Background: an optimization exercise with open tools, aiming at small area. Do not read the settings as production practice.
At most, simulation tests tie the RTL to the original design; equivalence was not proved.
The series may have gaps, and a smaller design here may also do less where the tests do not look.
Only the layout flow was run in runs 2, 3, 9 and 10; the RTL was not checked for function there.

File: flow/design.v
module piece_hit(input logic [3:0] vx, input logic [4:0] vy, input logic [15:0] M, input logic [15:0] MF,
                 input logic init, input logic fetching, input logic [2:0] count, input logic [1:0] ri,
                 input logic [2:0] xf, input logic [1:0] r0, input logic signed [4:0] rx,
                 input logic [4:0] ry, output logic hit);
    function automatic logic keep_old(input logic [15:0] m, input logic [1:0] q0, input logic [1:0] dr,
                                      input logic [1:0] dc, input logic [2:0] cnt);
        logic [2:0] rank;
        logic [1:0] pd, pq;
        rank = 3'd0;
        pd = dr - q0;
        for (int q = 0; q < 4; q++) begin
            pq = 2'(q) - q0;
            if (pq < pd)
                for (int c = 0; c < 4; c++) rank = rank + {2'b00, m[q * 4 + c]};
        end
        for (int c = 0; c < 4; c++)
            if (2'(c) < dc) rank = rank + {2'b00, m[{dr, 2'(c)}]};
        keep_old = rank >= cnt;
    endfunction
    always_comb begin
        logic signed [5:0] dr6, dc6;
        logic inbox, on_old, keep, on_new;
        logic [1:0] nc;
        keep = 1'b0;
        on_new = 1'b0;
        nc = 2'd0;
        dr6 = 6'({1'b0, vy}) - 6'({1'b0, ry});
        dc6 = 6'({2'b00, vx}) - 6'(signed'(rx));
        inbox = (dr6 >= 0) && (dr6 <= 3) && (dc6 >= 0) && (dc6 <= 3);
        on_old = init ? (vx == 4'd0 && vy == 5'd0) : (inbox && M[{dr6[1:0], dc6[1:0]}]);
        if (fetching) begin
            keep = init ? (count != 3'd4) : keep_old(M, r0, dr6[1:0], dc6[1:0], count);
            nc = 2'(vx - 4'd3);
            on_new = (vy < 5'd4) && (vx >= 4'd3) && (vx <= 4'd6) && MF[{vy[1:0], nc}] &&
                     ((vy[1:0] < ri) || (vy[1:0] == ri && {1'b0, nc} < xf));
            hit = (on_old && keep) || on_new;
        end else hit = on_old;
    end
endmodule
module tetris(input logic CLOCK_50, input logic[3:0] KEY, input logic RESET_N, input logic START_N,
              output logic[6:0] HEX5,
              output logic [7:0] VGA_X, output logic [6:0] VGA_Y,
              output logic [2:0] VGA_COLOUR, output logic VGA_PLOT);
    function automatic logic [15:0] shape(input logic [2:0] p, input logic [1:0] rot);
        logic [15:0] t, m;
        case ({p, rot})
            5'b000_00, 5'b000_10: t = 16'hf000;
            5'b000_01, 5'b000_11: t = 16'h2222;
            5'b001_00: t = 16'h4700;
            5'b001_01: t = 16'h2260;
            5'b001_10: t = 16'h0710;
            5'b001_11: t = 16'h3220;
            5'b010_00: t = 16'h1700;
            5'b010_01: t = 16'h6220;
            5'b010_10: t = 16'h0740;
            5'b010_11: t = 16'h2230;
            5'b011_00, 5'b011_01, 5'b011_10, 5'b011_11: t = 16'h6600;
            5'b100_00, 5'b100_10: t = 16'h3600;
            5'b100_01, 5'b100_11: t = 16'h4620;
            5'b101_00: t = 16'h2700;
            5'b101_01: t = 16'h2620;
            5'b101_10: t = 16'h0720;
            5'b101_11: t = 16'h2320;
            5'b110_00, 5'b110_10: t = 16'h6300;
            5'b110_01, 5'b110_11: t = 16'h1320;
            default: t = 16'h0000;
        endcase
        for (int r = 0; r < 4; r++)
            for (int c = 0; c < 4; c++)
                m[r * 4 + c] = t[12 - 4 * r + c];
        shape = m;
    endfunction
    function automatic logic [2:0] colour_of(input logic [2:0] p);
        case (p)
            3'd0: colour_of = 3'b011;
            3'd1: colour_of = 3'b001;
            3'd2: colour_of = 3'b111;
            3'd3: colour_of = 3'b110;
            3'd4: colour_of = 3'b010;
            3'd5: colour_of = 3'b101;
            3'd6: colour_of = 3'b100;
            default: colour_of = 3'b000;
        endcase
    endfunction
    assign HEX5 = 7'b0001001;
    assign VGA_PLOT = 1'b1;
    localparam logic [1:0] T_RESET = 2'd0, T_WAIT = 2'd1, T_SCAN = 2'd2, T_OVER = 2'd3;
    logic [1:0] tstate;
    logic [7:0] x;
    logic [6:0] y;
    logic gameover;
    always_ff @(posedge CLOCK_50) begin
        if (!RESET_N) begin
            tstate <= T_RESET;
            x <= 8'd0;
            y <= 7'd0;
        end else begin
            case (tstate)
                T_RESET: begin
                    y <= y + 7'd1;
                    if (y == 7'd119) begin
                        x <= x + 8'd1;
                        y <= 7'd0;
                        if (x == 8'd159) begin
                            x <= 8'd3;
                            tstate <= T_WAIT;
                        end
                    end
                end
                T_WAIT: if (!START_N) tstate <= T_SCAN;
                T_SCAN: begin
                    if (gameover) tstate <= T_OVER;
                    else begin
                        x <= x + 8'd1;
                        if (x == 8'd62) begin
                            x <= 8'd3;
                            y <= (y == 7'd119) ? 7'd0 : y + 7'd1;
                        end
                    end
                end
                default: ;
            endcase
        end
    end
    assign VGA_X = x;
    assign VGA_Y = y;
    logic [3:0] vx;
    logic [4:0] vy;
    always_comb begin
        logic [5:0] xm;
        xm = x[5:0] - 6'd3;
        vx = 4'(xm / 6'd6);
        vy = 5'(y / 7'd6);
    end
    logic board_rdy, board_clr;
    assign board_rdy = !(tstate == T_RESET && (x == 8'd0 || (x == 8'd1 && y < 7'd80)));
    assign board_clr = (tstate == T_RESET) && (x == 8'd0);
    logic [2:0] num;
    always_ff @(posedge CLOCK_50) begin
        if (!RESET_N) num <= 3'd0;
        else num <= (num == 3'd6) ? 3'd0 : num + 3'd1;
    end
    logic ticking;
    logic [8:0] vt;
    logic [6:0] ht;
    logic vflag, hflag;
    always_ff @(posedge CLOCK_50) begin
        if (!RESET_N) begin
            vt <= 9'd0;
            ht <= 7'd0;
            vflag <= 1'b0;
            hflag <= 1'b0;
        end else if (ticking) begin
            vt <= (vt == 9'd358) ? 9'd0 : vt + 9'd1;
            ht <= (ht == 7'd100) ? 7'd0 : ht + 7'd1;
            vflag <= !vflag && (vt == 9'd358);
            hflag <= !hflag && (ht == 7'd100);
        end
    end
    logic [2:0] brd [0:19][0:9];
    logic [4:0] ra;
    logic [2:0] rowc [0:9];
    logic [9:0] rowocc;
    always_comb begin
        logic [19:0] ra_oh;
        for (int r = 0; r < 20; r++) ra_oh[r] = (ra == 5'(r));
        for (int c = 0; c < 10; c++) begin
            rowc[c] = 3'd0;
            for (int r = 0; r < 20; r++) rowc[c] = rowc[c] | ({3{ra_oh[r]}} & brd[r][c]);
            rowocc[c] = (ra >= 5'd20) ? 1'b1 : (rowc[c] != 3'd0);
        end
    end
    logic [2:0] vcol;
    always_comb begin
        logic [19:0] vy_oh;
        logic [9:0] vx_oh;
        logic [2:0] rv;
        for (int r = 0; r < 20; r++) vy_oh[r] = (vy == 5'(r));
        for (int c = 0; c < 10; c++) vx_oh[c] = (vx == 4'(c));
        vcol = 3'd0;
        for (int r = 0; r < 20; r++) begin
            rv = 3'd0;
            for (int c = 0; c < 10; c++) rv = rv | ({3{vx_oh[c]}} & brd[r][c]);
            vcol = vcol | ({3{vy_oh[r]}} & rv);
        end
    end
    localparam logic [1:0] G_WAIT = 2'd0, G_ACTIVE = 2'd1, G_VALID = 2'd2, G_OVER = 2'd3;
    localparam logic [2:0] AP_INIT = 3'd0, AP_FETCH = 3'd1, AP_MA = 3'd2, AP_MNA = 3'd3,
                           AP_ROT = 3'd4, AP_RFETCH = 3'd5, AP_FD = 3'd6;
    localparam logic [2:0] B_IDLE = 3'd0, B_START = 3'd1, B_WRITE = 3'd2, B_CHECK = 3'd3,
                           B_COPY = 3'd4, B_FILL = 3'd5, B_DONE = 3'd6;
    logic [1:0] gstate;
    logic [2:0] ap;
    logic [2:0] count;         
    logic [2:0] xf;            
    logic [1:0] ri;            
    logic [2:0] cid;           
    logic [2:0] id;            
    logic [1:0] rot;           
    logic signed [4:0] rx;     
    logic [4:0] ry;            
    logic [1:0] r0;            
    logic init;                
    logic rok;                 
    logic [9:0] W [0:4];       
    logic [2:0] bstate;
    logic [4:0] bx;
    logic [4:0] wr, rr;        
    assign gameover = (gstate == G_OVER);
    assign ticking = (gstate == G_ACTIVE) && (ap != AP_RFETCH) && (ap != AP_FD);
    logic [15:0] M, MF;
    assign M = shape(id, rot);
    assign MF = (ap == AP_FETCH) ? shape(cid, 2'd0) : shape(id, rot + 2'd1);
    logic [9:0] P [0:3];
    always_comb begin
        for (int r = 0; r < 4; r++)
            for (int col = 0; col < 10; col++) begin
                P[r][col] = 1'b0;
                for (int c = 0; c < 4; c++)
                    if (M[r * 4 + c] && (6'(signed'(rx)) + 6'(c) == 6'(col))) P[r][col] = 1'b1;
            end
    end
    logic crash, left_ok, right_ok;
    always_comb begin
        crash = 1'b0;
        left_ok = 1'b1;
        right_ok = 1'b1;
        for (int r = 0; r < 4; r++) begin
            crash = crash | (|(P[r] & W[r + 1]));
            left_ok = left_ok & !P[r][0] & !(|(P[r][9:1] & W[r][8:0]));
            right_ok = right_ok & !P[r][9] & !(|(P[r][8:0] & W[r][9:1]));
        end
    end
    logic fbit;
    assign fbit = (xf[2] == 1'b0) && MF[{ri, xf[1:0]}];
    logic spawn_occ;
    always_comb begin
        spawn_occ = 1'b0;
        for (int r = 0; r < 4; r++)
            for (int c = 0; c < 4; c++)
                if (ri == 2'(r) && xf[1:0] == 2'(c)) spawn_occ = (brd[r][c + 3] != 3'd0);
    end
    logic rot_blocked;
    always_comb begin
        logic signed [5:0] col;
        col = 6'(signed'(rx)) + 6'(xf[1:0]);
        rot_blocked = 1'b1;
        for (int c = 0; c < 10; c++)
            if (col == 6'(c)) rot_blocked = W[ri][c];
    end
    logic vmove, wshift;
    assign vmove = (((ap == AP_MA) || (ap == AP_MNA)) && vflag && !crash) || ((ap == AP_FD) && !crash);
    assign wshift = (gstate == G_ACTIVE) &&
                    ((ap == AP_INIT) || ((ap == AP_FETCH) && (ri == 2'd0) && !xf[2]) || vmove);
    always_comb begin
        if (bstate == B_CHECK || bstate == B_COPY) ra = rr;
        else if (ap == AP_INIT) ra = 5'd0;
        else if (ap == AP_FETCH) ra = {2'b00, xf} + 5'd1;
        else ra = ry + 5'd5;
    end
    always_ff @(posedge CLOCK_50) begin
        if (wshift) begin
            for (int i = 0; i < 4; i++) W[i] <= W[i + 1];
            W[4] <= rowocc;
        end
    end
    always_ff @(posedge CLOCK_50) begin
        if (!RESET_N) begin
            gstate <= G_WAIT;
            ap <= AP_INIT;
            count <= 3'd0;
            xf <= 3'd0;
            ri <= 2'd0;
            cid <= 3'd0;
            id <= 3'd0;
            rot <= 2'd0;
            rx <= 5'sd0;
            ry <= 5'd0;
            r0 <= 2'd0;
            init <= 1'b1;
            rok <= 1'b0;
        end else begin
            case (gstate)
                G_WAIT: begin
                    if (!START_N && board_rdy && KEY[0]) begin
                        gstate <= G_ACTIVE;
                        ap <= AP_INIT;
                    end
                end
                G_ACTIVE: begin
                    case (ap)
                        AP_INIT: begin
                            count <= 3'd0;
                            xf <= 3'd0;
                            ri <= 2'd0;
                            cid <= num;
                            ap <= AP_FETCH;
                        end
                        AP_FETCH, AP_RFETCH: begin
                            if (count == 3'd4) begin
                                count <= 3'd0;
                                if (ap == AP_FETCH) begin
                                    ap <= AP_MA;
                                    id <= cid;
                                    rot <= 2'd0;
                                    rx <= 5'sd3;
                                    ry <= 5'd0;
                                    r0 <= ri + 2'd1;
                                    init <= 1'b0;
                                end else ap <= AP_ROT;
                            end else if (xf == 3'd4) begin
                                ri <= ri + 2'd1;
                                xf <= 3'd0;
                            end else begin
                                xf <= xf + 3'd1;
                                if (fbit) begin
                                    count <= count + 3'd1;
                                    if (ap == AP_FETCH) begin
                                        if (spawn_occ) gstate <= G_OVER;
                                    end else if (rot_blocked) rok <= 1'b0;
                                end
                            end
                        end
                        AP_MA: begin
                            if (vflag) begin
                                if (crash) gstate <= G_VALID;
                                else ry <= ry + 5'd1;
                            end else if (hflag) begin
                                if (!KEY[2] && right_ok) begin
                                    rx <= rx + 5'sd1;
                                    ap <= AP_MNA;
                                end else if (!KEY[3] && left_ok) begin
                                    rx <= rx - 5'sd1;
                                    ap <= AP_MNA;
                                end
                            end else if (!KEY[1]) begin
                                count <= 3'd0;
                                xf <= 3'd0;
                                rok <= 1'b1;
                                ap <= AP_RFETCH;
                            end else if (!KEY[0] && !crash) ap <= AP_FD;
                        end
                        AP_MNA: begin
                            if (vflag) begin
                                if (crash) gstate <= G_VALID;
                                else ry <= ry + 5'd1;
                            end
                            if (KEY == 4'b1111) ap <= AP_MA;
                        end
                        AP_ROT: begin
                            ap <= AP_MNA;
                            if (rok) begin
                                rot <= rot + 2'd1;
                                r0 <= ri + 2'd1;
                            end
                        end
                        AP_FD: begin
                            if (crash) gstate <= G_VALID;
                            else ry <= ry + 5'd1;
                        end
                        default: ;
                    endcase
                end
                G_VALID: if (bstate == B_DONE) gstate <= G_WAIT;
                default: ;
            endcase
        end
    end
    logic rowfull;
    assign rowfull = &rowocc;
    always_ff @(posedge CLOCK_50) begin
        if (!RESET_N) begin
            bstate <= B_IDLE;
            bx <= 5'd0;
            wr <= 5'd0;
            rr <= 5'd0;
        end else begin
            case (bstate)
                B_IDLE: if (gstate == G_ACTIVE && (ap == AP_MA || ap == AP_MNA || ap == AP_FD) &&
                            crash && (vflag || ap == AP_FD)) bstate <= B_START;
                B_START: begin
                    bstate <= B_WRITE;
                    bx <= 5'd0;
                end
                B_WRITE: begin
                    bx <= bx + 5'd1;
                    if (bx == 5'd4) begin
                        bstate <= B_CHECK;
                        wr <= 5'd19;
                        rr <= 5'd19;
                        bx <= 5'd0;
                    end
                end
                B_CHECK: begin
                    if (rr == 5'd31) begin
                        bstate <= B_FILL;
                        bx <= 5'd0;
                    end else begin
                        bx <= bx + 5'd1;
                        if (bx == 5'd10) begin
                            if (rowfull) rr <= rr - 5'd1;
                            else begin
                                bstate <= B_COPY;
                                bx <= 5'd0;
                            end
                        end
                    end
                end
                B_COPY: begin
                    if (bx == 5'd10) begin
                        bstate <= B_CHECK;
                        wr <= wr - 5'd1;
                        rr <= rr - 5'd1;
                        bx <= 5'd0;
                    end else bx <= bx + 5'd1;
                end
                B_FILL: begin
                    if (wr == 5'd31) bstate <= B_DONE;
                    else begin
                        bx <= bx + 5'd1;
                        if (bx == 5'd10) begin
                            wr <= wr - 5'd1;
                            bx <= 5'd0;
                        end
                    end
                end
                B_DONE: bstate <= B_IDLE;
                default: bstate <= B_IDLE;
            endcase
        end
    end
    logic [19:0] rowsel;
    logic [9:0] colsel;
    logic [2:0] wdata;
    always_comb begin
        logic [4:0] wrow;
        logic wen;
        logic [9:0] onehot;
        onehot = 10'd0;
        for (int c = 0; c < 10; c++) if (bx == 5'(c)) onehot[c] = 1'b1;
        wrow = (bstate == B_WRITE) ? (ry + {3'b000, bx[1:0]}) : wr;
        wen = ((bstate == B_WRITE) && !bx[2]) || (bstate == B_COPY) || ((bstate == B_FILL) && (wr != 5'd31));
        for (int r = 0; r < 20; r++) rowsel[r] = board_clr || (wen && wrow == 5'(r));
        if (board_clr) colsel = 10'h3ff;
        else if (bstate == B_WRITE) colsel = P[bx[1:0]];
        else colsel = onehot;
        if (board_clr) wdata = 3'd0;
        else if (bstate == B_WRITE) wdata = colour_of(cid);
        else if (bstate == B_COPY) wdata = rowc[bx[3:0]];
        else wdata = 3'd0;
    end
    always_ff @(posedge CLOCK_50) begin
        for (int r = 0; r < 20; r++)
            for (int c = 0; c < 10; c++)
                if (rowsel[r] && colsel[c]) brd[r][c] <= wdata;
    end
    logic hit;
    piece_hit ph(.vx(vx), .vy(vy), .M(M), .MF(MF), .init(init), .fetching(ap == AP_FETCH), .count(count),
                 .ri(ri), .xf(xf), .r0(r0), .rx(rx), .ry(ry), .hit(hit));
    always_comb begin
        VGA_COLOUR = 3'b000;
        case (tstate)
            T_RESET: if ((x <= 8'd2) || (x >= 8'd63 && x <= 8'd65)) VGA_COLOUR = 3'b111;
            T_SCAN: begin
                if (vcol != 3'd0) VGA_COLOUR = vcol;
                else if (hit) VGA_COLOUR = colour_of(cid);
            end
            default: ;
        endcase
    end
endmodule
File: flow/constraint.sdc
create_clock -name core_clock -period 20.0 [get_ports {CLOCK_50}]
set_input_delay 4.0000 -clock core_clock [delete_from_list [all_inputs] [get_ports {CLOCK_50}]]
set_output_delay 4.0000 -clock core_clock [all_outputs]
set_load 0.01 [all_outputs]
File: flow/run.sh
#!/bin/bash
# synth_recipe.tcl (not shown) runs the flow's synth.tcl, then flattens the netlist and writes it again
# the make line also repeats each setting of config.mk as NAME=value (left out here)
make -C /OpenROAD-flow-scripts/flow DESIGN_CONFIG=/design/flow/config.mk WORK_HOME=/design/flow/orfs CLKGATE_MAP_FILE= SYNTH_SCRIPT=/design/flow/synth_recipe.tcl finish
File: flow/config.mk
export PLATFORM = sky130hd
export DESIGN_NAME = tetris
export DESIGN_NICKNAME = tetris
export VERILOG_FILES = /design/flow/design.v
export SDC_FILE = /design/flow/constraint.sdc
export NUM_CORES = 8
export LEC_CHECK = 0
export CAP_MARGIN = 20
export CORE_MARGIN = 2
export CORE_UTILIZATION = 30
export SLEW_MARGIN = 20
Figure 1. Wiring heat map (run 1).
38 x 38 tiles, from dark blue (low) to red (high), scaled to the fullest tile. Values are wire area over tile area, all layers added.
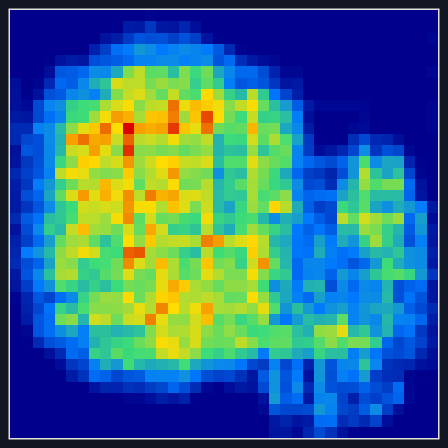
emptiest ninth of the die: north-east
fullest tile: 0.93
densest ninth of the die: center
Total GRT Usage: 30.6%
via count: 38,039

Figure 2. Logic cells by family (run 1).
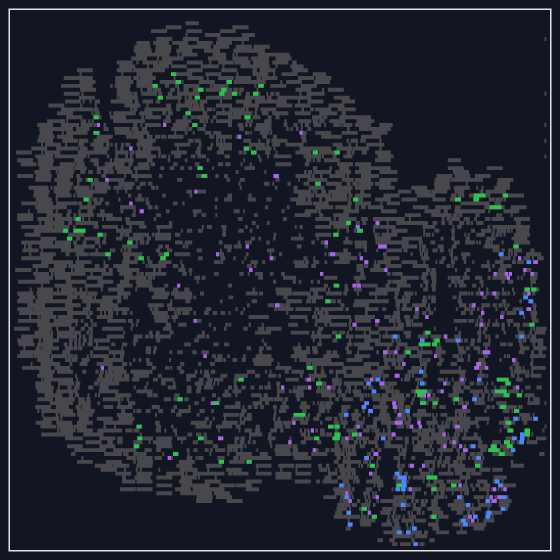
legend:
  multiplexers:
    color: green
    cells: 109
    where: widely spread
  AND and OR gates:
    color: purple
    cells: 117
  XOR/XNOR gates:
    color: blue
    cells: 60
    where: south-east
most common cell after layout, fill and taps aside: edfxtp_1
Post-Layout Cell Count: 5,762
multi-input gate share of total cell area: 39.5%

Figure 3. Placement by cell class (run 1).
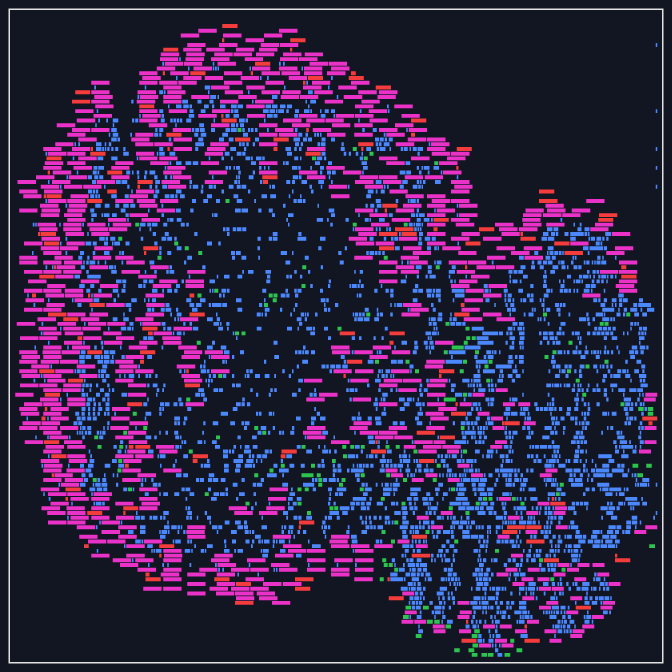
legend:
  clock drivers and dummy loads:
    color: red
    cells: 159
    share_of_their_area: 6.5%
  flops:
    color: magenta
    cells: 741
    share_of_their_area: 48%
  combinational and other logic:
    color: blue
    cells: 2,901
    share_of_their_area: 43%
  other buffers and delay cells:
    color: green
    cells: 163
    share_of_their_area: 3.0%

Figure 4. Pin map (run 1).
Pins as bars across the die edge, other pins in gray.
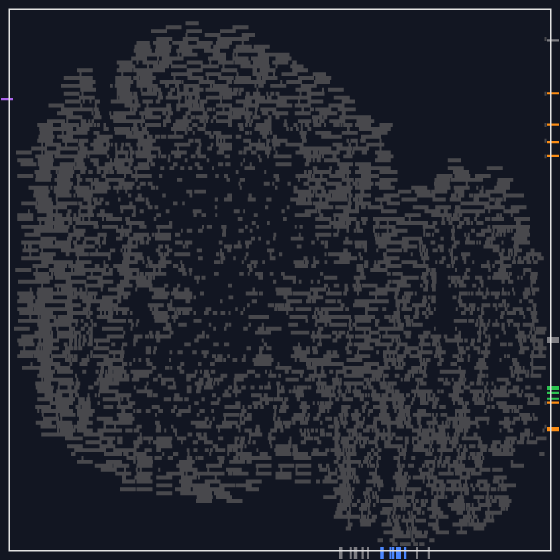
legend:
  VGA_X:
    color: blue
    pins: 8
    direction: output
    edge: south
  HEX5:
    color: orange
    pins: 7
    direction: output
    edge: east
  KEY:
    color: green
    pins: 4
    direction: input
    edge: east
  CLOCK_50:
    color: purple
    pins: 1
    direction: input
    edge: west
all pins by edge: 17 south, 15 east, 1 west

==> impl_results.md, run 1 <==
* Synth cell types at 107
* Nature of the critical path startpoint: flop
* Multi-input gate area at 18,500 um2
* Tap cells at 1,794
* Clk Latency, worst-skew pair at 760 ps
* Largest class: registers
* Worst hold path startpoint: W[4][1]
* RSZ-0062 raised after global routing: no
* CTS Root Cell: clkbuf_16
* Row count at 136
* Max cap viols at 0
* Seq cells at 741
* Syn-to-layout area delta at 13.6%
* Crit path max-delay family: adder cells
* Post-Place Cells at 5,599
* Post-route setup slack at 3320 ps
* Io pins at 33
* Top_reg_cell synth: edfxtp_1
* Placed instance area at 44,000 um2
* FF-to-FF End: brd[52][2]
* Die area at 141,000 um2
* Outcome: timing/DRC/antenna clean
* Max layer used: met5
* Post-CTS Setup Bufs at 0
* Initial detailed-routing violation count at 7,503
* Most common cell in the synthesized netlist: edfxtp_1
* Fillers at 13,678
* Tmin final at 16,680 ps
* Post-synth EDFFs at 650
* Starting density of the core at 30.2%
* Antenna Nets Post-Route at 0
* Post-layout nets at 4,005
* Port Buffers at 24
* Slew margin rel. at 17.2%
* Initial antenna violation count at 21
* Most frequent cells in the layout: edfxtp_1, nor2_1, nand2_1
* GR Util met3 at 9.73%
* Synthesized area at 41,300 um2
* Final Slew Violations at 0
* Area leader, netlist: edfxtp_1
* Fin area at 46,900 um2
* Mapped Avg Cell Area at 10.5 um2
* Multiplexer share of the synthesized area at 2.93%
* Fin crit share at 83.4%
* DR WL/cell at 38.5 um
* R2R setup slack at 11,640 ps
* Clkbuf count at 100
* Clock tree from TritonCTS: done
* Critical Path Source: y[6]
* Hold Violations, Final at 0
* Clk_skew at 77.1 ps
* Share of layout cells above drive strength 1 at 10.6%
--- run 2 (diff from run 1) ---
--- a/flow/design.v
+++ b/flow/design.v
@@ -2,19 +2,4 @@
                  input logic init, input logic fetching, input logic [2:0] count, input logic [1:0] ri,
-                 input logic [2:0] xf, input logic [1:0] r0, input logic signed [4:0] rx,
+                 input logic [2:0] xf, input logic [1:0] rofs, input logic signed [4:0] rx,
                  input logic [4:0] ry, output logic hit);
-    function automatic logic keep_old(input logic [15:0] m, input logic [1:0] q0, input logic [1:0] dr,
-                                      input logic [1:0] dc, input logic [2:0] cnt);
-        logic [2:0] rank;
-        logic [1:0] pd, pq;
-        rank = 3'd0;
-        pd = dr - q0;
-        for (int q = 0; q < 4; q++) begin
-            pq = 2'(q) - q0;
-            if (pq < pd)
-                for (int c = 0; c < 4; c++) rank = rank + {2'b00, m[q * 4 + c]};
-        end
-        for (int c = 0; c < 4; c++)
-            if (2'(c) < dc) rank = rank + {2'b00, m[{dr, 2'(c)}]};
-        keep_old = rank >= cnt;
-    endfunction
     always_comb begin
@@ -22,3 +7,3 @@
         logic inbox, on_old, keep, on_new;
-        logic [1:0] nc;
+        logic [1:0] nc, rank0, rank;
         keep = 1'b0;
@@ -30,4 +15,8 @@
         on_old = init ? (vx == 4'd0 && vy == 5'd0) : (inbox && M[{dr6[1:0], dc6[1:0]}]);
+        rank0 = 2'd0;
+        for (int q = 0; q < 16; q++)
+            if (4'(q) < {dr6[1:0], dc6[1:0]}) rank0 = rank0 + {1'b0, M[q]};
+        rank = rank0 - rofs;
         if (fetching) begin
-            keep = init ? (count != 3'd4) : keep_old(M, r0, dr6[1:0], dc6[1:0], count);
+            keep = init ? (count != 3'd4) : ({1'b0, rank} >= count);
             nc = 2'(vx - 4'd3);
@@ -172,16 +161,2 @@
     end
-    logic [2:0] vcol;
-    always_comb begin
-        logic [19:0] vy_oh;
-        logic [9:0] vx_oh;
-        logic [2:0] rv;
-        for (int r = 0; r < 20; r++) vy_oh[r] = (vy == 5'(r));
-        for (int c = 0; c < 10; c++) vx_oh[c] = (vx == 4'(c));
-        vcol = 3'd0;
-        for (int r = 0; r < 20; r++) begin
-            rv = 3'd0;
-            for (int c = 0; c < 10; c++) rv = rv | ({3{vx_oh[c]}} & brd[r][c]);
-            vcol = vcol | ({3{vy_oh[r]}} & rv);
-        end
-    end
     localparam logic [1:0] G_WAIT = 2'd0, G_ACTIVE = 2'd1, G_VALID = 2'd2, G_OVER = 2'd3;
@@ -201,3 +176,3 @@
     logic [4:0] ry;            
-    logic [1:0] r0;            
+    logic [1:0] rofs;          
     logic init;                
@@ -233,2 +208,9 @@
     end
+    logic [1:0] pc_le;
+    always_comb begin
+        pc_le = 2'd0;
+        for (int q = 0; q < 4; q++)
+            if (2'(q) <= ri)
+                for (int c = 0; c < 4; c++) pc_le = pc_le + {1'b0, MF[q * 4 + c]};
+    end
     logic fbit;
@@ -238,5 +220,4 @@
         spawn_occ = 1'b0;
-        for (int r = 0; r < 4; r++)
-            for (int c = 0; c < 4; c++)
-                if (ri == 2'(r) && xf[1:0] == 2'(c)) spawn_occ = (brd[r][c + 3] != 3'd0);
+        for (int c = 0; c < 4; c++)
+            if (xf[1:0] == 2'(c)) spawn_occ = (ri == 2'd0) ? W[4 - c][c + 3] : W[ri][c + 3];
     end
@@ -254,4 +235,11 @@
                     ((ap == AP_INIT) || ((ap == AP_FETCH) && (ri == 2'd0) && !xf[2]) || vmove);
+    logic board_use, game_use;
+    logic [4:0] vb_row;
+    assign board_use = ((bstate == B_CHECK) && (bx == 5'd10)) || ((bstate == B_COPY) && (bx != 5'd10));
+    assign game_use = (gstate == G_ACTIVE) &&
+                      ((ap == AP_INIT) || ((ap == AP_FETCH) && (ri == 2'd0) && !xf[2]) ||
+                       (((ap == AP_MA) || (ap == AP_MNA)) && vflag) || (ap == AP_FD));
     always_comb begin
-        if (bstate == B_CHECK || bstate == B_COPY) ra = rr;
+        if (board_use) ra = rr;
+        else if (!game_use) ra = vb_row;
         else if (ap == AP_INIT) ra = 5'd0;
@@ -278,3 +266,3 @@
             ry <= 5'd0;
-            r0 <= 2'd0;
+            rofs <= 2'd0;
             init <= 1'b1;
@@ -307,3 +295,3 @@
                                     ry <= 5'd0;
-                                    r0 <= ri + 2'd1;
+                                    rofs <= 2'd0;
                                     init <= 1'b0;
@@ -353,3 +341,3 @@
                                 rot <= rot + 2'd1;
-                                r0 <= ri + 2'd1;
+                                rofs <= pc_le;
                             end
@@ -434,5 +422,5 @@
     logic [2:0] wdata;
+    logic [4:0] wrow;
+    logic wen;
     always_comb begin
-        logic [4:0] wrow;
-        logic wen;
         logic [9:0] onehot;
@@ -456,5 +444,27 @@
     end
+    logic [2:0] VB [0:9];
+    logic [2:0] ymod;
+    logic lastrow;
+    logic [4:0] vyr, vyn;
+    assign ymod = 3'(y - 7'(vy) * 7'd6);
+    assign lastrow = (tstate == T_SCAN) && (ymod == 3'd5);
+    assign vyr = (tstate == T_SCAN || tstate == T_OVER) ? vy : 5'd0;
+    assign vyn = (vy == 5'd19) ? 5'd0 : vy + 5'd1;
+    assign vb_row = lastrow ? vyn : vyr;
+    always_ff @(posedge CLOCK_50) begin
+        for (int c = 0; c < 10; c++) begin
+            logic passed;
+            passed = lastrow && (4'(c) < vx);
+            if (colsel[c] && (board_clr || (wen && wrow == (passed ? vyn : vyr)))) VB[c] <= wdata;
+            else if (!board_use && !game_use && (!lastrow || passed)) VB[c] <= rowc[c];
+        end
+    end
+    logic [2:0] vcol;
+    always_comb begin
+        vcol = 3'd0;
+        for (int c = 0; c < 10; c++) if (vx == 4'(c)) vcol = VB[c];
+    end
     logic hit;
     piece_hit ph(.vx(vx), .vy(vy), .M(M), .MF(MF), .init(init), .fetching(ap == AP_FETCH), .count(count),
-                 .ri(ri), .xf(xf), .r0(r0), .rx(rx), .ry(ry), .hit(hit));
+                 .ri(ri), .xf(xf), .rofs(rofs), .rx(rx), .ry(ry), .hit(hit));
     always_comb begin
--- a/flow/config.mk
+++ b/flow/config.mk
@@ -9,3 +9,5 @@
 export CORE_MARGIN = 2
-export CORE_UTILIZATION = 30
+export CORE_UTILIZATION = 50
+export CTS_BUF_LIST = sky130_fd_sc_hd__clkbuf_4
+export GPL_TIMING_DRIVEN = 0
 export SLEW_MARGIN = 20
==> impl_results.md, run 2 <==
* Final Slew Violations at 0
* GR Util met3 at 13.3%
* Fillers at 6,990
* Starting density of the core at 50.4%
* FF-to-FF End: brd[194][0]
* Hold Violations, Final at 0
* R2R setup slack at 9810 ps
* Largest class: registers
* RSZ-0062 raised after global routing: no
* Top_reg_cell synth: edfxtp_1
* Post-layout nets at 4,128
* Share of layout cells above drive strength 1 at 14.0%
* Post-Place Cells at 4,878
* Clock tree from TritonCTS: done
* F_max at 0.0526 GHz
* Fin area at 46,100 um2
* Nature of the critical path startpoint: flop
* Post-Layout Cell Count at 5,236
* Worst hold path startpoint: W[4][5]
* Mapped Avg Cell Area at 10.9 um2
* Io pins at 33
* Tap cells at 1,060
* Initial antenna violation count at 10
* Post-CTS Setup Bufs at 0
* Initial detailed-routing violation count at 6,110
* Clk_skew at 98.1 ps
* Critical Path Source: x[1]
* Row count at 104
* Synth cell types at 103
* Most frequent cells in the layout: edfxtp_1, nor2_1, nand2_1
* Multi-input gate area at 17,500 um2
* Max layer used: met5
* Syn-to-layout area delta at 13.4%
* Clkbuf count at 280
* Most common cell after layout, fill and taps aside: edfxtp_1
* Synthesized area at 40,600 um2
* Fin crit share at 95.0%
* Crit path max-delay family: adder cells
* Placed instance area at 43,600 um2
* Multi-input gate share of total cell area at 37.9%
* Most common cell in the synthesized netlist: edfxtp_1
* Area leader, netlist: edfxtp_1
* Tmin final at 19,000 ps
* CTS Root Cell: clkbuf_4
* Multiplexer share of the synthesized area at 3.89%
* Outcome: timing/DRC/antenna clean
Figure 5. Clock wiring as the flow saved it (run 2).
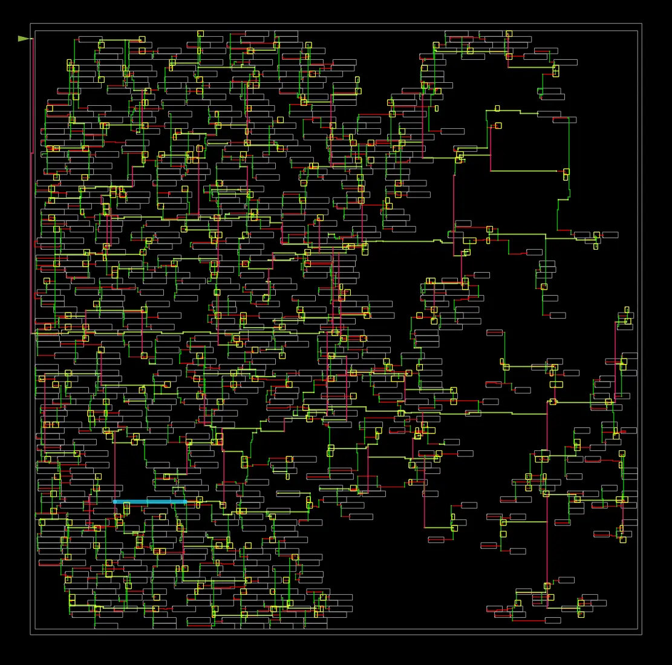
CTS sink count: 771
Seq cells: 771
Clk Latency, worst-skew pair: 1150 ps

Figure 6. Logic cells by family (run 2).
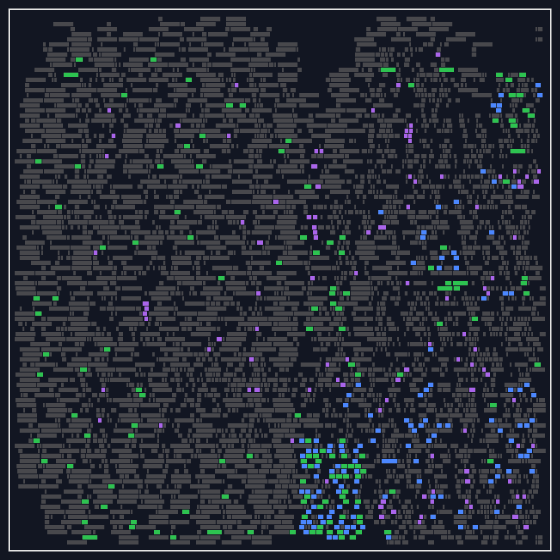
legend:
  multiplexers:
    color: green
    cells: 144
    where: widely spread
  XOR/XNOR gates:
    color: blue
    cells: 125
  AND and OR gates:
    color: purple
    cells: 107
    where: widely spread

Figure 7. Wiring heat map (run 2).
29 x 29 tiles, from dark blue (low) to red (high), scaled to the fullest tile. Values are wire area over tile area, all layers added.
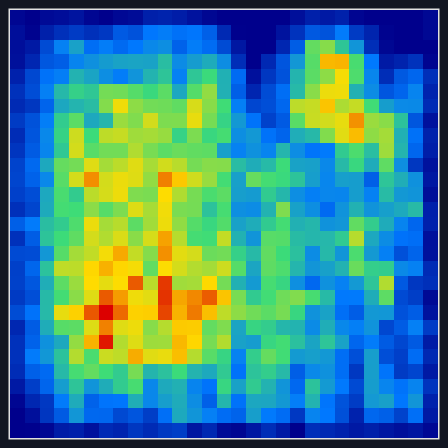
emptiest ninth of the die: south-east
nearly empty tiles: 4.9%
tiles over half the peak: 32%
mean over tiles: 0.38
fullest tile: 1.0
via count: 36,150
detailed-route wire length: 172 mm
DR WL/cell: 32.9 um
Total GRT Usage: 40.7%

--- run 3 (diff from run 2) ---
--- a/flow/design.v
+++ b/flow/design.v
@@ -1,12 +1,37 @@
-module piece_hit(input logic [3:0] vx, input logic [4:0] vy, input logic [15:0] M, input logic [15:0] MF,
-                 input logic init, input logic fetching, input logic [2:0] count, input logic [1:0] ri,
-                 input logic [2:0] xf, input logic [1:0] rofs, input logic signed [4:0] rx,
-                 input logic [4:0] ry, output logic hit);
+module piece_hit(input logic [3:0] vx, input logic [4:0] vy, input logic [2:0] id, input logic [1:0] rot,
+                 input logic [15:0] MF, input logic init, input logic fetching, input logic [2:0] count,
+                 input logic [1:0] ri, input logic [2:0] xf, input logic [1:0] rofs,
+                 input logic signed [4:0] rx, input logic [4:0] ry, output logic hit);
+    function automatic logic [15:0] cells_of(input logic [2:0] p, input logic [1:0] rot);
+        case ({p, rot})
+            5'b000_00, 5'b000_10: cells_of = 16'h3210;
+            5'b000_01, 5'b000_11: cells_of = 16'hd951;
+            5'b001_00: cells_of = 16'h6542;
+            5'b001_01: cells_of = 16'ha951;
+            5'b001_10: cells_of = 16'h8654;
+            5'b001_11: cells_of = 16'h9510;
+            5'b010_00: cells_of = 16'h6540;
+            5'b010_01: cells_of = 16'h9521;
+            5'b010_10: cells_of = 16'ha654;
+            5'b010_11: cells_of = 16'h9851;
+            5'b011_00, 5'b011_01, 5'b011_10, 5'b011_11: cells_of = 16'h6521;
+            5'b100_00, 5'b100_10: cells_of = 16'h6510;
+            5'b100_01, 5'b100_11: cells_of = 16'h9652;
+            5'b101_00: cells_of = 16'h6541;
+            5'b101_01: cells_of = 16'h9651;
+            5'b101_10: cells_of = 16'h9654;
+            5'b101_11: cells_of = 16'h9541;
+            5'b110_00, 5'b110_10: cells_of = 16'h5421;
+            5'b110_01, 5'b110_11: cells_of = 16'h9540;
+            default: cells_of = 16'h0000;
+        endcase
+    endfunction
     always_comb begin
         logic signed [5:0] dr6, dc6;
-        logic inbox, on_old, keep, on_new;
-        logic [1:0] nc, rank0, rank;
-        keep = 1'b0;
+        logic inbox, on_old, on_new;
+        logic [15:0] cl;
+        logic [1:0] nc;
         on_new = 1'b0;
         nc = 2'd0;
+        cl = cells_of(id, rot);
         dr6 = 6'({1'b0, vy}) - 6'({1'b0, ry});
@@ -14,9 +39,10 @@
         inbox = (dr6 >= 0) && (dr6 <= 3) && (dc6 >= 0) && (dc6 <= 3);
-        on_old = init ? (vx == 4'd0 && vy == 5'd0) : (inbox && M[{dr6[1:0], dc6[1:0]}]);
-        rank0 = 2'd0;
-        for (int q = 0; q < 16; q++)
-            if (4'(q) < {dr6[1:0], dc6[1:0]}) rank0 = rank0 + {1'b0, M[q]};
-        rank = rank0 - rofs;
+        on_old = 1'b0;
+        for (int j = 0; j < 4; j++) begin
+            logic [1:0] rk;
+            rk = 2'(j) - rofs;
+            if (cl[4 * j +: 4] == {dr6[1:0], dc6[1:0]} && (!fetching || {1'b0, rk} >= count)) on_old = inbox;
+        end
+        if (init) on_old = (vx == 4'd0) && (vy == 5'd0) && (!fetching || count != 3'd4);
         if (fetching) begin
-            keep = init ? (count != 3'd4) : ({1'b0, rank} >= count);
             nc = 2'(vx - 4'd3);
@@ -24,4 +50,4 @@
                      ((vy[1:0] < ri) || (vy[1:0] == ri && {1'b0, nc} < xf));
-            hit = (on_old && keep) || on_new;
-        end else hit = on_old;
+        end
+        hit = on_old || on_new;
     end
@@ -467,3 +493,3 @@
     logic hit;
-    piece_hit ph(.vx(vx), .vy(vy), .M(M), .MF(MF), .init(init), .fetching(ap == AP_FETCH), .count(count),
+    piece_hit ph(.vx(vx), .vy(vy), .id(id), .rot(rot), .MF(MF), .init(init), .fetching(ap == AP_FETCH), .count(count),
                  .ri(ri), .xf(xf), .rofs(rofs), .rx(rx), .ry(ry), .hit(hit));
==> flow/flow/run.sh (new file) <==
#!/bin/bash
# Layout flow: the standard ORFS flow (standard.sh), with two changes:
#  - synthesis maps the logic with the ABC script in flow/abc_speed.script (area-oriented &nf mapping)
#    instead of ORFS's default; registers, their names and their cells are unchanged;
#  - clock tree synthesis runs with the settings in CTS_ARGS below.
# Every tool's output goes to ORFS's own logs under orfs/logs; standard.sh's output to standard.log.
set -euo pipefail
here=$(pwd)
rm -rf "$here/scripts_custom"
cp -r "$FLOW_HOME/scripts" "$here/scripts_custom"
cp "$here/flow/abc_speed.script" "$here/scripts_custom/abc_speed.script"
export SCRIPTS_DIR="$here/scripts_custom"
export CTS_ARGS="-sink_clustering_enable -repair_clock_nets -buf_list sky130_fd_sc_hd__clkbuf_4"
bash standard.sh > "$here/standard.log" 2>&1
==> flow/flow/abc_speed.script (new file) <==
strash
&get -n
&fraig -x
&put
scorr
dc2
dretime
strash
&get -n
&dch -f
&nf -R 1000
&put
==> flow/standard.sh (new file) <==
#!/bin/bash
# synth_recipe.tcl (not shown) runs the flow's synth.tcl, then flattens the netlist and writes it again
# the make line also repeats each setting of config.mk as NAME=value (left out here)
make -C /OpenROAD-flow-scripts/flow DESIGN_CONFIG=/design/flow/config.mk WORK_HOME=/design/flow/orfs CLKGATE_MAP_FILE= SYNTH_SCRIPT=/design/flow/synth_recipe.tcl "${@:-finish}"
--- a/flow/config.mk
+++ b/flow/config.mk
@@ -10,3 +10,2 @@
 export CORE_UTILIZATION = 50
-export CTS_BUF_LIST = sky130_fd_sc_hd__clkbuf_4
 export GPL_TIMING_DRIVEN = 0
removed: flow/run.sh
==> impl_results.md, run 3 <==
* Fillers at 6,009
* Crit path max-delay family: simple AND/OR/NAND/NOR gates
* Top_reg_cell synth: edfxtp_1
* Share of layout cells above drive strength 1 at 12.5%
* Post-Layout Cell Count at 4,480
* Post-layout nets at 3,474
* First-pass GRT wire length at 185 mm
* Slew margin rel. at 20.5%
* Post-Place Cells at 4,126
* Post-route setup slack at 6790 ps
* Initial antenna violation count at 2
* Most frequent cells in the layout: edfxtp_1, nor2_1, clkbuf_4
* Clkbuf count at 269
* Synthesized area at 36,300 um2
* Syn-to-layout area delta at 15.9%
* FF-to-FF End: brd[89][1]
* Seq cells at 771
* Tap cells at 950
* Clock tree from TritonCTS: done
* Die area at 74,800 um2
* Worst hold path startpoint: num[0]
* Final Slew Violations at 0
* Most common cell in the synthesized netlist: edfxtp_1
* Tmin final at 13,210 ps
* CTS sink count at 771
* Outcome: timing/DRC/antenna clean
* Clock transition at the registers of the reported paths at 70 ps
* Post-CTS Setup Bufs at 0
* Clk Latency, worst-skew pair at 1090 ps
* Initial detailed-routing violation count at 3,998
* Critical Path Source: y[4]
* RSZ-0062 raised after global routing: no
* Synth cell types at 64
* Port Buffers at 24
* Io pins at 33
* Nature of the critical path startpoint: flop
* Fin crit share at 66.1%
* Area leader, netlist: edfxtp_1
* Largest class: registers
* F_max at 0.0757 GHz
* Antenna Nets Post-Route at 0
* R2R setup slack at 7610 ps
* CTS Root Cell: clkbuf_4
* Fin area at 42,100 um2
* Starting density of the core at 50.6%
* Post-synth EDFFs at 680
* Max cap viols at 0
* Multi-input gate share of total cell area at 33.8%
* Hold Violations, Final at 0
* Mapped Avg Cell Area at 11.8 um2
* Row count at 98
* GR Util met3 at 6.66%
* Clk_skew at 125 ps
Figure 8. Placement by cell class (run 3).
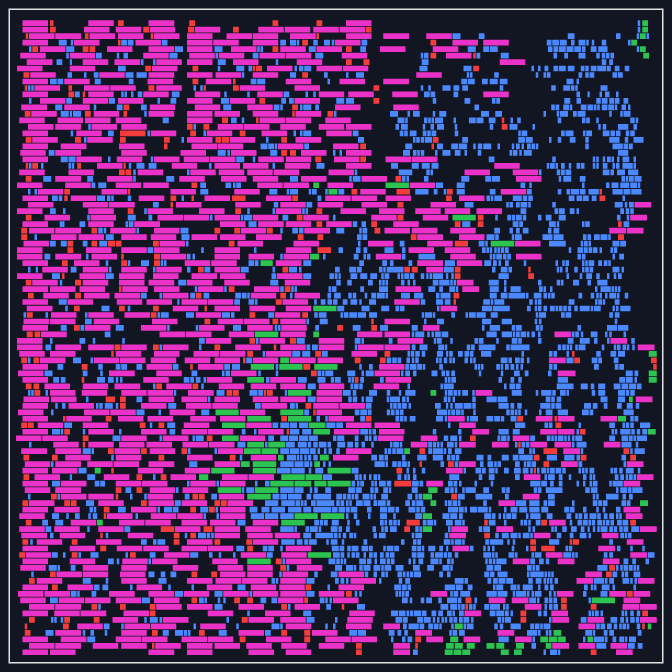
legend:
  flops:
    color: magenta
    cells: 771
    share_of_their_area: 54%
  combinational and other logic:
    color: blue
    cells: 2,311
    share_of_their_area: 36%
  clock drivers and dummy loads:
    color: red
    cells: 349
    share_of_their_area: 6.1%
  other buffers and delay cells:
    color: green
    cells: 94
    share_of_their_area: 3.8%

Figure 9. Logic cells by family (run 3).
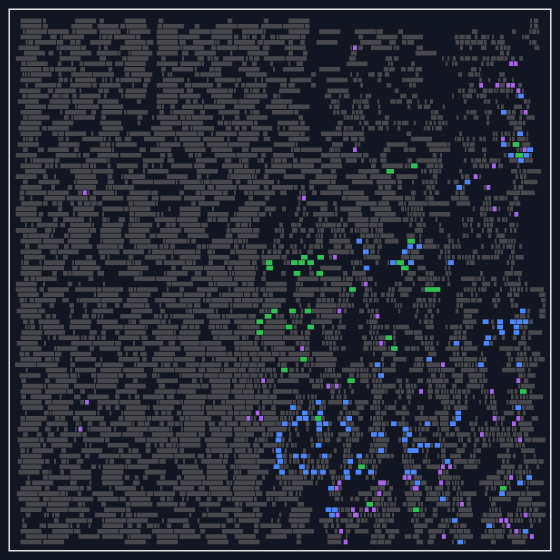
legend:
  AND and OR gates:
    color: purple
    cells: 69
  XOR/XNOR gates:
    color: blue
    cells: 105
  multiplexers:
    color: green
    cells: 37

Figure 10. Wiring heat map (run 3).
27 x 27 tiles, from dark blue (low) to red (high), scaled to the fullest tile. Values are wire area over tile area, all layers added.
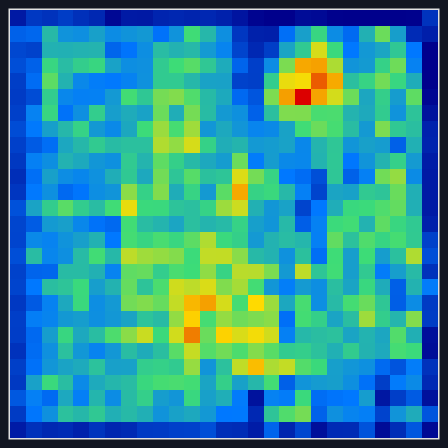
fullest tile: 0.77
tiles over half the peak: 21%
nearly empty tiles: 2.2%
mean over tiles: 0.28
detailed-route wire length: 125 mm
via count: 29,725
DR WL/cell: 27.9 um
Total GRT Usage: 33.2%

--- run 4 (diff from run 3) ---
--- a/flow/design.v
+++ b/flow/design.v
@@ -1,3 +1,3 @@
 module piece_hit(input logic [3:0] vx, input logic [4:0] vy, input logic [2:0] id, input logic [1:0] rot,
-                 input logic [15:0] MF, input logic init, input logic fetching, input logic [2:0] count,
+                 input logic [15:0] MF, input logic fetching, input logic [2:0] count,
                  input logic [1:0] ri, input logic [2:0] xf, input logic [1:0] rofs,
@@ -45,3 +45,2 @@
         end
-        if (init) on_old = (vx == 4'd0) && (vy == 5'd0) && (!fetching || count != 3'd4);
         if (fetching) begin
@@ -99,2 +98,10 @@
     endfunction
+    function automatic logic [8:0] lfsr9(input logic [8:0] s);
+        lfsr9 = {s[7:0], ~(s[8] ^ s[4])};
+    endfunction
+    function automatic logic [6:0] lfsr7(input logic [6:0] s);
+        lfsr7 = {s[5:0], ~(s[6] ^ s[5])};
+    endfunction
+    localparam logic [8:0] VT_END = 9'd275;    
+    localparam logic [6:0] HT_END = 7'd22;     
     assign HEX5 = 7'b0001001;
@@ -168,6 +175,6 @@
         end else if (ticking) begin
-            vt <= (vt == 9'd358) ? 9'd0 : vt + 9'd1;
-            ht <= (ht == 7'd100) ? 7'd0 : ht + 7'd1;
-            vflag <= !vflag && (vt == 9'd358);
-            hflag <= !hflag && (ht == 7'd100);
+            vt <= (vt == VT_END) ? 9'd0 : lfsr9(vt);
+            ht <= (ht == HT_END) ? 7'd0 : lfsr7(ht);
+            vflag <= !vflag && (vt == VT_END);
+            hflag <= !hflag && (ht == HT_END);
         end
@@ -194,4 +201,5 @@
     logic [2:0] ap;
-    logic [2:0] count;         
-    logic [2:0] xf;            
+    logic [5:0] k;             
+    logic [2:0] count, xf;
+    logic [4:0] bx;
     logic [1:0] ri;            
@@ -203,8 +211,9 @@
     logic [1:0] rofs;          
-    logic init;                
     logic rok;                 
-    logic [9:0] W [0:4];       
+    logic [9:0] W [0:3];       
     logic [2:0] bstate;
-    logic [4:0] bx;
     logic [4:0] wr, rr;        
+    assign count = k[5:3];
+    assign xf = k[2:0];
+    assign bx = k[4:0];
     assign gameover = (gstate == G_OVER);
@@ -225,2 +234,3 @@
     always_comb begin
+        logic [9:0] wrow;
         crash = 1'b0;
@@ -229,5 +239,6 @@
         for (int r = 0; r < 4; r++) begin
-            crash = crash | (|(P[r] & W[r + 1]));
-            left_ok = left_ok & !P[r][0] & !(|(P[r][9:1] & W[r][8:0]));
-            right_ok = right_ok & !P[r][9] & !(|(P[r][8:0] & W[r][9:1]));
+            wrow = (r == 0) ? rowocc : W[r - 1];
+            crash = crash | (|(P[r] & W[r]));
+            left_ok = left_ok & !P[r][0] & !(|(P[r][9:1] & wrow[8:0]));
+            right_ok = right_ok & !P[r][9] & !(|(P[r][8:0] & wrow[9:1]));
         end
@@ -247,3 +258,3 @@
         for (int c = 0; c < 4; c++)
-            if (xf[1:0] == 2'(c)) spawn_occ = (ri == 2'd0) ? W[4 - c][c + 3] : W[ri][c + 3];
+            if (xf[1:0] == 2'(c)) spawn_occ = (ri == 2'd0) ? (brd[0][c + 3] != 3'd0) : W[ri - 2'd1][c + 3];
     end
@@ -252,17 +263,19 @@
         logic signed [5:0] col;
+        logic [9:0] wrow;
         col = 6'(signed'(rx)) + 6'(xf[1:0]);
+        wrow = (ri == 2'd0) ? rowocc : W[ri - 2'd1];
         rot_blocked = 1'b1;
         for (int c = 0; c < 10; c++)
-            if (col == 6'(c)) rot_blocked = W[ri][c];
+            if (col == 6'(c)) rot_blocked = wrow[c];
     end
-    logic vmove, wshift;
+    logic vmove, wload, wshift;
     assign vmove = (((ap == AP_MA) || (ap == AP_MNA)) && vflag && !crash) || ((ap == AP_FD) && !crash);
-    assign wshift = (gstate == G_ACTIVE) &&
-                    ((ap == AP_INIT) || ((ap == AP_FETCH) && (ri == 2'd0) && !xf[2]) || vmove);
-    logic board_use, game_use;
+    assign wload = (ap == AP_INIT) || ((ap == AP_FETCH) && (ri == 2'd0) && (xf < 3'd3));
+    assign wshift = (gstate == G_ACTIVE) && (wload || vmove);
+    logic board_use, game_use, game_top;
     logic [4:0] vb_row;
     assign board_use = ((bstate == B_CHECK) && (bx == 5'd10)) || ((bstate == B_COPY) && (bx != 5'd10));
+    assign game_top = (ap == AP_RFETCH) || ((ap == AP_MA) && hflag && !vflag);
     assign game_use = (gstate == G_ACTIVE) &&
-                      ((ap == AP_INIT) || ((ap == AP_FETCH) && (ri == 2'd0) && !xf[2]) ||
-                       (((ap == AP_MA) || (ap == AP_MNA)) && vflag) || (ap == AP_FD));
+                      (wload || game_top || (((ap == AP_MA) || (ap == AP_MNA)) && vflag) || (ap == AP_FD));
     always_comb begin
@@ -270,4 +283,5 @@
         else if (!game_use) ra = vb_row;
-        else if (ap == AP_INIT) ra = 5'd0;
-        else if (ap == AP_FETCH) ra = {2'b00, xf} + 5'd1;
+        else if (ap == AP_INIT) ra = 5'd1;
+        else if (ap == AP_FETCH) ra = {2'b00, xf} + 5'd2;
+        else if (game_top) ra = ry;
         else ra = ry + 5'd5;
@@ -276,6 +290,9 @@
         if (wshift) begin
-            for (int i = 0; i < 4; i++) W[i] <= W[i + 1];
-            W[4] <= rowocc;
+            for (int i = 0; i < 3; i++) W[i] <= W[i + 1];
+            W[3] <= rowocc;
         end
     end
+    logic bstart;
+    assign bstart = (gstate == G_ACTIVE) && (ap == AP_MA || ap == AP_MNA || ap == AP_FD) &&
+                    crash && (vflag || ap == AP_FD);
     always_ff @(posedge CLOCK_50) begin
@@ -284,7 +301,6 @@
             ap <= AP_INIT;
-            count <= 3'd0;
-            xf <= 3'd0;
+            k <= 6'd0;
             ri <= 2'd0;
             cid <= 3'd0;
-            id <= 3'd0;
+            id <= 3'd7;
             rot <= 2'd0;
@@ -293,3 +309,2 @@
             rofs <= 2'd0;
-            init <= 1'b1;
             rok <= 1'b0;
@@ -306,4 +321,3 @@
                         AP_INIT: begin
-                            count <= 3'd0;
-                            xf <= 3'd0;
+                            k <= 6'd0;
                             ri <= 2'd0;
@@ -314,3 +328,3 @@
                             if (count == 3'd4) begin
-                                count <= 3'd0;
+                                k[5:3] <= 3'd0;
                                 if (ap == AP_FETCH) begin
@@ -322,3 +336,2 @@
                                     rofs <= 2'd0;
-                                    init <= 1'b0;
                                 end else ap <= AP_ROT;
@@ -326,7 +339,7 @@
                                 ri <= ri + 2'd1;
-                                xf <= 3'd0;
+                                k[2:0] <= 3'd0;
                             end else begin
-                                xf <= xf + 3'd1;
+                                k[2:0] <= xf + 3'd1;
                                 if (fbit) begin
-                                    count <= count + 3'd1;
+                                    k[5:3] <= count + 3'd1;
                                     if (ap == AP_FETCH) begin
@@ -350,4 +363,3 @@
                             end else if (!KEY[1]) begin
-                                count <= 3'd0;
-                                xf <= 3'd0;
+                                k <= 6'd0;
                                 rok <= 1'b1;
@@ -377,3 +389,17 @@
                 end
-                G_VALID: if (bstate == B_DONE) gstate <= G_WAIT;
+                G_VALID: begin
+                    if (bstate == B_DONE) gstate <= G_WAIT;
+                    case (bstate)
+                        B_START: k[4:0] <= 5'd0;
+                        B_WRITE: k[4:0] <= (bx == 5'd4) ? 5'd0 : bx + 5'd1;
+                        B_CHECK: begin
+                            if (rr == 5'd31) k[4:0] <= 5'd0;
+                            else if (bx == 5'd10 && !rowfull) k[4:0] <= 5'd0;
+                            else k[4:0] <= bx + 5'd1;
+                        end
+                        B_COPY: k[4:0] <= (bx == 5'd10) ? 5'd0 : bx + 5'd1;
+                        B_FILL: if (wr != 5'd31) k[4:0] <= (bx == 5'd10) ? 5'd0 : bx + 5'd1;
+                        default: ;
+                    endcase
+                end
                 default: ;
@@ -387,3 +413,2 @@
             bstate <= B_IDLE;
-            bx <= 5'd0;
             wr <= 5'd0;
@@ -392,10 +417,5 @@
             case (bstate)
-                B_IDLE: if (gstate == G_ACTIVE && (ap == AP_MA || ap == AP_MNA || ap == AP_FD) &&
-                            crash && (vflag || ap == AP_FD)) bstate <= B_START;
-                B_START: begin
-                    bstate <= B_WRITE;
-                    bx <= 5'd0;
-                end
+                B_IDLE: if (bstart) bstate <= B_START;
+                B_START: bstate <= B_WRITE;
                 B_WRITE: begin
-                    bx <= bx + 5'd1;
                     if (bx == 5'd4) begin
@@ -404,3 +424,2 @@
                         rr <= 5'd19;
-                        bx <= 5'd0;
                     end
@@ -408,14 +427,6 @@
                 B_CHECK: begin
-                    if (rr == 5'd31) begin
-                        bstate <= B_FILL;
-                        bx <= 5'd0;
-                    end else begin
-                        bx <= bx + 5'd1;
-                        if (bx == 5'd10) begin
-                            if (rowfull) rr <= rr - 5'd1;
-                            else begin
-                                bstate <= B_COPY;
-                                bx <= 5'd0;
-                            end
-                        end
+                    if (rr == 5'd31) bstate <= B_FILL;
+                    else if (bx == 5'd10) begin
+                        if (rowfull) rr <= rr - 5'd1;
+                        else bstate <= B_COPY;
                     end
@@ -427,4 +438,3 @@
                         rr <= rr - 5'd1;
-                        bx <= 5'd0;
-                    end else bx <= bx + 5'd1;
+                    end
                 end
@@ -432,9 +442,3 @@
                     if (wr == 5'd31) bstate <= B_DONE;
-                    else begin
-                        bx <= bx + 5'd1;
-                        if (bx == 5'd10) begin
-                            wr <= wr - 5'd1;
-                            bx <= 5'd0;
-                        end
-                    end
+                    else if (bx == 5'd10) wr <= wr - 5'd1;
                 end
@@ -479,2 +483,5 @@
     assign vb_row = lastrow ? vyn : vyr;
+    logic wr_vyn, wr_vyr;
+    assign wr_vyn = wen && (wrow == vyn);
+    assign wr_vyr = wen && (wrow == vyr);
     always_ff @(posedge CLOCK_50) begin
@@ -483,3 +490,3 @@
             passed = lastrow && (4'(c) < vx);
-            if (colsel[c] && (board_clr || (wen && wrow == (passed ? vyn : vyr)))) VB[c] <= wdata;
+            if (colsel[c] && (board_clr || (passed ? wr_vyn : wr_vyr))) VB[c] <= wdata;
             else if (!board_use && !game_use && (!lastrow || passed)) VB[c] <= rowc[c];
@@ -493,3 +500,3 @@
     logic hit;
-    piece_hit ph(.vx(vx), .vy(vy), .id(id), .rot(rot), .MF(MF), .init(init), .fetching(ap == AP_FETCH), .count(count),
+    piece_hit ph(.vx(vx), .vy(vy), .id(id), .rot(rot), .MF(MF), .fetching(ap == AP_FETCH), .count(count),
                  .ri(ri), .xf(xf), .rofs(rofs), .rx(rx), .ry(ry), .hit(hit));
==> flow/flow/run.sh (replaced) <==
#!/bin/bash
# Layout flow: the standard ORFS flow (standard.sh), with two changes:
#  - synthesis maps the logic with the ABC script in flow/abc_speed.script (area-oriented mapping)
#    instead of ORFS's default; registers, their names and their cells are unchanged;
#  - clock tree synthesis runs with the settings in CTS_ARGS below (no dummy loads, small clkbuf_4 clusters).
# Every tool's output goes to ORFS's own logs under orfs/logs; standard.sh's output to standard.log.
set -euo pipefail
here=$(pwd)
rm -rf "$here/scripts_custom"
cp -r "$FLOW_HOME/scripts" "$here/scripts_custom"
cp "$here/flow/abc_speed.script" "$here/scripts_custom/abc_speed.script"
export SCRIPTS_DIR="$here/scripts_custom"
export CTS_ARGS="-sink_clustering_enable -repair_clock_nets -dont_use_dummy_load -buf_list sky130_fd_sc_hd__clkbuf_4 -sink_clustering_size 8 -sink_clustering_max_diameter 30"
bash standard.sh > "$here/standard.log" 2>&1
==> flow/flow/abc_speed.script (replaced) <==
strash
&get -n
&deepsyn -T 30
&put
strash
&get -n
&dch -f
&nf -R 1000
&put
==> impl_results.md, run 4 <==
* Clock tree from TritonCTS: done
* Clock transition at the registers of the reported paths at 70 ps
* Most frequent cells in the layout: edfxtp_1, nor2_1, nand2_1
* Multiplexer share of the synthesized area at 0.662%
* Share of layout cells above drive strength 1 at 9.02%
* Post-synth EDFFs at 670
* Max layer used: met4
* Initial antenna violation count at 2
* Nature of the critical path startpoint: flop
* FF-to-FF End: rx[2]
* Port Buffers at 24
* Most common cell in the synthesized netlist: edfxtp_1
* Post-CTS Setup Bufs at 0
* Tmin final at 12,500 ps
* Starting density of the core at 50.7%
* Clk_skew at 181 ps
* Crit path max-delay family: simple AND/OR/NAND/NOR gates
* Post-Layout Cell Count at 4,107
* RSZ-0062 raised after global routing: no
* Final Slew Violations at 0
* Post-layout nets at 3,277
* Syn-to-layout area delta at 12.1%
* Post-route setup slack at 7500 ps
* CTS Root Cell: clkbuf_4
* Antenna Nets Post-Route at 0
* Slew margin rel. at 19.4%
* Initial detailed-routing violation count at 4,075
* Synth cell types at 67
* Largest class: registers
* Clkbuf count at 146
* Multi-input gate area at 13,200 um2
* Multi-input gate share of total cell area at 33.8%
* Outcome: timing/DRC/antenna clean
* Die area at 72,100 um2
* Most common cell after layout, fill and taps aside: edfxtp_1
* Max cap viols at 0
* R2R setup slack at 9030 ps
* Placed instance area at 38,100 um2
* Post-Place Cells at 3,957
* Fin crit share at 62.5%
* Critical Path Source: x[0]
* Row count at 96
* GR Util met3 at 6.37%
Figure 11. Clock wiring as the flow saved it (run 4).
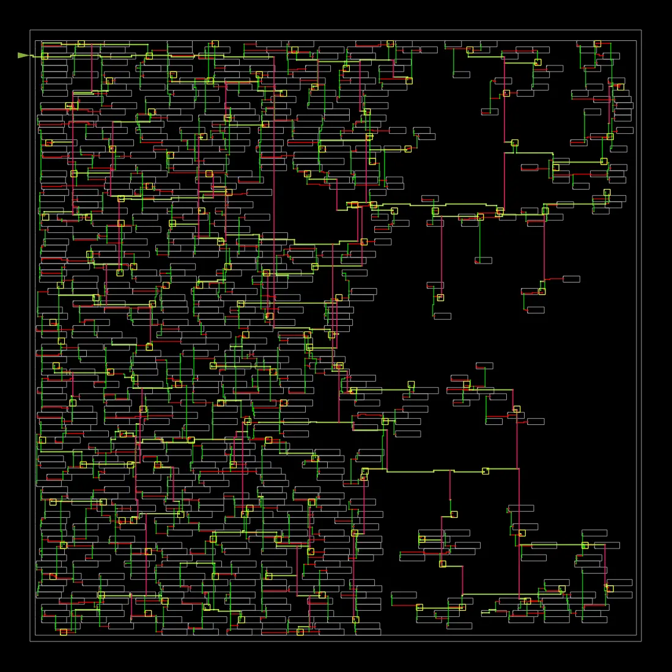
CTS sink count: 755
Seq cells: 755
cts bufs inserted: 146
Clk Latency, worst-skew pair: 1060 ps

Figure 12. Wiring heat map (run 4).
27 x 27 tiles, from dark blue (low) to red (high), scaled to the fullest tile. Values are wire area over tile area, all layers added.
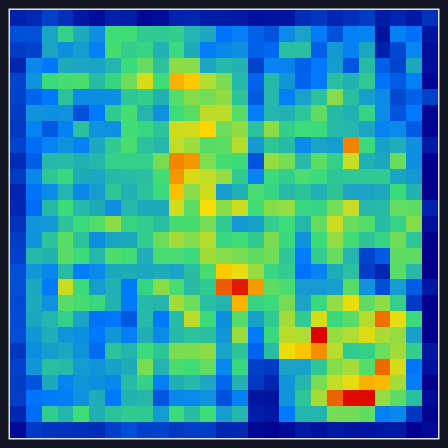
fullest tile: 0.74
emptiest ninth of the die: north-east
densest ninth of the die: center
nearly empty tiles: 2.5%
Total GRT Usage: 33.3%
detailed-route wire length: 120 mm
via count: 27,856
DR WL/cell: 29.2 um

Figure 13. Logic cells by family (run 4).
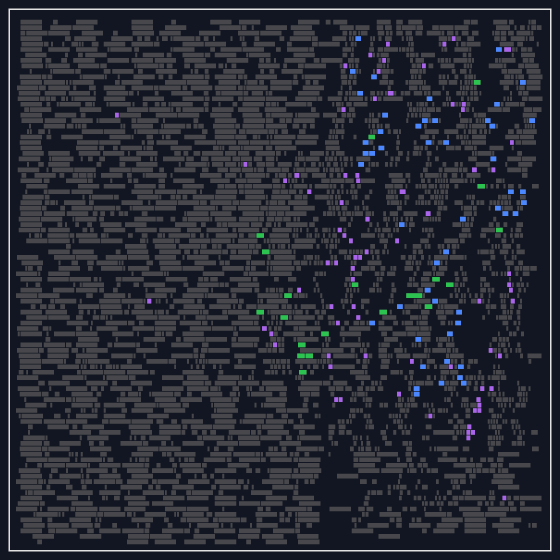
legend:
  multiplexers:
    color: green
    cells: 20
  AND and OR gates:
    color: purple
    cells: 77
  XOR/XNOR gates:
    color: blue
    cells: 50

--- run 5 (diff from run 4) ---
--- a/flow/flow/run.sh
+++ b/flow/flow/run.sh
@@ -12,3 +12,3 @@
 export SCRIPTS_DIR="$here/scripts_custom"
-export CTS_ARGS="-sink_clustering_enable -repair_clock_nets -dont_use_dummy_load -buf_list sky130_fd_sc_hd__clkbuf_4 -sink_clustering_size 8 -sink_clustering_max_diameter 30"
+export CTS_ARGS="-sink_clustering_enable -repair_clock_nets -dont_use_dummy_load -buf_list sky130_fd_sc_hd__clkbuf_4 -sink_clustering_size 10 -sink_clustering_max_diameter 40"
 bash standard.sh > "$here/standard.log" 2>&1
==> impl_results.md, run 5 <==
* Most frequent cells in the layout: edfxtp_1, nor2_1, nand2_1
* Tmin final at 12,510 ps
* Antenna Nets Post-Route at 0
* Most common cell after layout, fill and taps aside: edfxtp_1
* Detailed-route wire length at 120 mm
* Placed instance area at 38,100 um2
* Via count at 27,529
* Final Slew Violations at 0
* Multiplexer share of the synthesized area at 0.662%
* Critical Path Source: x[0]
* R2R setup slack at 9010 ps
* Fin crit share at 62.6%
* Nature of the critical path startpoint: flop
* Initial detailed-routing violation count at 4,016
* F_max at 0.0799 GHz
* Cts bufs inserted at 107
* FF-to-FF End: rx[2]
* Synth cell types at 67
* RSZ-0062 raised after global routing: no
* Clk Latency, worst-skew pair at 980 ps
* Multi-input gate area at 13,200 um2
* Share of layout cells above drive strength 1 at 7.88%
* Top_reg_cell synth: edfxtp_1
* Area leader, netlist: edfxtp_1
* Crit path max-delay family: simple AND/OR/NAND/NOR gates
* Die area at 72,100 um2
* Outcome: timing/DRC/antenna clean
* Largest class: registers
* Syn-to-layout area delta at 11.3%
* Max layer used: met4
* Multi-input gate share of total cell area at 34.0%
* First-pass GRT wire length at 175 mm
* Fillers at 5,867
* Hold Violations, Final at 0
* Initial antenna violation count at 4
* Clkbuf count at 107
* Post-layout nets at 3,238
* GR Util met3 at 6.37%
* Clock transition at the registers of the reported paths at 80 ps
* Total GRT Usage at 33.0%
* Tap cells at 931
* Synthesized area at 35,000 um2
* Worst hold path startpoint: num[0]
* Post-DP HPWL at 83.9 mm
* Fin area at 38,900 um2
* CTS Root Cell: clkbuf_4
* RePlAce Congestion at 0.963
* Max cap viols at 0
* DR WL/cell at 29.4 um
* Post-Place Cells at 3,957
* CTS sink count at 755
* Starting density of the core at 50.7%
Figure 14. Pin map (run 5).
Pins as bars across the die edge, other pins in gray.
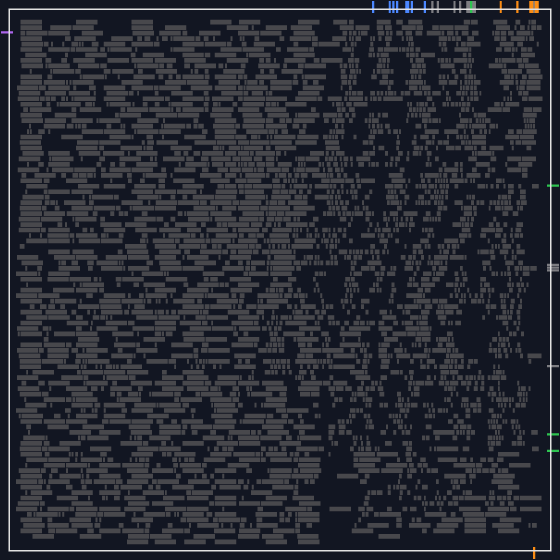
legend:
  CLOCK_50:
    color: purple
    pins: 1
    direction: input
    edge: west
  VGA_X:
    color: blue
    pins: 8
    direction: output
    edge: north
  KEY:
    color: green
    pins: 4
    direction: input
    edge: 3 east, 1 north
  HEX5:
    color: orange
    pins: 7
    direction: output
    edge: 6 north, 1 south
all pins by edge: 24 north, 7 east, 1 west, 1 south
chip width: 269 um
Port Buffers: 24
die height: 269 um

Figure 15. Logic cells by family (run 5).
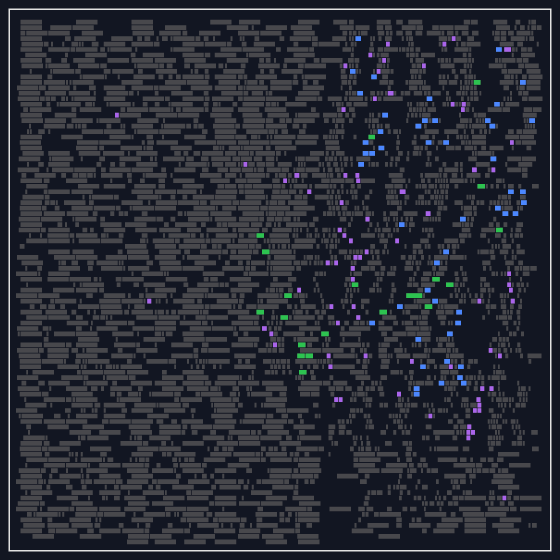
legend:
  multiplexers:
    color: green
    cells: 20
  XOR/XNOR gates:
    color: blue
    cells: 50
  AND and OR gates:
    color: purple
    cells: 77

Figure 16. Placement by cell class (run 5).
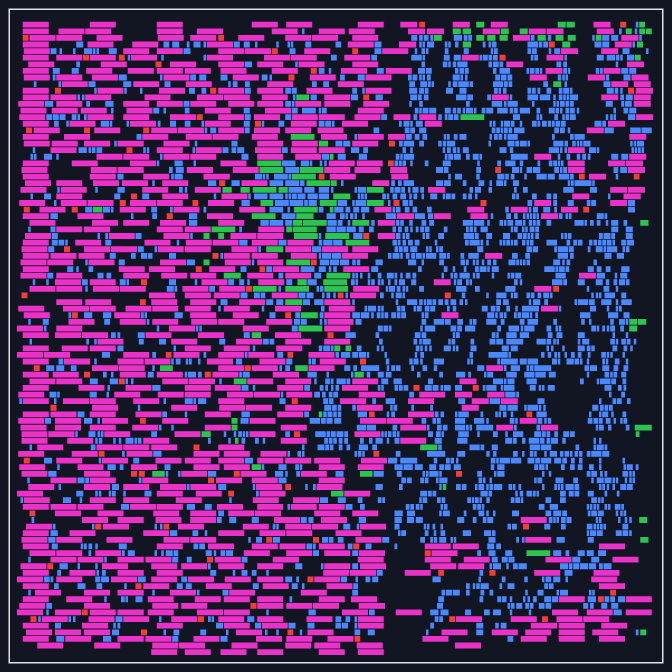
legend:
  flops:
    color: magenta
    cells: 755
    share_of_their_area: 58%
  clock drivers:
    color: red
    cells: 107
    share_of_their_area: 2.1%
  combinational and other logic:
    color: blue
    cells: 2,170
    share_of_their_area: 36%
  other buffers and delay cells:
    color: green
    cells: 101
    share_of_their_area: 4.1%

--- run 6 (diff from run 5) ---
==> flow/flow/run.sh (replaced) <==
#!/bin/bash
# Layout flow: the standard ORFS flow (standard.sh), with these changes:
#  - synthesis maps the logic with the ABC script in flow/abc_speed.script (area-oriented mapping)
#    instead of ORFS's default, and leaves adders to ABC (no ADDER_MAP_FILE); registers, their names
#    and their cells are unchanged;
#  - the larger buffers (buf_6/8/12/16, bufbuf_8/16) are added to the platform's don't-use list, so repair_design
#    fixes slew with smaller ones;
#  - clock tree synthesis runs with the settings in CTS_ARGS below (no dummy loads, clkbuf_8
#    clusters).
# Every tool's output goes to ORFS's own logs under orfs/logs; standard.sh's output to standard.log.
set -euo pipefail
here=$(pwd)
rm -rf "$here/scripts_custom"
cp -r "$FLOW_HOME/scripts" "$here/scripts_custom"
cp "$here/flow/abc_speed.script" "$here/scripts_custom/abc_speed.script"
export SCRIPTS_DIR="$here/scripts_custom"
export CTS_ARGS="-sink_clustering_enable -repair_clock_nets -dont_use_dummy_load -buf_list sky130_fd_sc_hd__clkbuf_8 -sink_clustering_size 15 -sink_clustering_max_diameter 50"
platform_du=$(make -s -C "$FLOW_HOME" DESIGN_CONFIG="$FLOW_CONFIG" WORK_HOME="$here/orfs" print-DONT_USE_CELLS 2> "$here/print_dont_use.log" | sed -n 's/^DONT_USE_CELLS: //p')
du="$platform_du sky130_fd_sc_hd__buf_6 sky130_fd_sc_hd__buf_8 sky130_fd_sc_hd__buf_12 sky130_fd_sc_hd__buf_16 sky130_fd_sc_hd__bufbuf_8 sky130_fd_sc_hd__bufbuf_16"
echo "$du" > "$here/dont_use_cells.log"
bash standard.sh "DONT_USE_CELLS=$du" "ADDER_MAP_FILE=" finish > "$here/standard.log" 2>&1
==> flow/flow/abc_speed.script (replaced) <==
strash
&get -n
&deepsyn -T 300
&put
strash
&get -n
&dch -f
&nf -R 1000
&put
--- a/flow/config.mk
+++ b/flow/config.mk
@@ -9,3 +9,3 @@
 export CORE_MARGIN = 2
-export CORE_UTILIZATION = 50
+export CORE_UTILIZATION = 70
 export GPL_TIMING_DRIVEN = 0
==> impl_results.md, run 6 <==
* Post-Layout Cell Count at 3,419
* First-pass GRT wire length at 158 mm
* Nature of the critical path startpoint: flop
* Fin area at 35,400 um2
* Outcome: timing/DRC/antenna clean
* Starting density of the core at 70.6%
* CTS Root Cell: clkbuf_8
* Synth cell types at 62
* Most common cell in the synthesized netlist: edfxtp_1
* Critical Path Source: x[5]
* Post-layout nets at 2,820
* Most common cell after layout, fill and taps aside: edfxtp_1
* Detailed-route wire length at 108 mm
* Cts bufs inserted at 66
* Largest class: registers
* Post-Place Cells at 3,352
* Placed instance area at 34,500 um2
* Hold Violations, Final at 0
* CTS sink count at 755
* Row count at 79
* Die area at 48,500 um2
* Clock transition at the registers of the reported paths at 90 ps
* Synthesized area at 32,700 um2
* Worst hold path startpoint: W[3][6]
* Antenna Nets Post-Route at 0
* Via count at 26,521
* Fillers at 2,716
* Post-synth EDFFs at 670
* Initial antenna violation count at 3
* Share of layout cells above drive strength 1 at 6.90%
* Clock tree from TritonCTS: done
* Total GRT Usage at 44.8%
* Multi-input gate area at 11,200 um2
* FF-to-FF End: brd[166][1]
* Clk_skew at 103 ps
* Multiplexer share of the synthesized area at 0.523%
* Tap cells at 607
* F_max at 0.0927 GHz
* Io pins at 33
* R2R setup slack at 9270 ps
* Multi-input gate share of total cell area at 31.7%
* DR WL/cell at 31.5 um
* Final Slew Violations at 0
* Area leader, netlist: edfxtp_1
* Max layer used: met5
* Initial detailed-routing violation count at 5,256
* Post-CTS Setup Bufs at 0
* Tmin final at 10,790 ps
* Seq cells at 755
* Syn-to-layout area delta at 8.09%
* Post-DP HPWL at 72.6 mm
* Most frequent cells in the layout: edfxtp_1, nor2_1, nand2_1
* Post-route setup slack at 9210 ps
Figure 17. Logic cells by family (run 6).
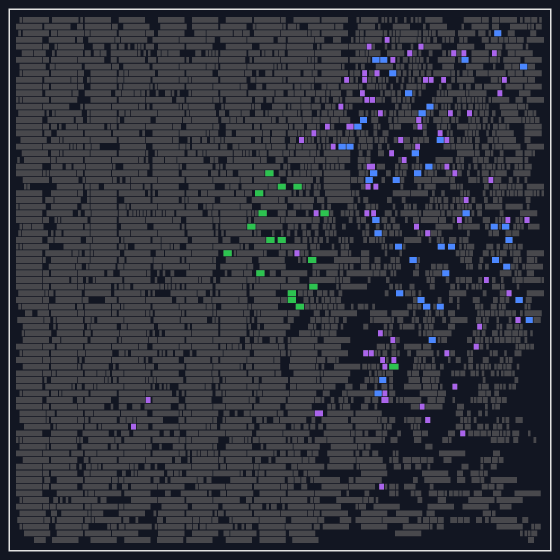
legend:
  AND and OR gates:
    color: purple
    cells: 76
  XOR/XNOR gates:
    color: blue
    cells: 42
  multiplexers:
    color: green
    cells: 17
    where: center

Figure 18. Clock wiring as the flow saved it (run 6).
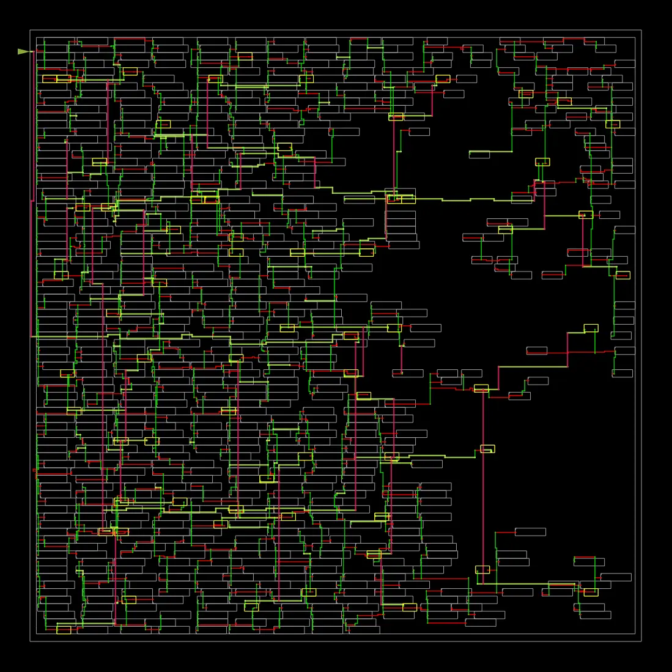
Clk Latency, worst-skew pair: 740 ps
clkbuf count: 66

Figure 19. Pin map (run 6).
Pins as bars across the die edge, other pins in gray.
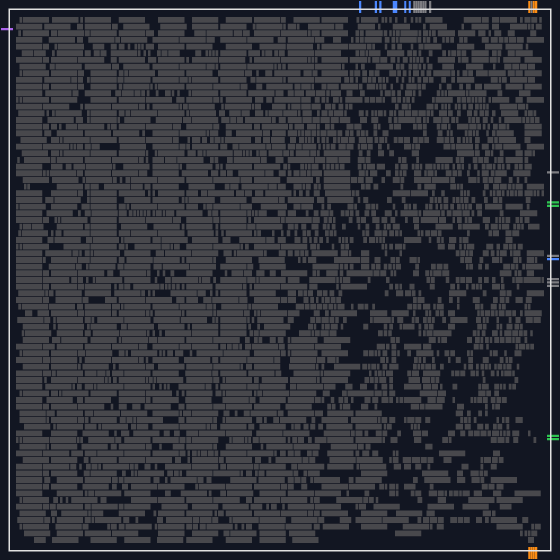
legend:
  HEX5:
    color: orange
    pins: 7
    direction: output
    edge: 4 south, 3 north
  CLOCK_50:
    color: purple
    pins: 1
    direction: input
    edge: west
  KEY:
    color: green
    pins: 4
    direction: input
    edge: east
  VGA_X:
    color: blue
    pins: 8
    direction: output
    edge: 7 north, 1 east
all pins by edge: 18 north, 10 east, 4 south, 1 west
chip width: 220 um
die height: 220 um

--- run 7 (diff from run 6) ---
--- a/flow/config.mk
+++ b/flow/config.mk
@@ -9,3 +9,3 @@
 export CORE_MARGIN = 2
-export CORE_UTILIZATION = 70
+export CORE_UTILIZATION = 60
 export GPL_TIMING_DRIVEN = 0
==> impl_results.md, run 7 <==
* Outcome: timing/DRC/antenna clean
* Placed instance area at 34,600 um2
* Worst hold path startpoint: W[3][6]
* F_max at 0.0931 GHz
* Starting density of the core at 60.7%
* First-pass GRT wire length at 156 mm
* Final Slew Violations at 0
* Post-Layout Cell Count at 3,510
* Fillers at 4,052
* Fin crit share at 53.7%
* Clock tree from TritonCTS: done
* Synthesized area at 32,700 um2
* RePlAce Congestion at 1.04
* Crit path max-delay family: simple AND/OR/NAND/NOR gates
* FF-to-FF End: ap[0]
* Chip width at 238 um
* Top_reg_cell synth: edfxtp_1
* Clk_skew at 88.4 ps
* Critical Path Source: x[5]
* Initial detailed-routing violation count at 4,025
* Fin area at 35,600 um2
* Slew margin rel. at 23.3%
* Multiplexer share of the synthesized area at 0.523%
* Die height at 238 um
* CTS Root Cell: clkbuf_8
* Post-layout nets at 2,822
* Clock transition at the registers of the reported paths at 90 ps
* GR Util met3 at 9.21%
Figure 20. Wiring heat map (run 7).
24 x 24 tiles, from dark blue (low) to red (high), scaled to the fullest tile. Values are wire area over tile area, all layers added.
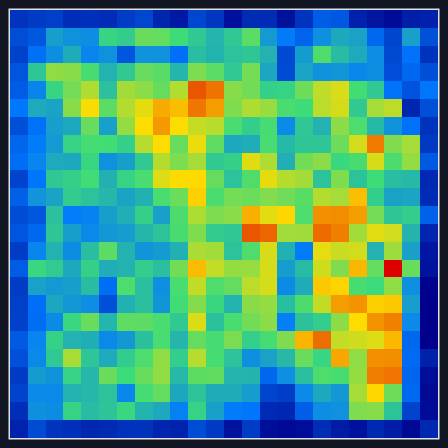
densest ninth of the die: center
mean over tiles: 0.33
nearly empty tiles: 1.0%
fullest tile: 0.78
DR WL/cell: 30.3 um
via count: 25,555
detailed-route wire length: 106 mm
Total GRT Usage: 37.5%

Figure 21. Logic cells by family (run 7).
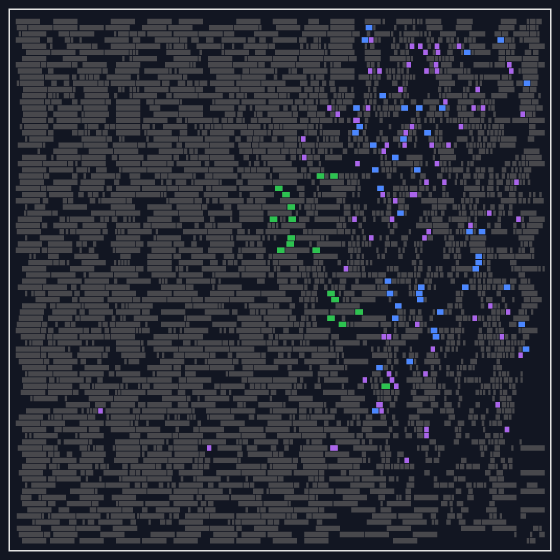
legend:
  multiplexers:
    color: green
    cells: 17
    where: center
  AND and OR gates:
    color: purple
    cells: 76
  XOR/XNOR gates:
    color: blue
    cells: 42

Figure 22. Clock wiring as the flow saved it (run 7).
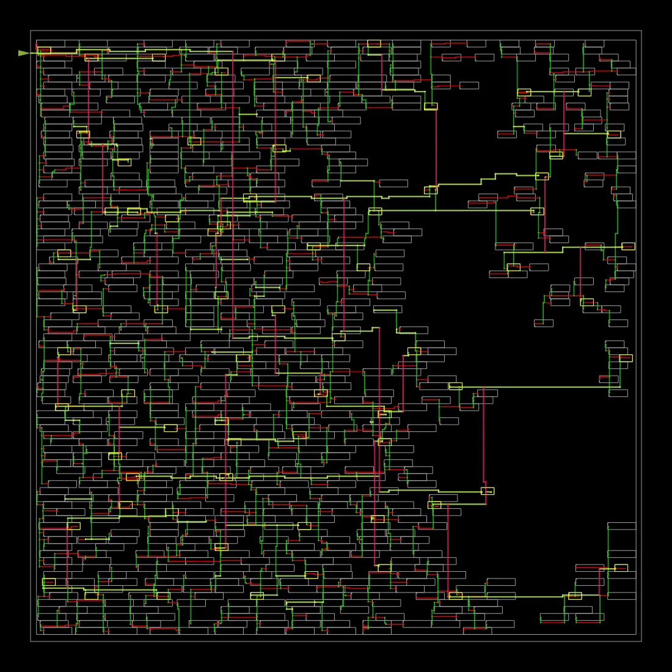
clkbuf count: 71

--- run 8 (diff from run 7) ---
--- a/flow/design.v
+++ b/flow/design.v
@@ -301,11 +301,6 @@
             ap <= AP_INIT;
-            k <= 6'd0;
-            ri <= 2'd0;
             cid <= 3'd0;
             id <= 3'd7;
-            rot <= 2'd0;
             rx <= 5'sd0;
             ry <= 5'd0;
-            rofs <= 2'd0;
-            rok <= 1'b0;
         end else begin
@@ -413,4 +408,2 @@
             bstate <= B_IDLE;
-            wr <= 5'd0;
-            rr <= 5'd0;
         end else begin
@@ -490,3 +483,3 @@
             passed = lastrow && (4'(c) < vx);
-            if (colsel[c] && (board_clr || (passed ? wr_vyn : wr_vyr))) VB[c] <= wdata;
+            if (colsel[c] && (passed ? wr_vyn : wr_vyr)) VB[c] <= wdata;
             else if (!board_use && !game_use && (!lastrow || passed)) VB[c] <= rowc[c];
--- a/flow/flow/run.sh
+++ b/flow/flow/run.sh
@@ -16,3 +16,3 @@
 export SCRIPTS_DIR="$here/scripts_custom"
-export CTS_ARGS="-sink_clustering_enable -repair_clock_nets -dont_use_dummy_load -buf_list sky130_fd_sc_hd__clkbuf_8 -sink_clustering_size 15 -sink_clustering_max_diameter 50"
+export CTS_ARGS="-sink_clustering_enable -repair_clock_nets -dont_use_dummy_load -buf_list sky130_fd_sc_hd__clkbuf_8 -sink_clustering_size 16 -sink_clustering_max_diameter 55"
 platform_du=$(make -s -C "$FLOW_HOME" DESIGN_CONFIG="$FLOW_CONFIG" WORK_HOME="$here/orfs" print-DONT_USE_CELLS 2> "$here/print_dont_use.log" | sed -n 's/^DONT_USE_CELLS: //p')
==> flow/flow/abc_speed.script (replaced) <==
strash
&get -n
&deepsyn -T 900
&put
strash
&get -n
&dch -f
&nf -R 1000 -p -a -A 4 -F 8 -C 32
&put
--- a/flow/config.mk
+++ b/flow/config.mk
@@ -9,3 +9,3 @@
 export CORE_MARGIN = 2
-export CORE_UTILIZATION = 60
+export CORE_UTILIZATION = 70
 export GPL_TIMING_DRIVEN = 0
==> impl_results.md, run 8 <==
* Starting density of the core at 70.5%
* R2R setup slack at 9430 ps
* Tmin final at 10,570 ps
* CTS sink count at 755
* Detailed-route wire length at 107 mm
* Outcome: timing/DRC/antenna clean
* Synth cell types at 63
* Syn-to-layout area delta at 8.28%
* Synthesized area at 32,600 um2
* Tap cells at 607
* Most common cell after layout, fill and taps aside: edfxtp_1
* Clkbuf count at 59
* Max layer used: met4
* Via count at 25,915
* Post-DP HPWL at 73.3 mm
* Placed instance area at 34,500 um2
* RSZ-0062 raised after global routing: no
* Clock transition at the registers of the reported paths at 100 ps
* Post-route setup slack at 9430 ps
* Post-Place Cells at 3,282
* Mapped Avg Cell Area at 12.7 um2
* Hold Violations, Final at 0
* Worst hold path startpoint: W[3][3]
* Post-synth EDFFs at 693
* GR Util met3 at 12.2%
* Largest class: registers
* RePlAce Congestion at 1.01
* Crit path max-delay family: compound AO/OA/AOI/OAI gates
* Post-layout nets at 2,743
* Initial antenna violation count at 4
* Most frequent cells in the layout: edfxtp_1, nor2_1, nand2_1
* Antenna Nets Post-Route at 0
* Final Slew Violations at 0
* FF-to-FF End: rx[4]
* Io pins at 33
* Multiplexer share of the synthesized area at 0.782%
* Total GRT Usage at 44.3%
* Max cap viols at 0
* Top_reg_cell synth: edfxtp_1
* Fillers at 2,802
* CTS Root Cell: clkbuf_8
* Fin area at 35,300 um2
* Chip width at 220 um
* Row count at 79
Figure 23. Logic cells by family (run 8).
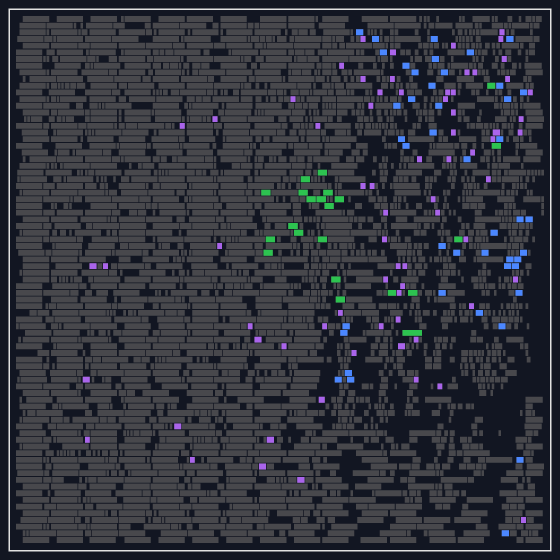
legend:
  AND and OR gates:
    color: purple
    cells: 71
  multiplexers:
    color: green
    cells: 22
  XOR/XNOR gates:
    color: blue
    cells: 44
multi-input gate share of total cell area: 30.7%
Post-Layout Cell Count: 3,343

Figure 24. Wiring heat map (run 8).
22 x 22 tiles, from dark blue (low) to red (high), scaled to the fullest tile. Values are wire area over tile area, all layers added.
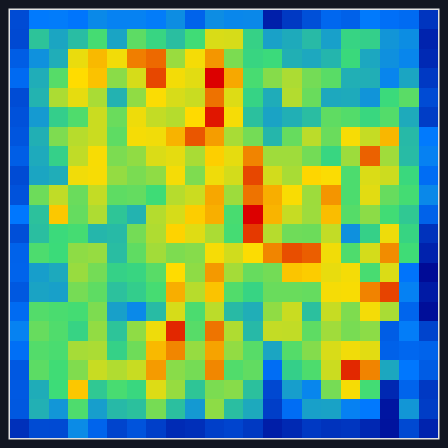
fullest tile: 0.81
tiles over half the peak: 56%
mean over tiles: 0.41
densest ninth of the die: center

Figure 25. Clock wiring as the flow saved it (run 8).
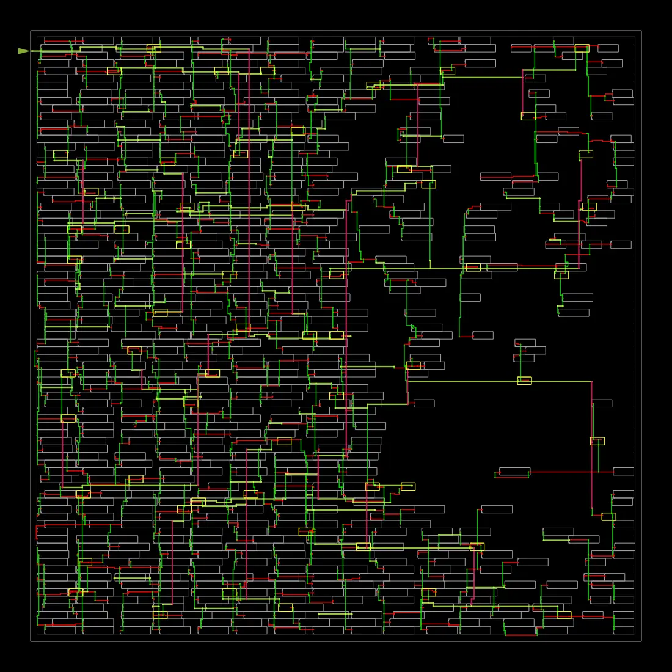
cts bufs inserted: 59
clk_skew: 125 ps

==> run 9: a larger rewrite; changed files in full <==
==> flow/design.v <==
module piece_hit(input logic [3:0] vx, input logic [4:0] vy, input logic [2:0] id, input logic [1:0] rot,
                 input logic [15:0] MF, input logic fetching, input logic [2:0] count,
                 input logic [1:0] ri, input logic [2:0] xf, input logic [1:0] rofs,
                 input logic signed [4:0] rx, input logic [4:0] ry, output logic hit);
    function automatic logic [15:0] cells_of(input logic [2:0] p, input logic [1:0] rot);
        case ({p, rot})
            5'b000_00, 5'b000_10: cells_of = 16'h3210;
            5'b000_01, 5'b000_11: cells_of = 16'hd951;
            5'b001_00: cells_of = 16'h6542;
            5'b001_01: cells_of = 16'ha951;
            5'b001_10: cells_of = 16'h8654;
            5'b001_11: cells_of = 16'h9510;
            5'b010_00: cells_of = 16'h6540;
            5'b010_01: cells_of = 16'h9521;
            5'b010_10: cells_of = 16'ha654;
            5'b010_11: cells_of = 16'h9851;
            5'b011_00, 5'b011_01, 5'b011_10, 5'b011_11: cells_of = 16'h6521;
            5'b100_00, 5'b100_10: cells_of = 16'h6510;
            5'b100_01, 5'b100_11: cells_of = 16'h9652;
            5'b101_00: cells_of = 16'h6541;
            5'b101_01: cells_of = 16'h9651;
            5'b101_10: cells_of = 16'h9654;
            5'b101_11: cells_of = 16'h9541;
            5'b110_00, 5'b110_10: cells_of = 16'h5421;
            5'b110_01, 5'b110_11: cells_of = 16'h9540;
            default: cells_of = 16'h0000;
        endcase
    endfunction
    always_comb begin
        logic signed [5:0] dr6, dc6;
        logic inbox, on_old, on_new;
        logic [15:0] cl;
        logic [1:0] nc;
        on_new = 1'b0;
        nc = 2'd0;
        cl = cells_of(id, rot);
        dr6 = 6'({1'b0, vy}) - 6'({1'b0, ry});
        dc6 = 6'({2'b00, vx}) - 6'(signed'(rx));
        inbox = (dr6 >= 0) && (dr6 <= 3) && (dc6 >= 0) && (dc6 <= 3);
        on_old = 1'b0;
        for (int j = 0; j < 4; j++) begin
            logic [1:0] rk;
            rk = 2'(j) - rofs;
            if (cl[4 * j +: 4] == {dr6[1:0], dc6[1:0]} && (!fetching || {1'b0, rk} >= count)) on_old = inbox;
        end
        if (fetching) begin
            nc = 2'(vx - 4'd3);
            on_new = (vy < 5'd4) && (vx >= 4'd3) && (vx <= 4'd6) && MF[{vy[1:0], nc}] &&
                     ((vy[1:0] < ri) || (vy[1:0] == ri && {1'b0, nc} < xf));
        end
        hit = on_old || on_new;
    end
endmodule
module tetris(input logic CLOCK_50, input logic[3:0] KEY, input logic RESET_N, input logic START_N,
              output logic[6:0] HEX5,
              output logic [7:0] VGA_X, output logic [6:0] VGA_Y,
              output logic [2:0] VGA_COLOUR, output logic VGA_PLOT);
    function automatic logic [15:0] shape(input logic [2:0] p, input logic [1:0] rot);
        logic [15:0] t, m;
        case ({p, rot})
            5'b000_00, 5'b000_10: t = 16'hf000;
            5'b000_01, 5'b000_11: t = 16'h2222;
            5'b001_00: t = 16'h4700;
            5'b001_01: t = 16'h2260;
            5'b001_10: t = 16'h0710;
            5'b001_11: t = 16'h3220;
            5'b010_00: t = 16'h1700;
            5'b010_01: t = 16'h6220;
            5'b010_10: t = 16'h0740;
            5'b010_11: t = 16'h2230;
            5'b011_00, 5'b011_01, 5'b011_10, 5'b011_11: t = 16'h6600;
            5'b100_00, 5'b100_10: t = 16'h3600;
            5'b100_01, 5'b100_11: t = 16'h4620;
            5'b101_00: t = 16'h2700;
            5'b101_01: t = 16'h2620;
            5'b101_10: t = 16'h0720;
            5'b101_11: t = 16'h2320;
            5'b110_00, 5'b110_10: t = 16'h6300;
            5'b110_01, 5'b110_11: t = 16'h1320;
            default: t = 16'h0000;
        endcase
        for (int r = 0; r < 4; r++)
            for (int c = 0; c < 4; c++)
                m[r * 4 + c] = t[12 - 4 * r + c];
        shape = m;
    endfunction
    function automatic logic [2:0] colour_of(input logic [2:0] p);
        case (p)
            3'd0: colour_of = 3'b011;
            3'd1: colour_of = 3'b001;
            3'd2: colour_of = 3'b111;
            3'd3: colour_of = 3'b110;
            3'd4: colour_of = 3'b010;
            3'd5: colour_of = 3'b101;
            3'd6: colour_of = 3'b100;
            default: colour_of = 3'b000;
        endcase
    endfunction
    function automatic logic [8:0] lfsr9(input logic [8:0] s);
        lfsr9 = {s[7:0], ~(s[8] ^ s[4])};
    endfunction
    function automatic logic [6:0] lfsr7(input logic [6:0] s);
        lfsr7 = {s[5:0], ~(s[6] ^ s[5])};
    endfunction
    localparam logic [8:0] VT_END = 9'd275;    
    localparam logic [6:0] HT_END = 7'd22;     
    assign HEX5 = 7'b0001001;
    assign VGA_PLOT = 1'b1;
    localparam logic [1:0] T_RESET = 2'd0, T_WAIT = 2'd1, T_SCAN = 2'd2, T_OVER = 2'd3;
    logic [1:0] tstate;
    logic [7:0] x;
    logic [6:0] y;
    logic gameover;
    always_ff @(posedge CLOCK_50) begin
        if (!RESET_N) begin
            tstate <= T_RESET;
            x <= 8'd0;
            y <= 7'd0;
        end else begin
            case (tstate)
                T_RESET: begin
                    y <= y + 7'd1;
                    if (y == 7'd119) begin
                        x <= x + 8'd1;
                        y <= 7'd0;
                        if (x == 8'd159) begin
                            x <= 8'd3;
                            tstate <= T_WAIT;
                        end
                    end
                end
                T_WAIT: if (!START_N) tstate <= T_SCAN;
                T_SCAN: begin
                    if (gameover) tstate <= T_OVER;
                    else begin
                        x <= x + 8'd1;
                        if (x == 8'd62) begin
                            x <= 8'd3;
                            y <= (y == 7'd119) ? 7'd0 : y + 7'd1;
                        end
                    end
                end
                default: ;
            endcase
        end
    end
    assign VGA_X = x;
    assign VGA_Y = y;
    logic [3:0] vx;
    logic [4:0] vy;
    always_comb begin
        logic [5:0] xm;
        xm = x[5:0] - 6'd3;
        vx = 4'(xm / 6'd6);
        vy = 5'(y / 7'd6);
    end
    logic board_rdy, board_clr;
    assign board_rdy = !(tstate == T_RESET && (x == 8'd0 || (x == 8'd1 && y < 7'd80)));
    assign board_clr = (tstate == T_RESET) && (x == 8'd0);
    logic [2:0] num;
    always_ff @(posedge CLOCK_50) begin
        if (!RESET_N) num <= 3'd0;
        else num <= (num == 3'd6) ? 3'd0 : num + 3'd1;
    end
    logic ticking;
    logic [8:0] vt;
    logic [6:0] ht;
    logic vflag, hflag;
    always_ff @(posedge CLOCK_50) begin
        if (!RESET_N) begin
            vt <= 9'd0;
            ht <= 7'd0;
            vflag <= 1'b0;
            hflag <= 1'b0;
        end else if (ticking) begin
            vt <= (vt == VT_END) ? 9'd0 : lfsr9(vt);
            ht <= (ht == HT_END) ? 7'd0 : lfsr7(ht);
            vflag <= !vflag && (vt == VT_END);
            hflag <= !hflag && (ht == HT_END);
        end
    end
    logic [2:0] brd [0:19][0:9];
    logic [4:0] ra;
    logic [2:0] rowc [0:9];
    logic [9:0] rowocc;
    always_comb begin
        logic [19:0] ra_oh;
        for (int r = 0; r < 20; r++) ra_oh[r] = (ra == 5'(r));
        for (int c = 0; c < 10; c++) begin
            rowc[c] = 3'd0;
            for (int r = 0; r < 20; r++) rowc[c] = rowc[c] | ({3{ra_oh[r]}} & brd[r][c]);
            rowocc[c] = (ra >= 5'd20) ? 1'b1 : (rowc[c] != 3'd0);
        end
    end
    localparam logic [3:0] S_WAIT = 4'd0, S_INIT = 4'd1, S_FETCH = 4'd2, S_MA = 4'd3, S_MNA = 4'd4,
                           S_ROT = 4'd5, S_RFETCH = 4'd6, S_FD = 4'd7, S_START = 4'd8, S_WRITE = 4'd9,
                           S_CHECK = 4'd10, S_COPY = 4'd11, S_FILL = 4'd12, S_DONE = 4'd13,
                           S_OVER = 4'd14;
    logic [3:0] st;
    logic active, fetching;
    logic [5:0] k;             
    logic [2:0] count, xf;
    logic [4:0] bx;
    logic [1:0] ri;            
    logic [2:0] cid;           
    logic [2:0] id;            
    logic [1:0] rot;           
    logic signed [4:0] rx;     
    logic [4:0] ry;            
    logic [1:0] rofs;          
    logic rok;                 
    logic [9:0] W [0:3];       
    logic [4:0] wr, rr;        
    assign count = k[5:3];
    assign xf = k[2:0];
    assign bx = k[4:0];
    assign gameover = (st == S_OVER);
    assign active = (st >= S_INIT) && (st <= S_FD);
    assign fetching = (st == S_FETCH) || (st == S_OVER);
    assign ticking = active && (st != S_RFETCH) && (st != S_FD);
    logic [15:0] M, MF;
    assign M = shape(id, rot);
    assign MF = fetching ? shape(cid, 2'd0) : shape(id, rot + 2'd1);
    logic [9:0] P [0:3];
    always_comb begin
        for (int r = 0; r < 4; r++)
            for (int col = 0; col < 10; col++) begin
                P[r][col] = 1'b0;
                for (int c = 0; c < 4; c++)
                    if (M[r * 4 + c] && (6'(signed'(rx)) + 6'(c) == 6'(col))) P[r][col] = 1'b1;
            end
    end
    logic crash, left_ok, right_ok;
    always_comb begin
        logic [9:0] wrow;
        crash = 1'b0;
        left_ok = 1'b1;
        right_ok = 1'b1;
        for (int r = 0; r < 4; r++) begin
            wrow = (r == 0) ? rowocc : W[r - 1];
            crash = crash | (|(P[r] & W[r]));
            left_ok = left_ok & !P[r][0] & !(|(P[r][9:1] & wrow[8:0]));
            right_ok = right_ok & !P[r][9] & !(|(P[r][8:0] & wrow[9:1]));
        end
    end
    logic [1:0] pc_le;
    always_comb begin
        pc_le = 2'd0;
        for (int q = 0; q < 4; q++)
            if (2'(q) <= ri)
                for (int c = 0; c < 4; c++) pc_le = pc_le + {1'b0, MF[q * 4 + c]};
    end
    logic fbit;
    assign fbit = (xf[2] == 1'b0) && MF[{ri, xf[1:0]}];
    logic spawn_occ;
    always_comb begin
        spawn_occ = 1'b0;
        for (int c = 0; c < 4; c++)
            if (xf[1:0] == 2'(c)) spawn_occ = (ri == 2'd0) ? (brd[0][c + 3] != 3'd0) : W[ri - 2'd1][c + 3];
    end
    logic rot_blocked;
    always_comb begin
        logic signed [5:0] col;
        logic [9:0] wrow;
        col = 6'(signed'(rx)) + 6'(xf[1:0]);
        wrow = (ri == 2'd0) ? rowocc : W[ri - 2'd1];
        rot_blocked = 1'b1;
        for (int c = 0; c < 10; c++)
            if (col == 6'(c)) rot_blocked = wrow[c];
    end
    logic vmove, wload, wshift;
    assign vmove = (((st == S_MA) || (st == S_MNA)) && vflag && !crash) || ((st == S_FD) && !crash);
    assign wload = (st == S_INIT) || ((st == S_FETCH) && (ri == 2'd0) && (xf < 3'd3));
    assign wshift = wload || vmove;
    logic board_use, game_use, game_top;
    logic [4:0] vb_row;
    assign board_use = ((st == S_CHECK) && (bx == 5'd10)) || ((st == S_COPY) && (bx != 5'd10));
    assign game_top = (st == S_RFETCH) || ((st == S_MA) && hflag && !vflag);
    assign game_use = wload || game_top || (((st == S_MA) || (st == S_MNA)) && vflag) || (st == S_FD);
    always_comb begin
        if (board_use) ra = rr;
        else if (!game_use) ra = vb_row;
        else if (st == S_INIT) ra = 5'd1;
        else if (st == S_FETCH) ra = {2'b00, xf} + 5'd2;
        else if (game_top) ra = ry;
        else ra = ry + 5'd5;
    end
    always_ff @(posedge CLOCK_50) begin
        if (wshift) begin
            for (int i = 0; i < 3; i++) W[i] <= W[i + 1];
            W[3] <= rowocc;
        end
    end
    logic rowfull;
    assign rowfull = &rowocc;
    always_ff @(posedge CLOCK_50) begin
        if (!RESET_N) begin
            st <= S_WAIT;
            cid <= 3'd0;
            id <= 3'd7;
            rx <= 5'sd0;
            ry <= 5'd0;
        end else begin
            case (st)
                S_WAIT: if (!START_N && board_rdy && KEY[0]) st <= S_INIT;
                S_INIT: begin
                    k <= 6'd0;
                    ri <= 2'd0;
                    cid <= num;
                    st <= S_FETCH;
                end
                S_FETCH, S_RFETCH: begin
                    if (count == 3'd4) begin
                        k[5:3] <= 3'd0;
                        if (st == S_FETCH) begin
                            st <= S_MA;
                            id <= cid;
                            rot <= 2'd0;
                            rx <= 5'sd3;
                            ry <= 5'd0;
                            rofs <= 2'd0;
                        end else st <= S_ROT;
                    end else if (xf == 3'd4) begin
                        ri <= ri + 2'd1;
                        k[2:0] <= 3'd0;
                    end else begin
                        k[2:0] <= xf + 3'd1;
                        if (fbit) begin
                            k[5:3] <= count + 3'd1;
                            if (st == S_FETCH) begin
                                if (spawn_occ) st <= S_OVER;
                            end else if (rot_blocked) rok <= 1'b0;
                        end
                    end
                end
                S_MA: begin
                    if (vflag) begin
                        if (crash) st <= S_START;
                        else ry <= ry + 5'd1;
                    end else if (hflag) begin
                        if (!KEY[2] && right_ok) begin
                            rx <= rx + 5'sd1;
                            st <= S_MNA;
                        end else if (!KEY[3] && left_ok) begin
                            rx <= rx - 5'sd1;
                            st <= S_MNA;
                        end
                    end else if (!KEY[1]) begin
                        k <= 6'd0;
                        rok <= 1'b1;
                        st <= S_RFETCH;
                    end else if (!KEY[0] && !crash) st <= S_FD;
                end
                S_MNA: begin
                    if (vflag && crash) st <= S_START;
                    else begin
                        if (vflag) ry <= ry + 5'd1;
                        if (KEY == 4'b1111) st <= S_MA;
                    end
                end
                S_ROT: begin
                    st <= S_MNA;
                    if (rok) begin
                        rot <= rot + 2'd1;
                        rofs <= pc_le;
                    end
                end
                S_FD: begin
                    if (crash) st <= S_START;
                    else ry <= ry + 5'd1;
                end
                S_START: begin
                    st <= S_WRITE;
                    k[4:0] <= 5'd0;
                end
                S_WRITE: begin
                    k[4:0] <= bx + 5'd1;
                    if (bx == 5'd4) begin
                        st <= S_CHECK;
                        wr <= 5'd19;
                        rr <= 5'd19;
                        k[4:0] <= 5'd0;
                    end
                end
                S_CHECK: begin
                    if (rr == 5'd31) begin
                        st <= S_FILL;
                        k[4:0] <= 5'd0;
                    end else begin
                        k[4:0] <= bx + 5'd1;
                        if (bx == 5'd10) begin
                            if (rowfull) rr <= rr - 5'd1;
                            else begin
                                st <= S_COPY;
                                k[4:0] <= 5'd0;
                            end
                        end
                    end
                end
                S_COPY: begin
                    k[4:0] <= bx + 5'd1;
                    if (bx == 5'd10) begin
                        st <= S_CHECK;
                        wr <= wr - 5'd1;
                        rr <= rr - 5'd1;
                        k[4:0] <= 5'd0;
                    end
                end
                S_FILL: begin
                    if (wr == 5'd31) st <= S_DONE;
                    else begin
                        k[4:0] <= bx + 5'd1;
                        if (bx == 5'd10) begin
                            wr <= wr - 5'd1;
                            k[4:0] <= 5'd0;
                        end
                    end
                end
                S_DONE: st <= S_WAIT;
                default: ;
            endcase
        end
    end
    logic [19:0] rowsel;
    logic [9:0] colsel;
    logic [2:0] wdata;
    logic [4:0] wrow;
    logic wen;
    always_comb begin
        logic [9:0] onehot;
        onehot = 10'd0;
        for (int c = 0; c < 10; c++) if (bx == 5'(c)) onehot[c] = 1'b1;
        wrow = (st == S_WRITE) ? (ry + {3'b000, bx[1:0]}) : wr;
        wen = ((st == S_WRITE) && !bx[2]) || (st == S_COPY) || ((st == S_FILL) && (wr != 5'd31));
        for (int r = 0; r < 20; r++) rowsel[r] = board_clr || (wen && wrow == 5'(r));
        if (board_clr) colsel = 10'h3ff;
        else if (st == S_WRITE) colsel = P[bx[1:0]];
        else colsel = onehot;
        if (board_clr) wdata = 3'd0;
        else if (st == S_WRITE) wdata = colour_of(cid);
        else if (st == S_COPY) wdata = rowc[bx[3:0]];
        else wdata = 3'd0;
    end
    always_ff @(posedge CLOCK_50) begin
        for (int r = 0; r < 20; r++)
            for (int c = 0; c < 10; c++)
                if (rowsel[r] && colsel[c]) brd[r][c] <= wdata;
    end
    logic [2:0] VB [0:9];
    logic [2:0] ymod;
    logic lastrow;
    logic [4:0] vyr, vyn;
    assign ymod = 3'(y - 7'(vy) * 7'd6);
    assign lastrow = (tstate == T_SCAN) && (ymod == 3'd5);
    assign vyr = (tstate == T_SCAN || tstate == T_OVER) ? vy : 5'd0;
    assign vyn = (vy == 5'd19) ? 5'd0 : vy + 5'd1;
    assign vb_row = lastrow ? vyn : vyr;
    logic wr_vyn, wr_vyr;
    assign wr_vyn = wen && (wrow == vyn);
    assign wr_vyr = wen && (wrow == vyr);
    always_ff @(posedge CLOCK_50) begin
        for (int c = 0; c < 10; c++) begin
            logic passed;
            passed = lastrow && (4'(c) < vx);
            if (colsel[c] && (passed ? wr_vyn : wr_vyr)) VB[c] <= wdata;
            else if (!board_use && !game_use && (!lastrow || passed)) VB[c] <= rowc[c];
        end
    end
    logic [2:0] vcol;
    always_comb begin
        vcol = 3'd0;
        for (int c = 0; c < 10; c++) if (vx == 4'(c)) vcol = VB[c];
    end
    logic hit;
    piece_hit ph(.vx(vx), .vy(vy), .id(id), .rot(rot), .MF(MF), .fetching(fetching), .count(count),
                 .ri(ri), .xf(xf), .rofs(rofs), .rx(rx), .ry(ry), .hit(hit));
    always_comb begin
        VGA_COLOUR = 3'b000;
        case (tstate)
            T_RESET: if ((x <= 8'd2) || (x >= 8'd63 && x <= 8'd65)) VGA_COLOUR = 3'b111;
            T_SCAN: begin
                if (vcol != 3'd0) VGA_COLOUR = vcol;
                else if (hit) VGA_COLOUR = colour_of(cid);
            end
            default: ;
        endcase
    end
endmodule
==> impl_results.md, run 9 <==
* Outcome: timing/DRC/antenna clean
* RePlAce Congestion at 1.02
* Starting density of the core at 70.4%
* Initial antenna violation count at 1
* CTS Root Cell: clkbuf_8
* Fillers at 2,747
* Antenna Nets Post-Route at 0
* Clock tree from TritonCTS: done
* GR Util met3 at 11.9%
* Post-CTS Setup Bufs at 0
* Tmin final at 11,320 ps
* Placed instance area at 34,500 um2
* Mapped Avg Cell Area at 12.8 um2
* Io pins at 33
* Die height at 220 um
* Clkbuf count at 59
* Most common cell after layout, fill and taps aside: edfxtp_1
* Nature of the critical path startpoint: flop
* Post-DP HPWL at 73.7 mm
* CTS sink count at 751
* Syn-to-layout area delta at 8.61%
* Max cap viols at 0
* F_max at 0.0883 GHz
* Hold Violations, Final at 0
* Row count at 79
* Cts bufs inserted at 59
* Critical Path Source: k[1]
* Worst hold path startpoint: W[3][9]
* FF-to-FF End: st[0]
* Top_reg_cell synth: edfxtp_1
* Multi-input gate area at 10,900 um2
* Fin crit share at 56.6%
* Detailed-route wire length at 106 mm
* DR WL/cell at 31.9 um
* Chip width at 220 um
* Share of layout cells above drive strength 1 at 8.46%
* Synth cell types at 67
* Post-synth EDFFs at 693
* First-pass GRT wire length at 156 mm
* Post-route setup slack at 8680 ps
* Tap cells at 607
* Clk_skew at 103 ps
* Largest class: registers
* Post-layout nets at 2,739
* Max layer used: met5
* Multiplexer share of the synthesized area at 0.734%
Figure 26. Clock wiring as the flow saved it (run 9).
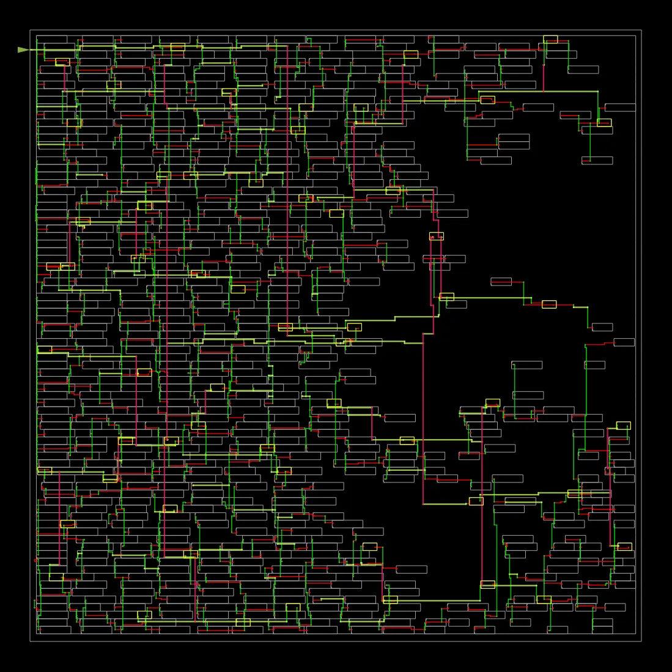
Clk Latency, worst-skew pair: 730 ps
Seq cells: 751

Figure 27. Logic cells by family (run 9).
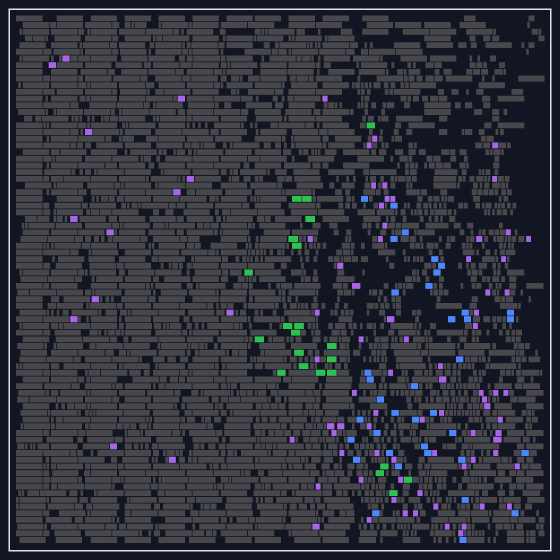
legend:
  AND and OR gates:
    color: purple
    cells: 86
  XOR/XNOR gates:
    color: blue
    cells: 37
  multiplexers:
    color: green
    cells: 22
Post-Layout Cell Count: 3,339
multi-input gate share of total cell area: 30.8%

Figure 28. Wiring heat map (run 9).
22 x 22 tiles, from dark blue (low) to red (high), scaled to the fullest tile. Values are wire area over tile area, all layers added.
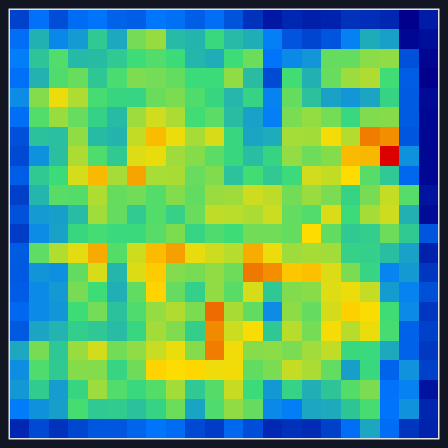
densest ninth of the die: center
mean over tiles: 0.41
emptiest ninth of the die: north-east
tiles over half the peak: 49%
fullest tile: 0.88
nearly empty tiles: 1.7%
Total GRT Usage: 44.4%
via count: 25,941

--- run 10 (diff from run 9) ---
==> flow/flow/abc_speed.script (replaced) <==
strash
&get -n
&deepsyn -T 300
&put
strash
&get -n
&dch -f
&nf -R 1000 -p -a -A 4 -F 8 -C 32
&put
--- a/flow/config.mk
+++ b/flow/config.mk
@@ -7,6 +7,6 @@
 export LEC_CHECK = 0
-export CAP_MARGIN = 20
+export CAP_MARGIN = 10
 export CORE_MARGIN = 2
-export CORE_UTILIZATION = 70
+export CORE_UTILIZATION = 75
 export GPL_TIMING_DRIVEN = 0
-export SLEW_MARGIN = 20
+export SLEW_MARGIN = 10
==> impl_results.md, run 10 <==
* Outcome: timing/DRC/antenna clean
* GR Util met3 at 31.2%
* Initial antenna violation count at 7
* Fin crit share at 52.4%
* Io pins at 33
* Fillers at 1,932
* Final Slew Violations at 0
* Row count at 76
* Die area at 45,000 um2
* Multi-input gate share of total cell area at 30.6%
* Synth cell types at 63
* Share of layout cells above drive strength 1 at 7.17%
* Max cap viols at 0
* Placed instance area at 34,100 um2
* Most frequent cells in the layout: edfxtp_1, nor2_1, nand2_1
* Chip width at 212 um
* RePlAce Congestion at 1.04
* Area leader, netlist: edfxtp_1
* First-pass GRT wire length at 182 mm
* Post-CTS Setup Bufs at 0
* Mapped Avg Cell Area at 12.7 um2
* Seq cells at 751
* Worst hold path startpoint: W[3][8]
* Port Buffers at 24
* Multi-input gate area at 10,700 um2
* Top_reg_cell synth: edfxtp_1
* Critical Path Source: k[1]
* Synthesized area at 32,500 um2
* Clock transition at the registers of the reported paths at 110 ps
* Clock tree from TritonCTS: done
* Syn-to-layout area delta at 7.64%
* Crit path max-delay family: simple AND/OR/NAND/NOR gates
* Multiplexer share of the synthesized area at 1.14%
* Die height at 212 um
* F_max at 0.0954 GHz
* Post-Layout Cell Count at 3,314
* FF-to-FF End: brd[67][2]
* Antenna Nets Post-Route at 0
* CTS Root Cell: clkbuf_8
* Post-Place Cells at 3,247
Figure 29. Placement by cell class (run 10).
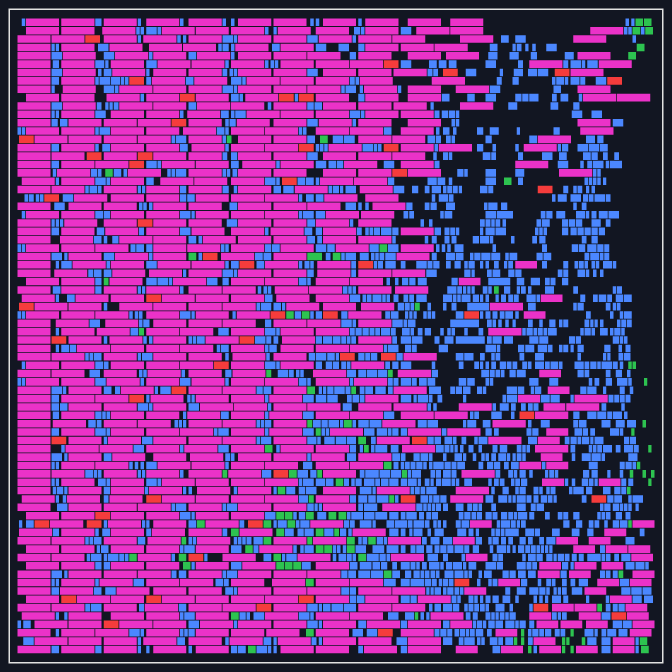
legend:
  other buffers and delay cells:
    color: green
    cells: 101
    share_of_their_area: 1.8%
  clock drivers:
    color: red
    cells: 57
    share_of_their_area: 2.3%
  flops:
    color: magenta
    cells: 751
    share_of_their_area: 64%
  combinational and other logic:
    color: blue
    cells: 1,811
    share_of_their_area: 32%
fin area: 35,000 um2
Core ar.: 42,900 um2

Figure 30. Wiring heat map (run 10).
21 x 21 tiles, from dark blue (low) to red (high), scaled to the fullest tile. Values are wire area over tile area, all layers added.
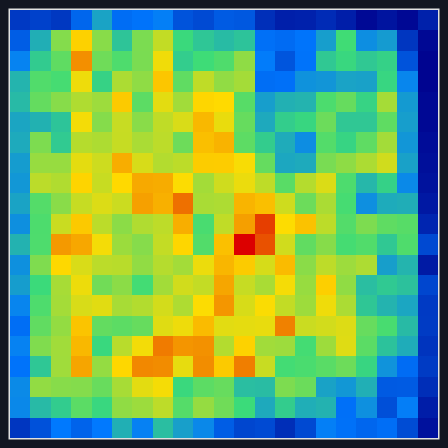
densest ninth of the die: center
fullest tile: 1.1
emptiest ninth of the die: north-east
tiles over half the peak: 60%
nearly empty tiles: 1.6%
mean over tiles: 0.56
Total GRT Usage: 57.0%
via count: 28,807
detailed-route wire length: 126 mm
DR WL/cell: 38.0 um

Figure 31. Clock wiring as the flow saved it (run 10).
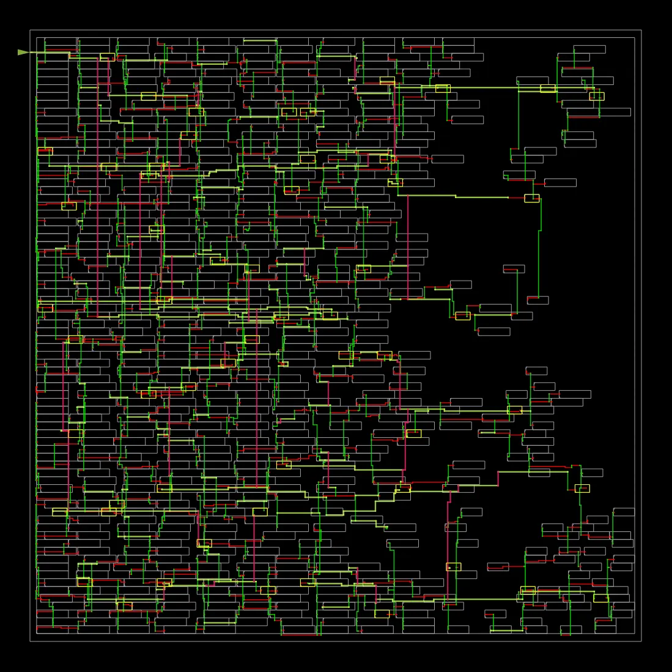
cts bufs inserted: 57
clkbuf count: 57
clk_skew: 87.8 ps
CTS sink count: 751


==> notes/layouts.md <==
Pictures saved along the way, in no particular order.

Clock wiring as the flow saved it.
Plate I
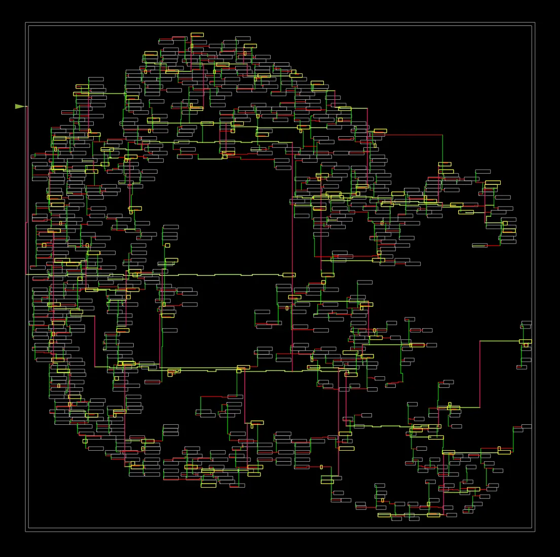
Plate II
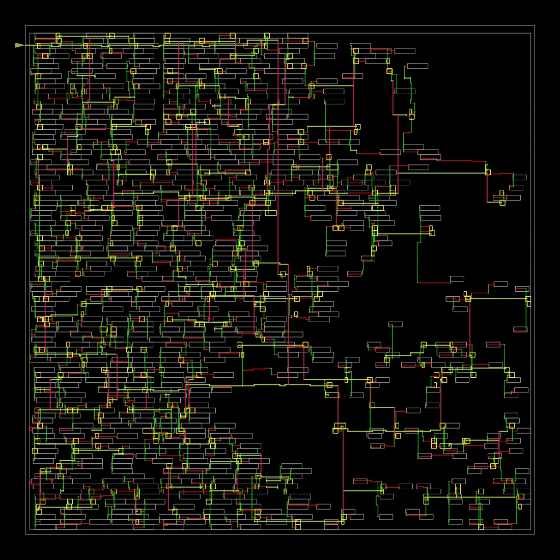
Plate III
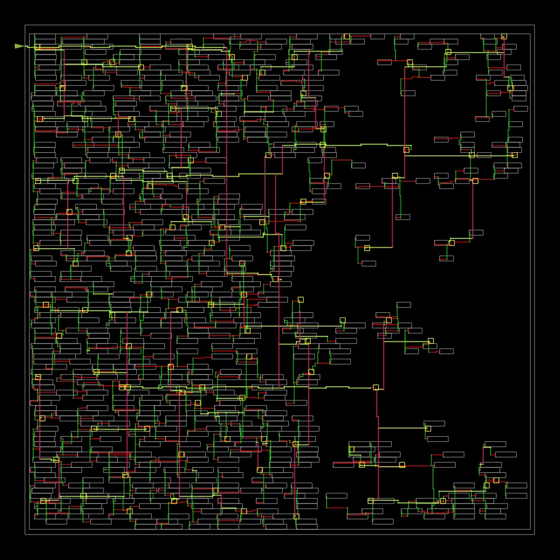
The one with the most clock buffers is Plate II.
run 5: Plate III
run 1: Plate I
run 3: Plate II


==> screenshots <==
Pin map.
Pins as bars across the die edge, other pins in gray.
(a)
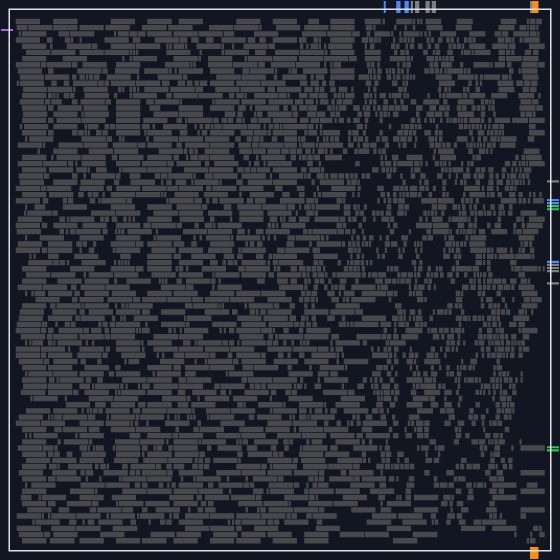
(b)
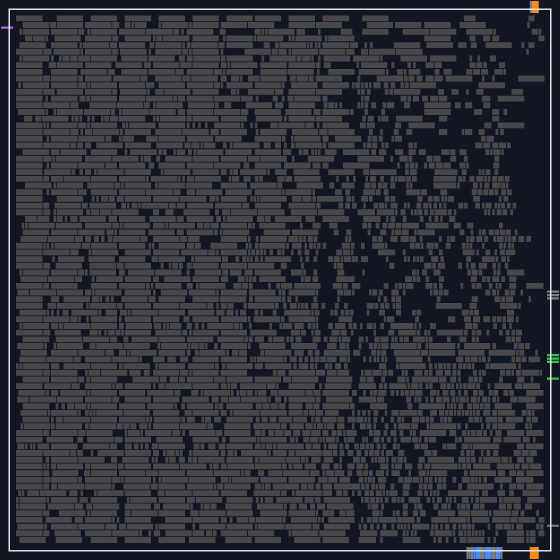
(c)
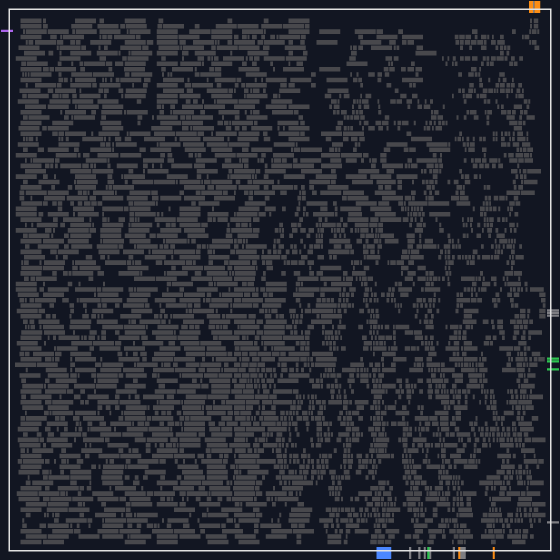
(d)
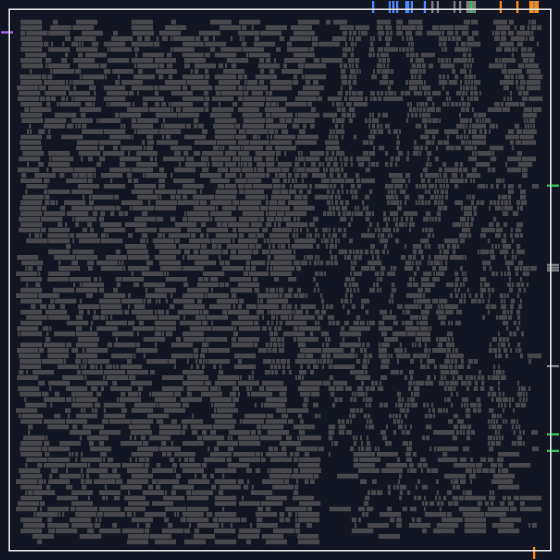
(e)
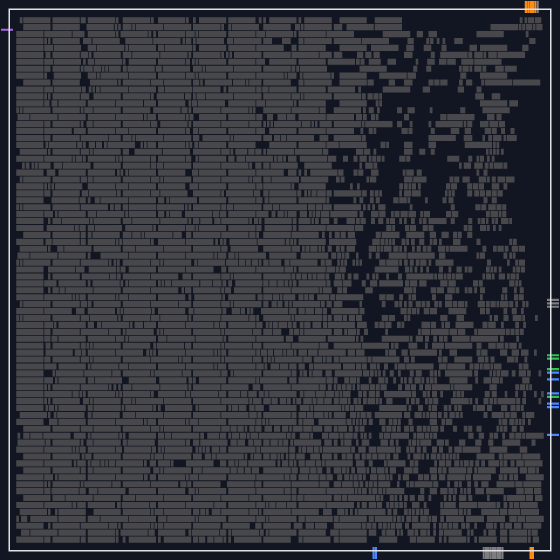
(f)
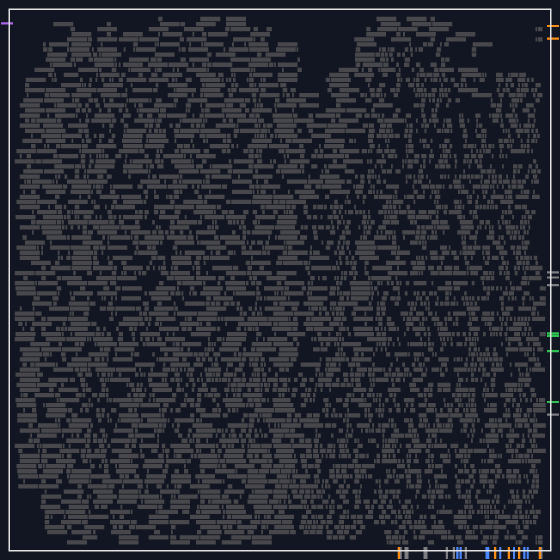
(f) comes from run 2.
(e) comes from run 10.
(b) comes from run 9.
(d) comes from run 4.
(c) comes from run 3.
(a) comes from run 7.

re-timing with driven ports:
In the flow no input, the clock included, has a driving cell. The finished layouts below were timed again as built, in two steps.
Step 1: set_driving_cell puts a clkbuf_16 on CLOCK_50 and a buf_2 on each other input, an assumption about the parent block.
Step 2 adds t to the input delays and takes it off the output delays; t is the mean of the earliest and latest rising clock arrival at the registers after step 1. Input paths then give back, and output paths get back, about the clock's delay inside the block.
Three values: no drivers, after step 1, after step 2; two values: the first two.
run	shift t [ns]	setup slack, ns	worst hold slack (ns)
run 1	0.791	3.317 / 3.243 / 4.035	0.429 / 0.429 / 0.429
run 2	1.163	1.001 / 0.938 / 2.101	0.445 / 0.445 / 0.445
run 3	1.093	6.788 / 6.723 / 7.608	0.467 / 0.467 / 0.467
run 4	1.038	7.503 / 7.438 / 8.476	0.471 / 0.471 / 0.471
run 5	0.956	7.489 / 7.426 / 8.382	0.472 / 0.472 / 0.472
run 6	0.748	9.207 / 9.145 / 9.272	0.455 / 0.455 / 0.455
run 7	0.725	9.260 / 9.199 / 9.768	0.433 / 0.433 / 0.433
run 8	0.750	9.431 / 9.431 / 9.431	0.449 / 0.449 / 0.449
run 9	0.740	8.678 / 8.678 / 8.678	0.466 / 0.466 / 0.466
run 10	0.790	9.518 / 9.518 / 9.518	0.452 / 0.452 / 0.452
After both steps setup and hold are still met in every run listed.
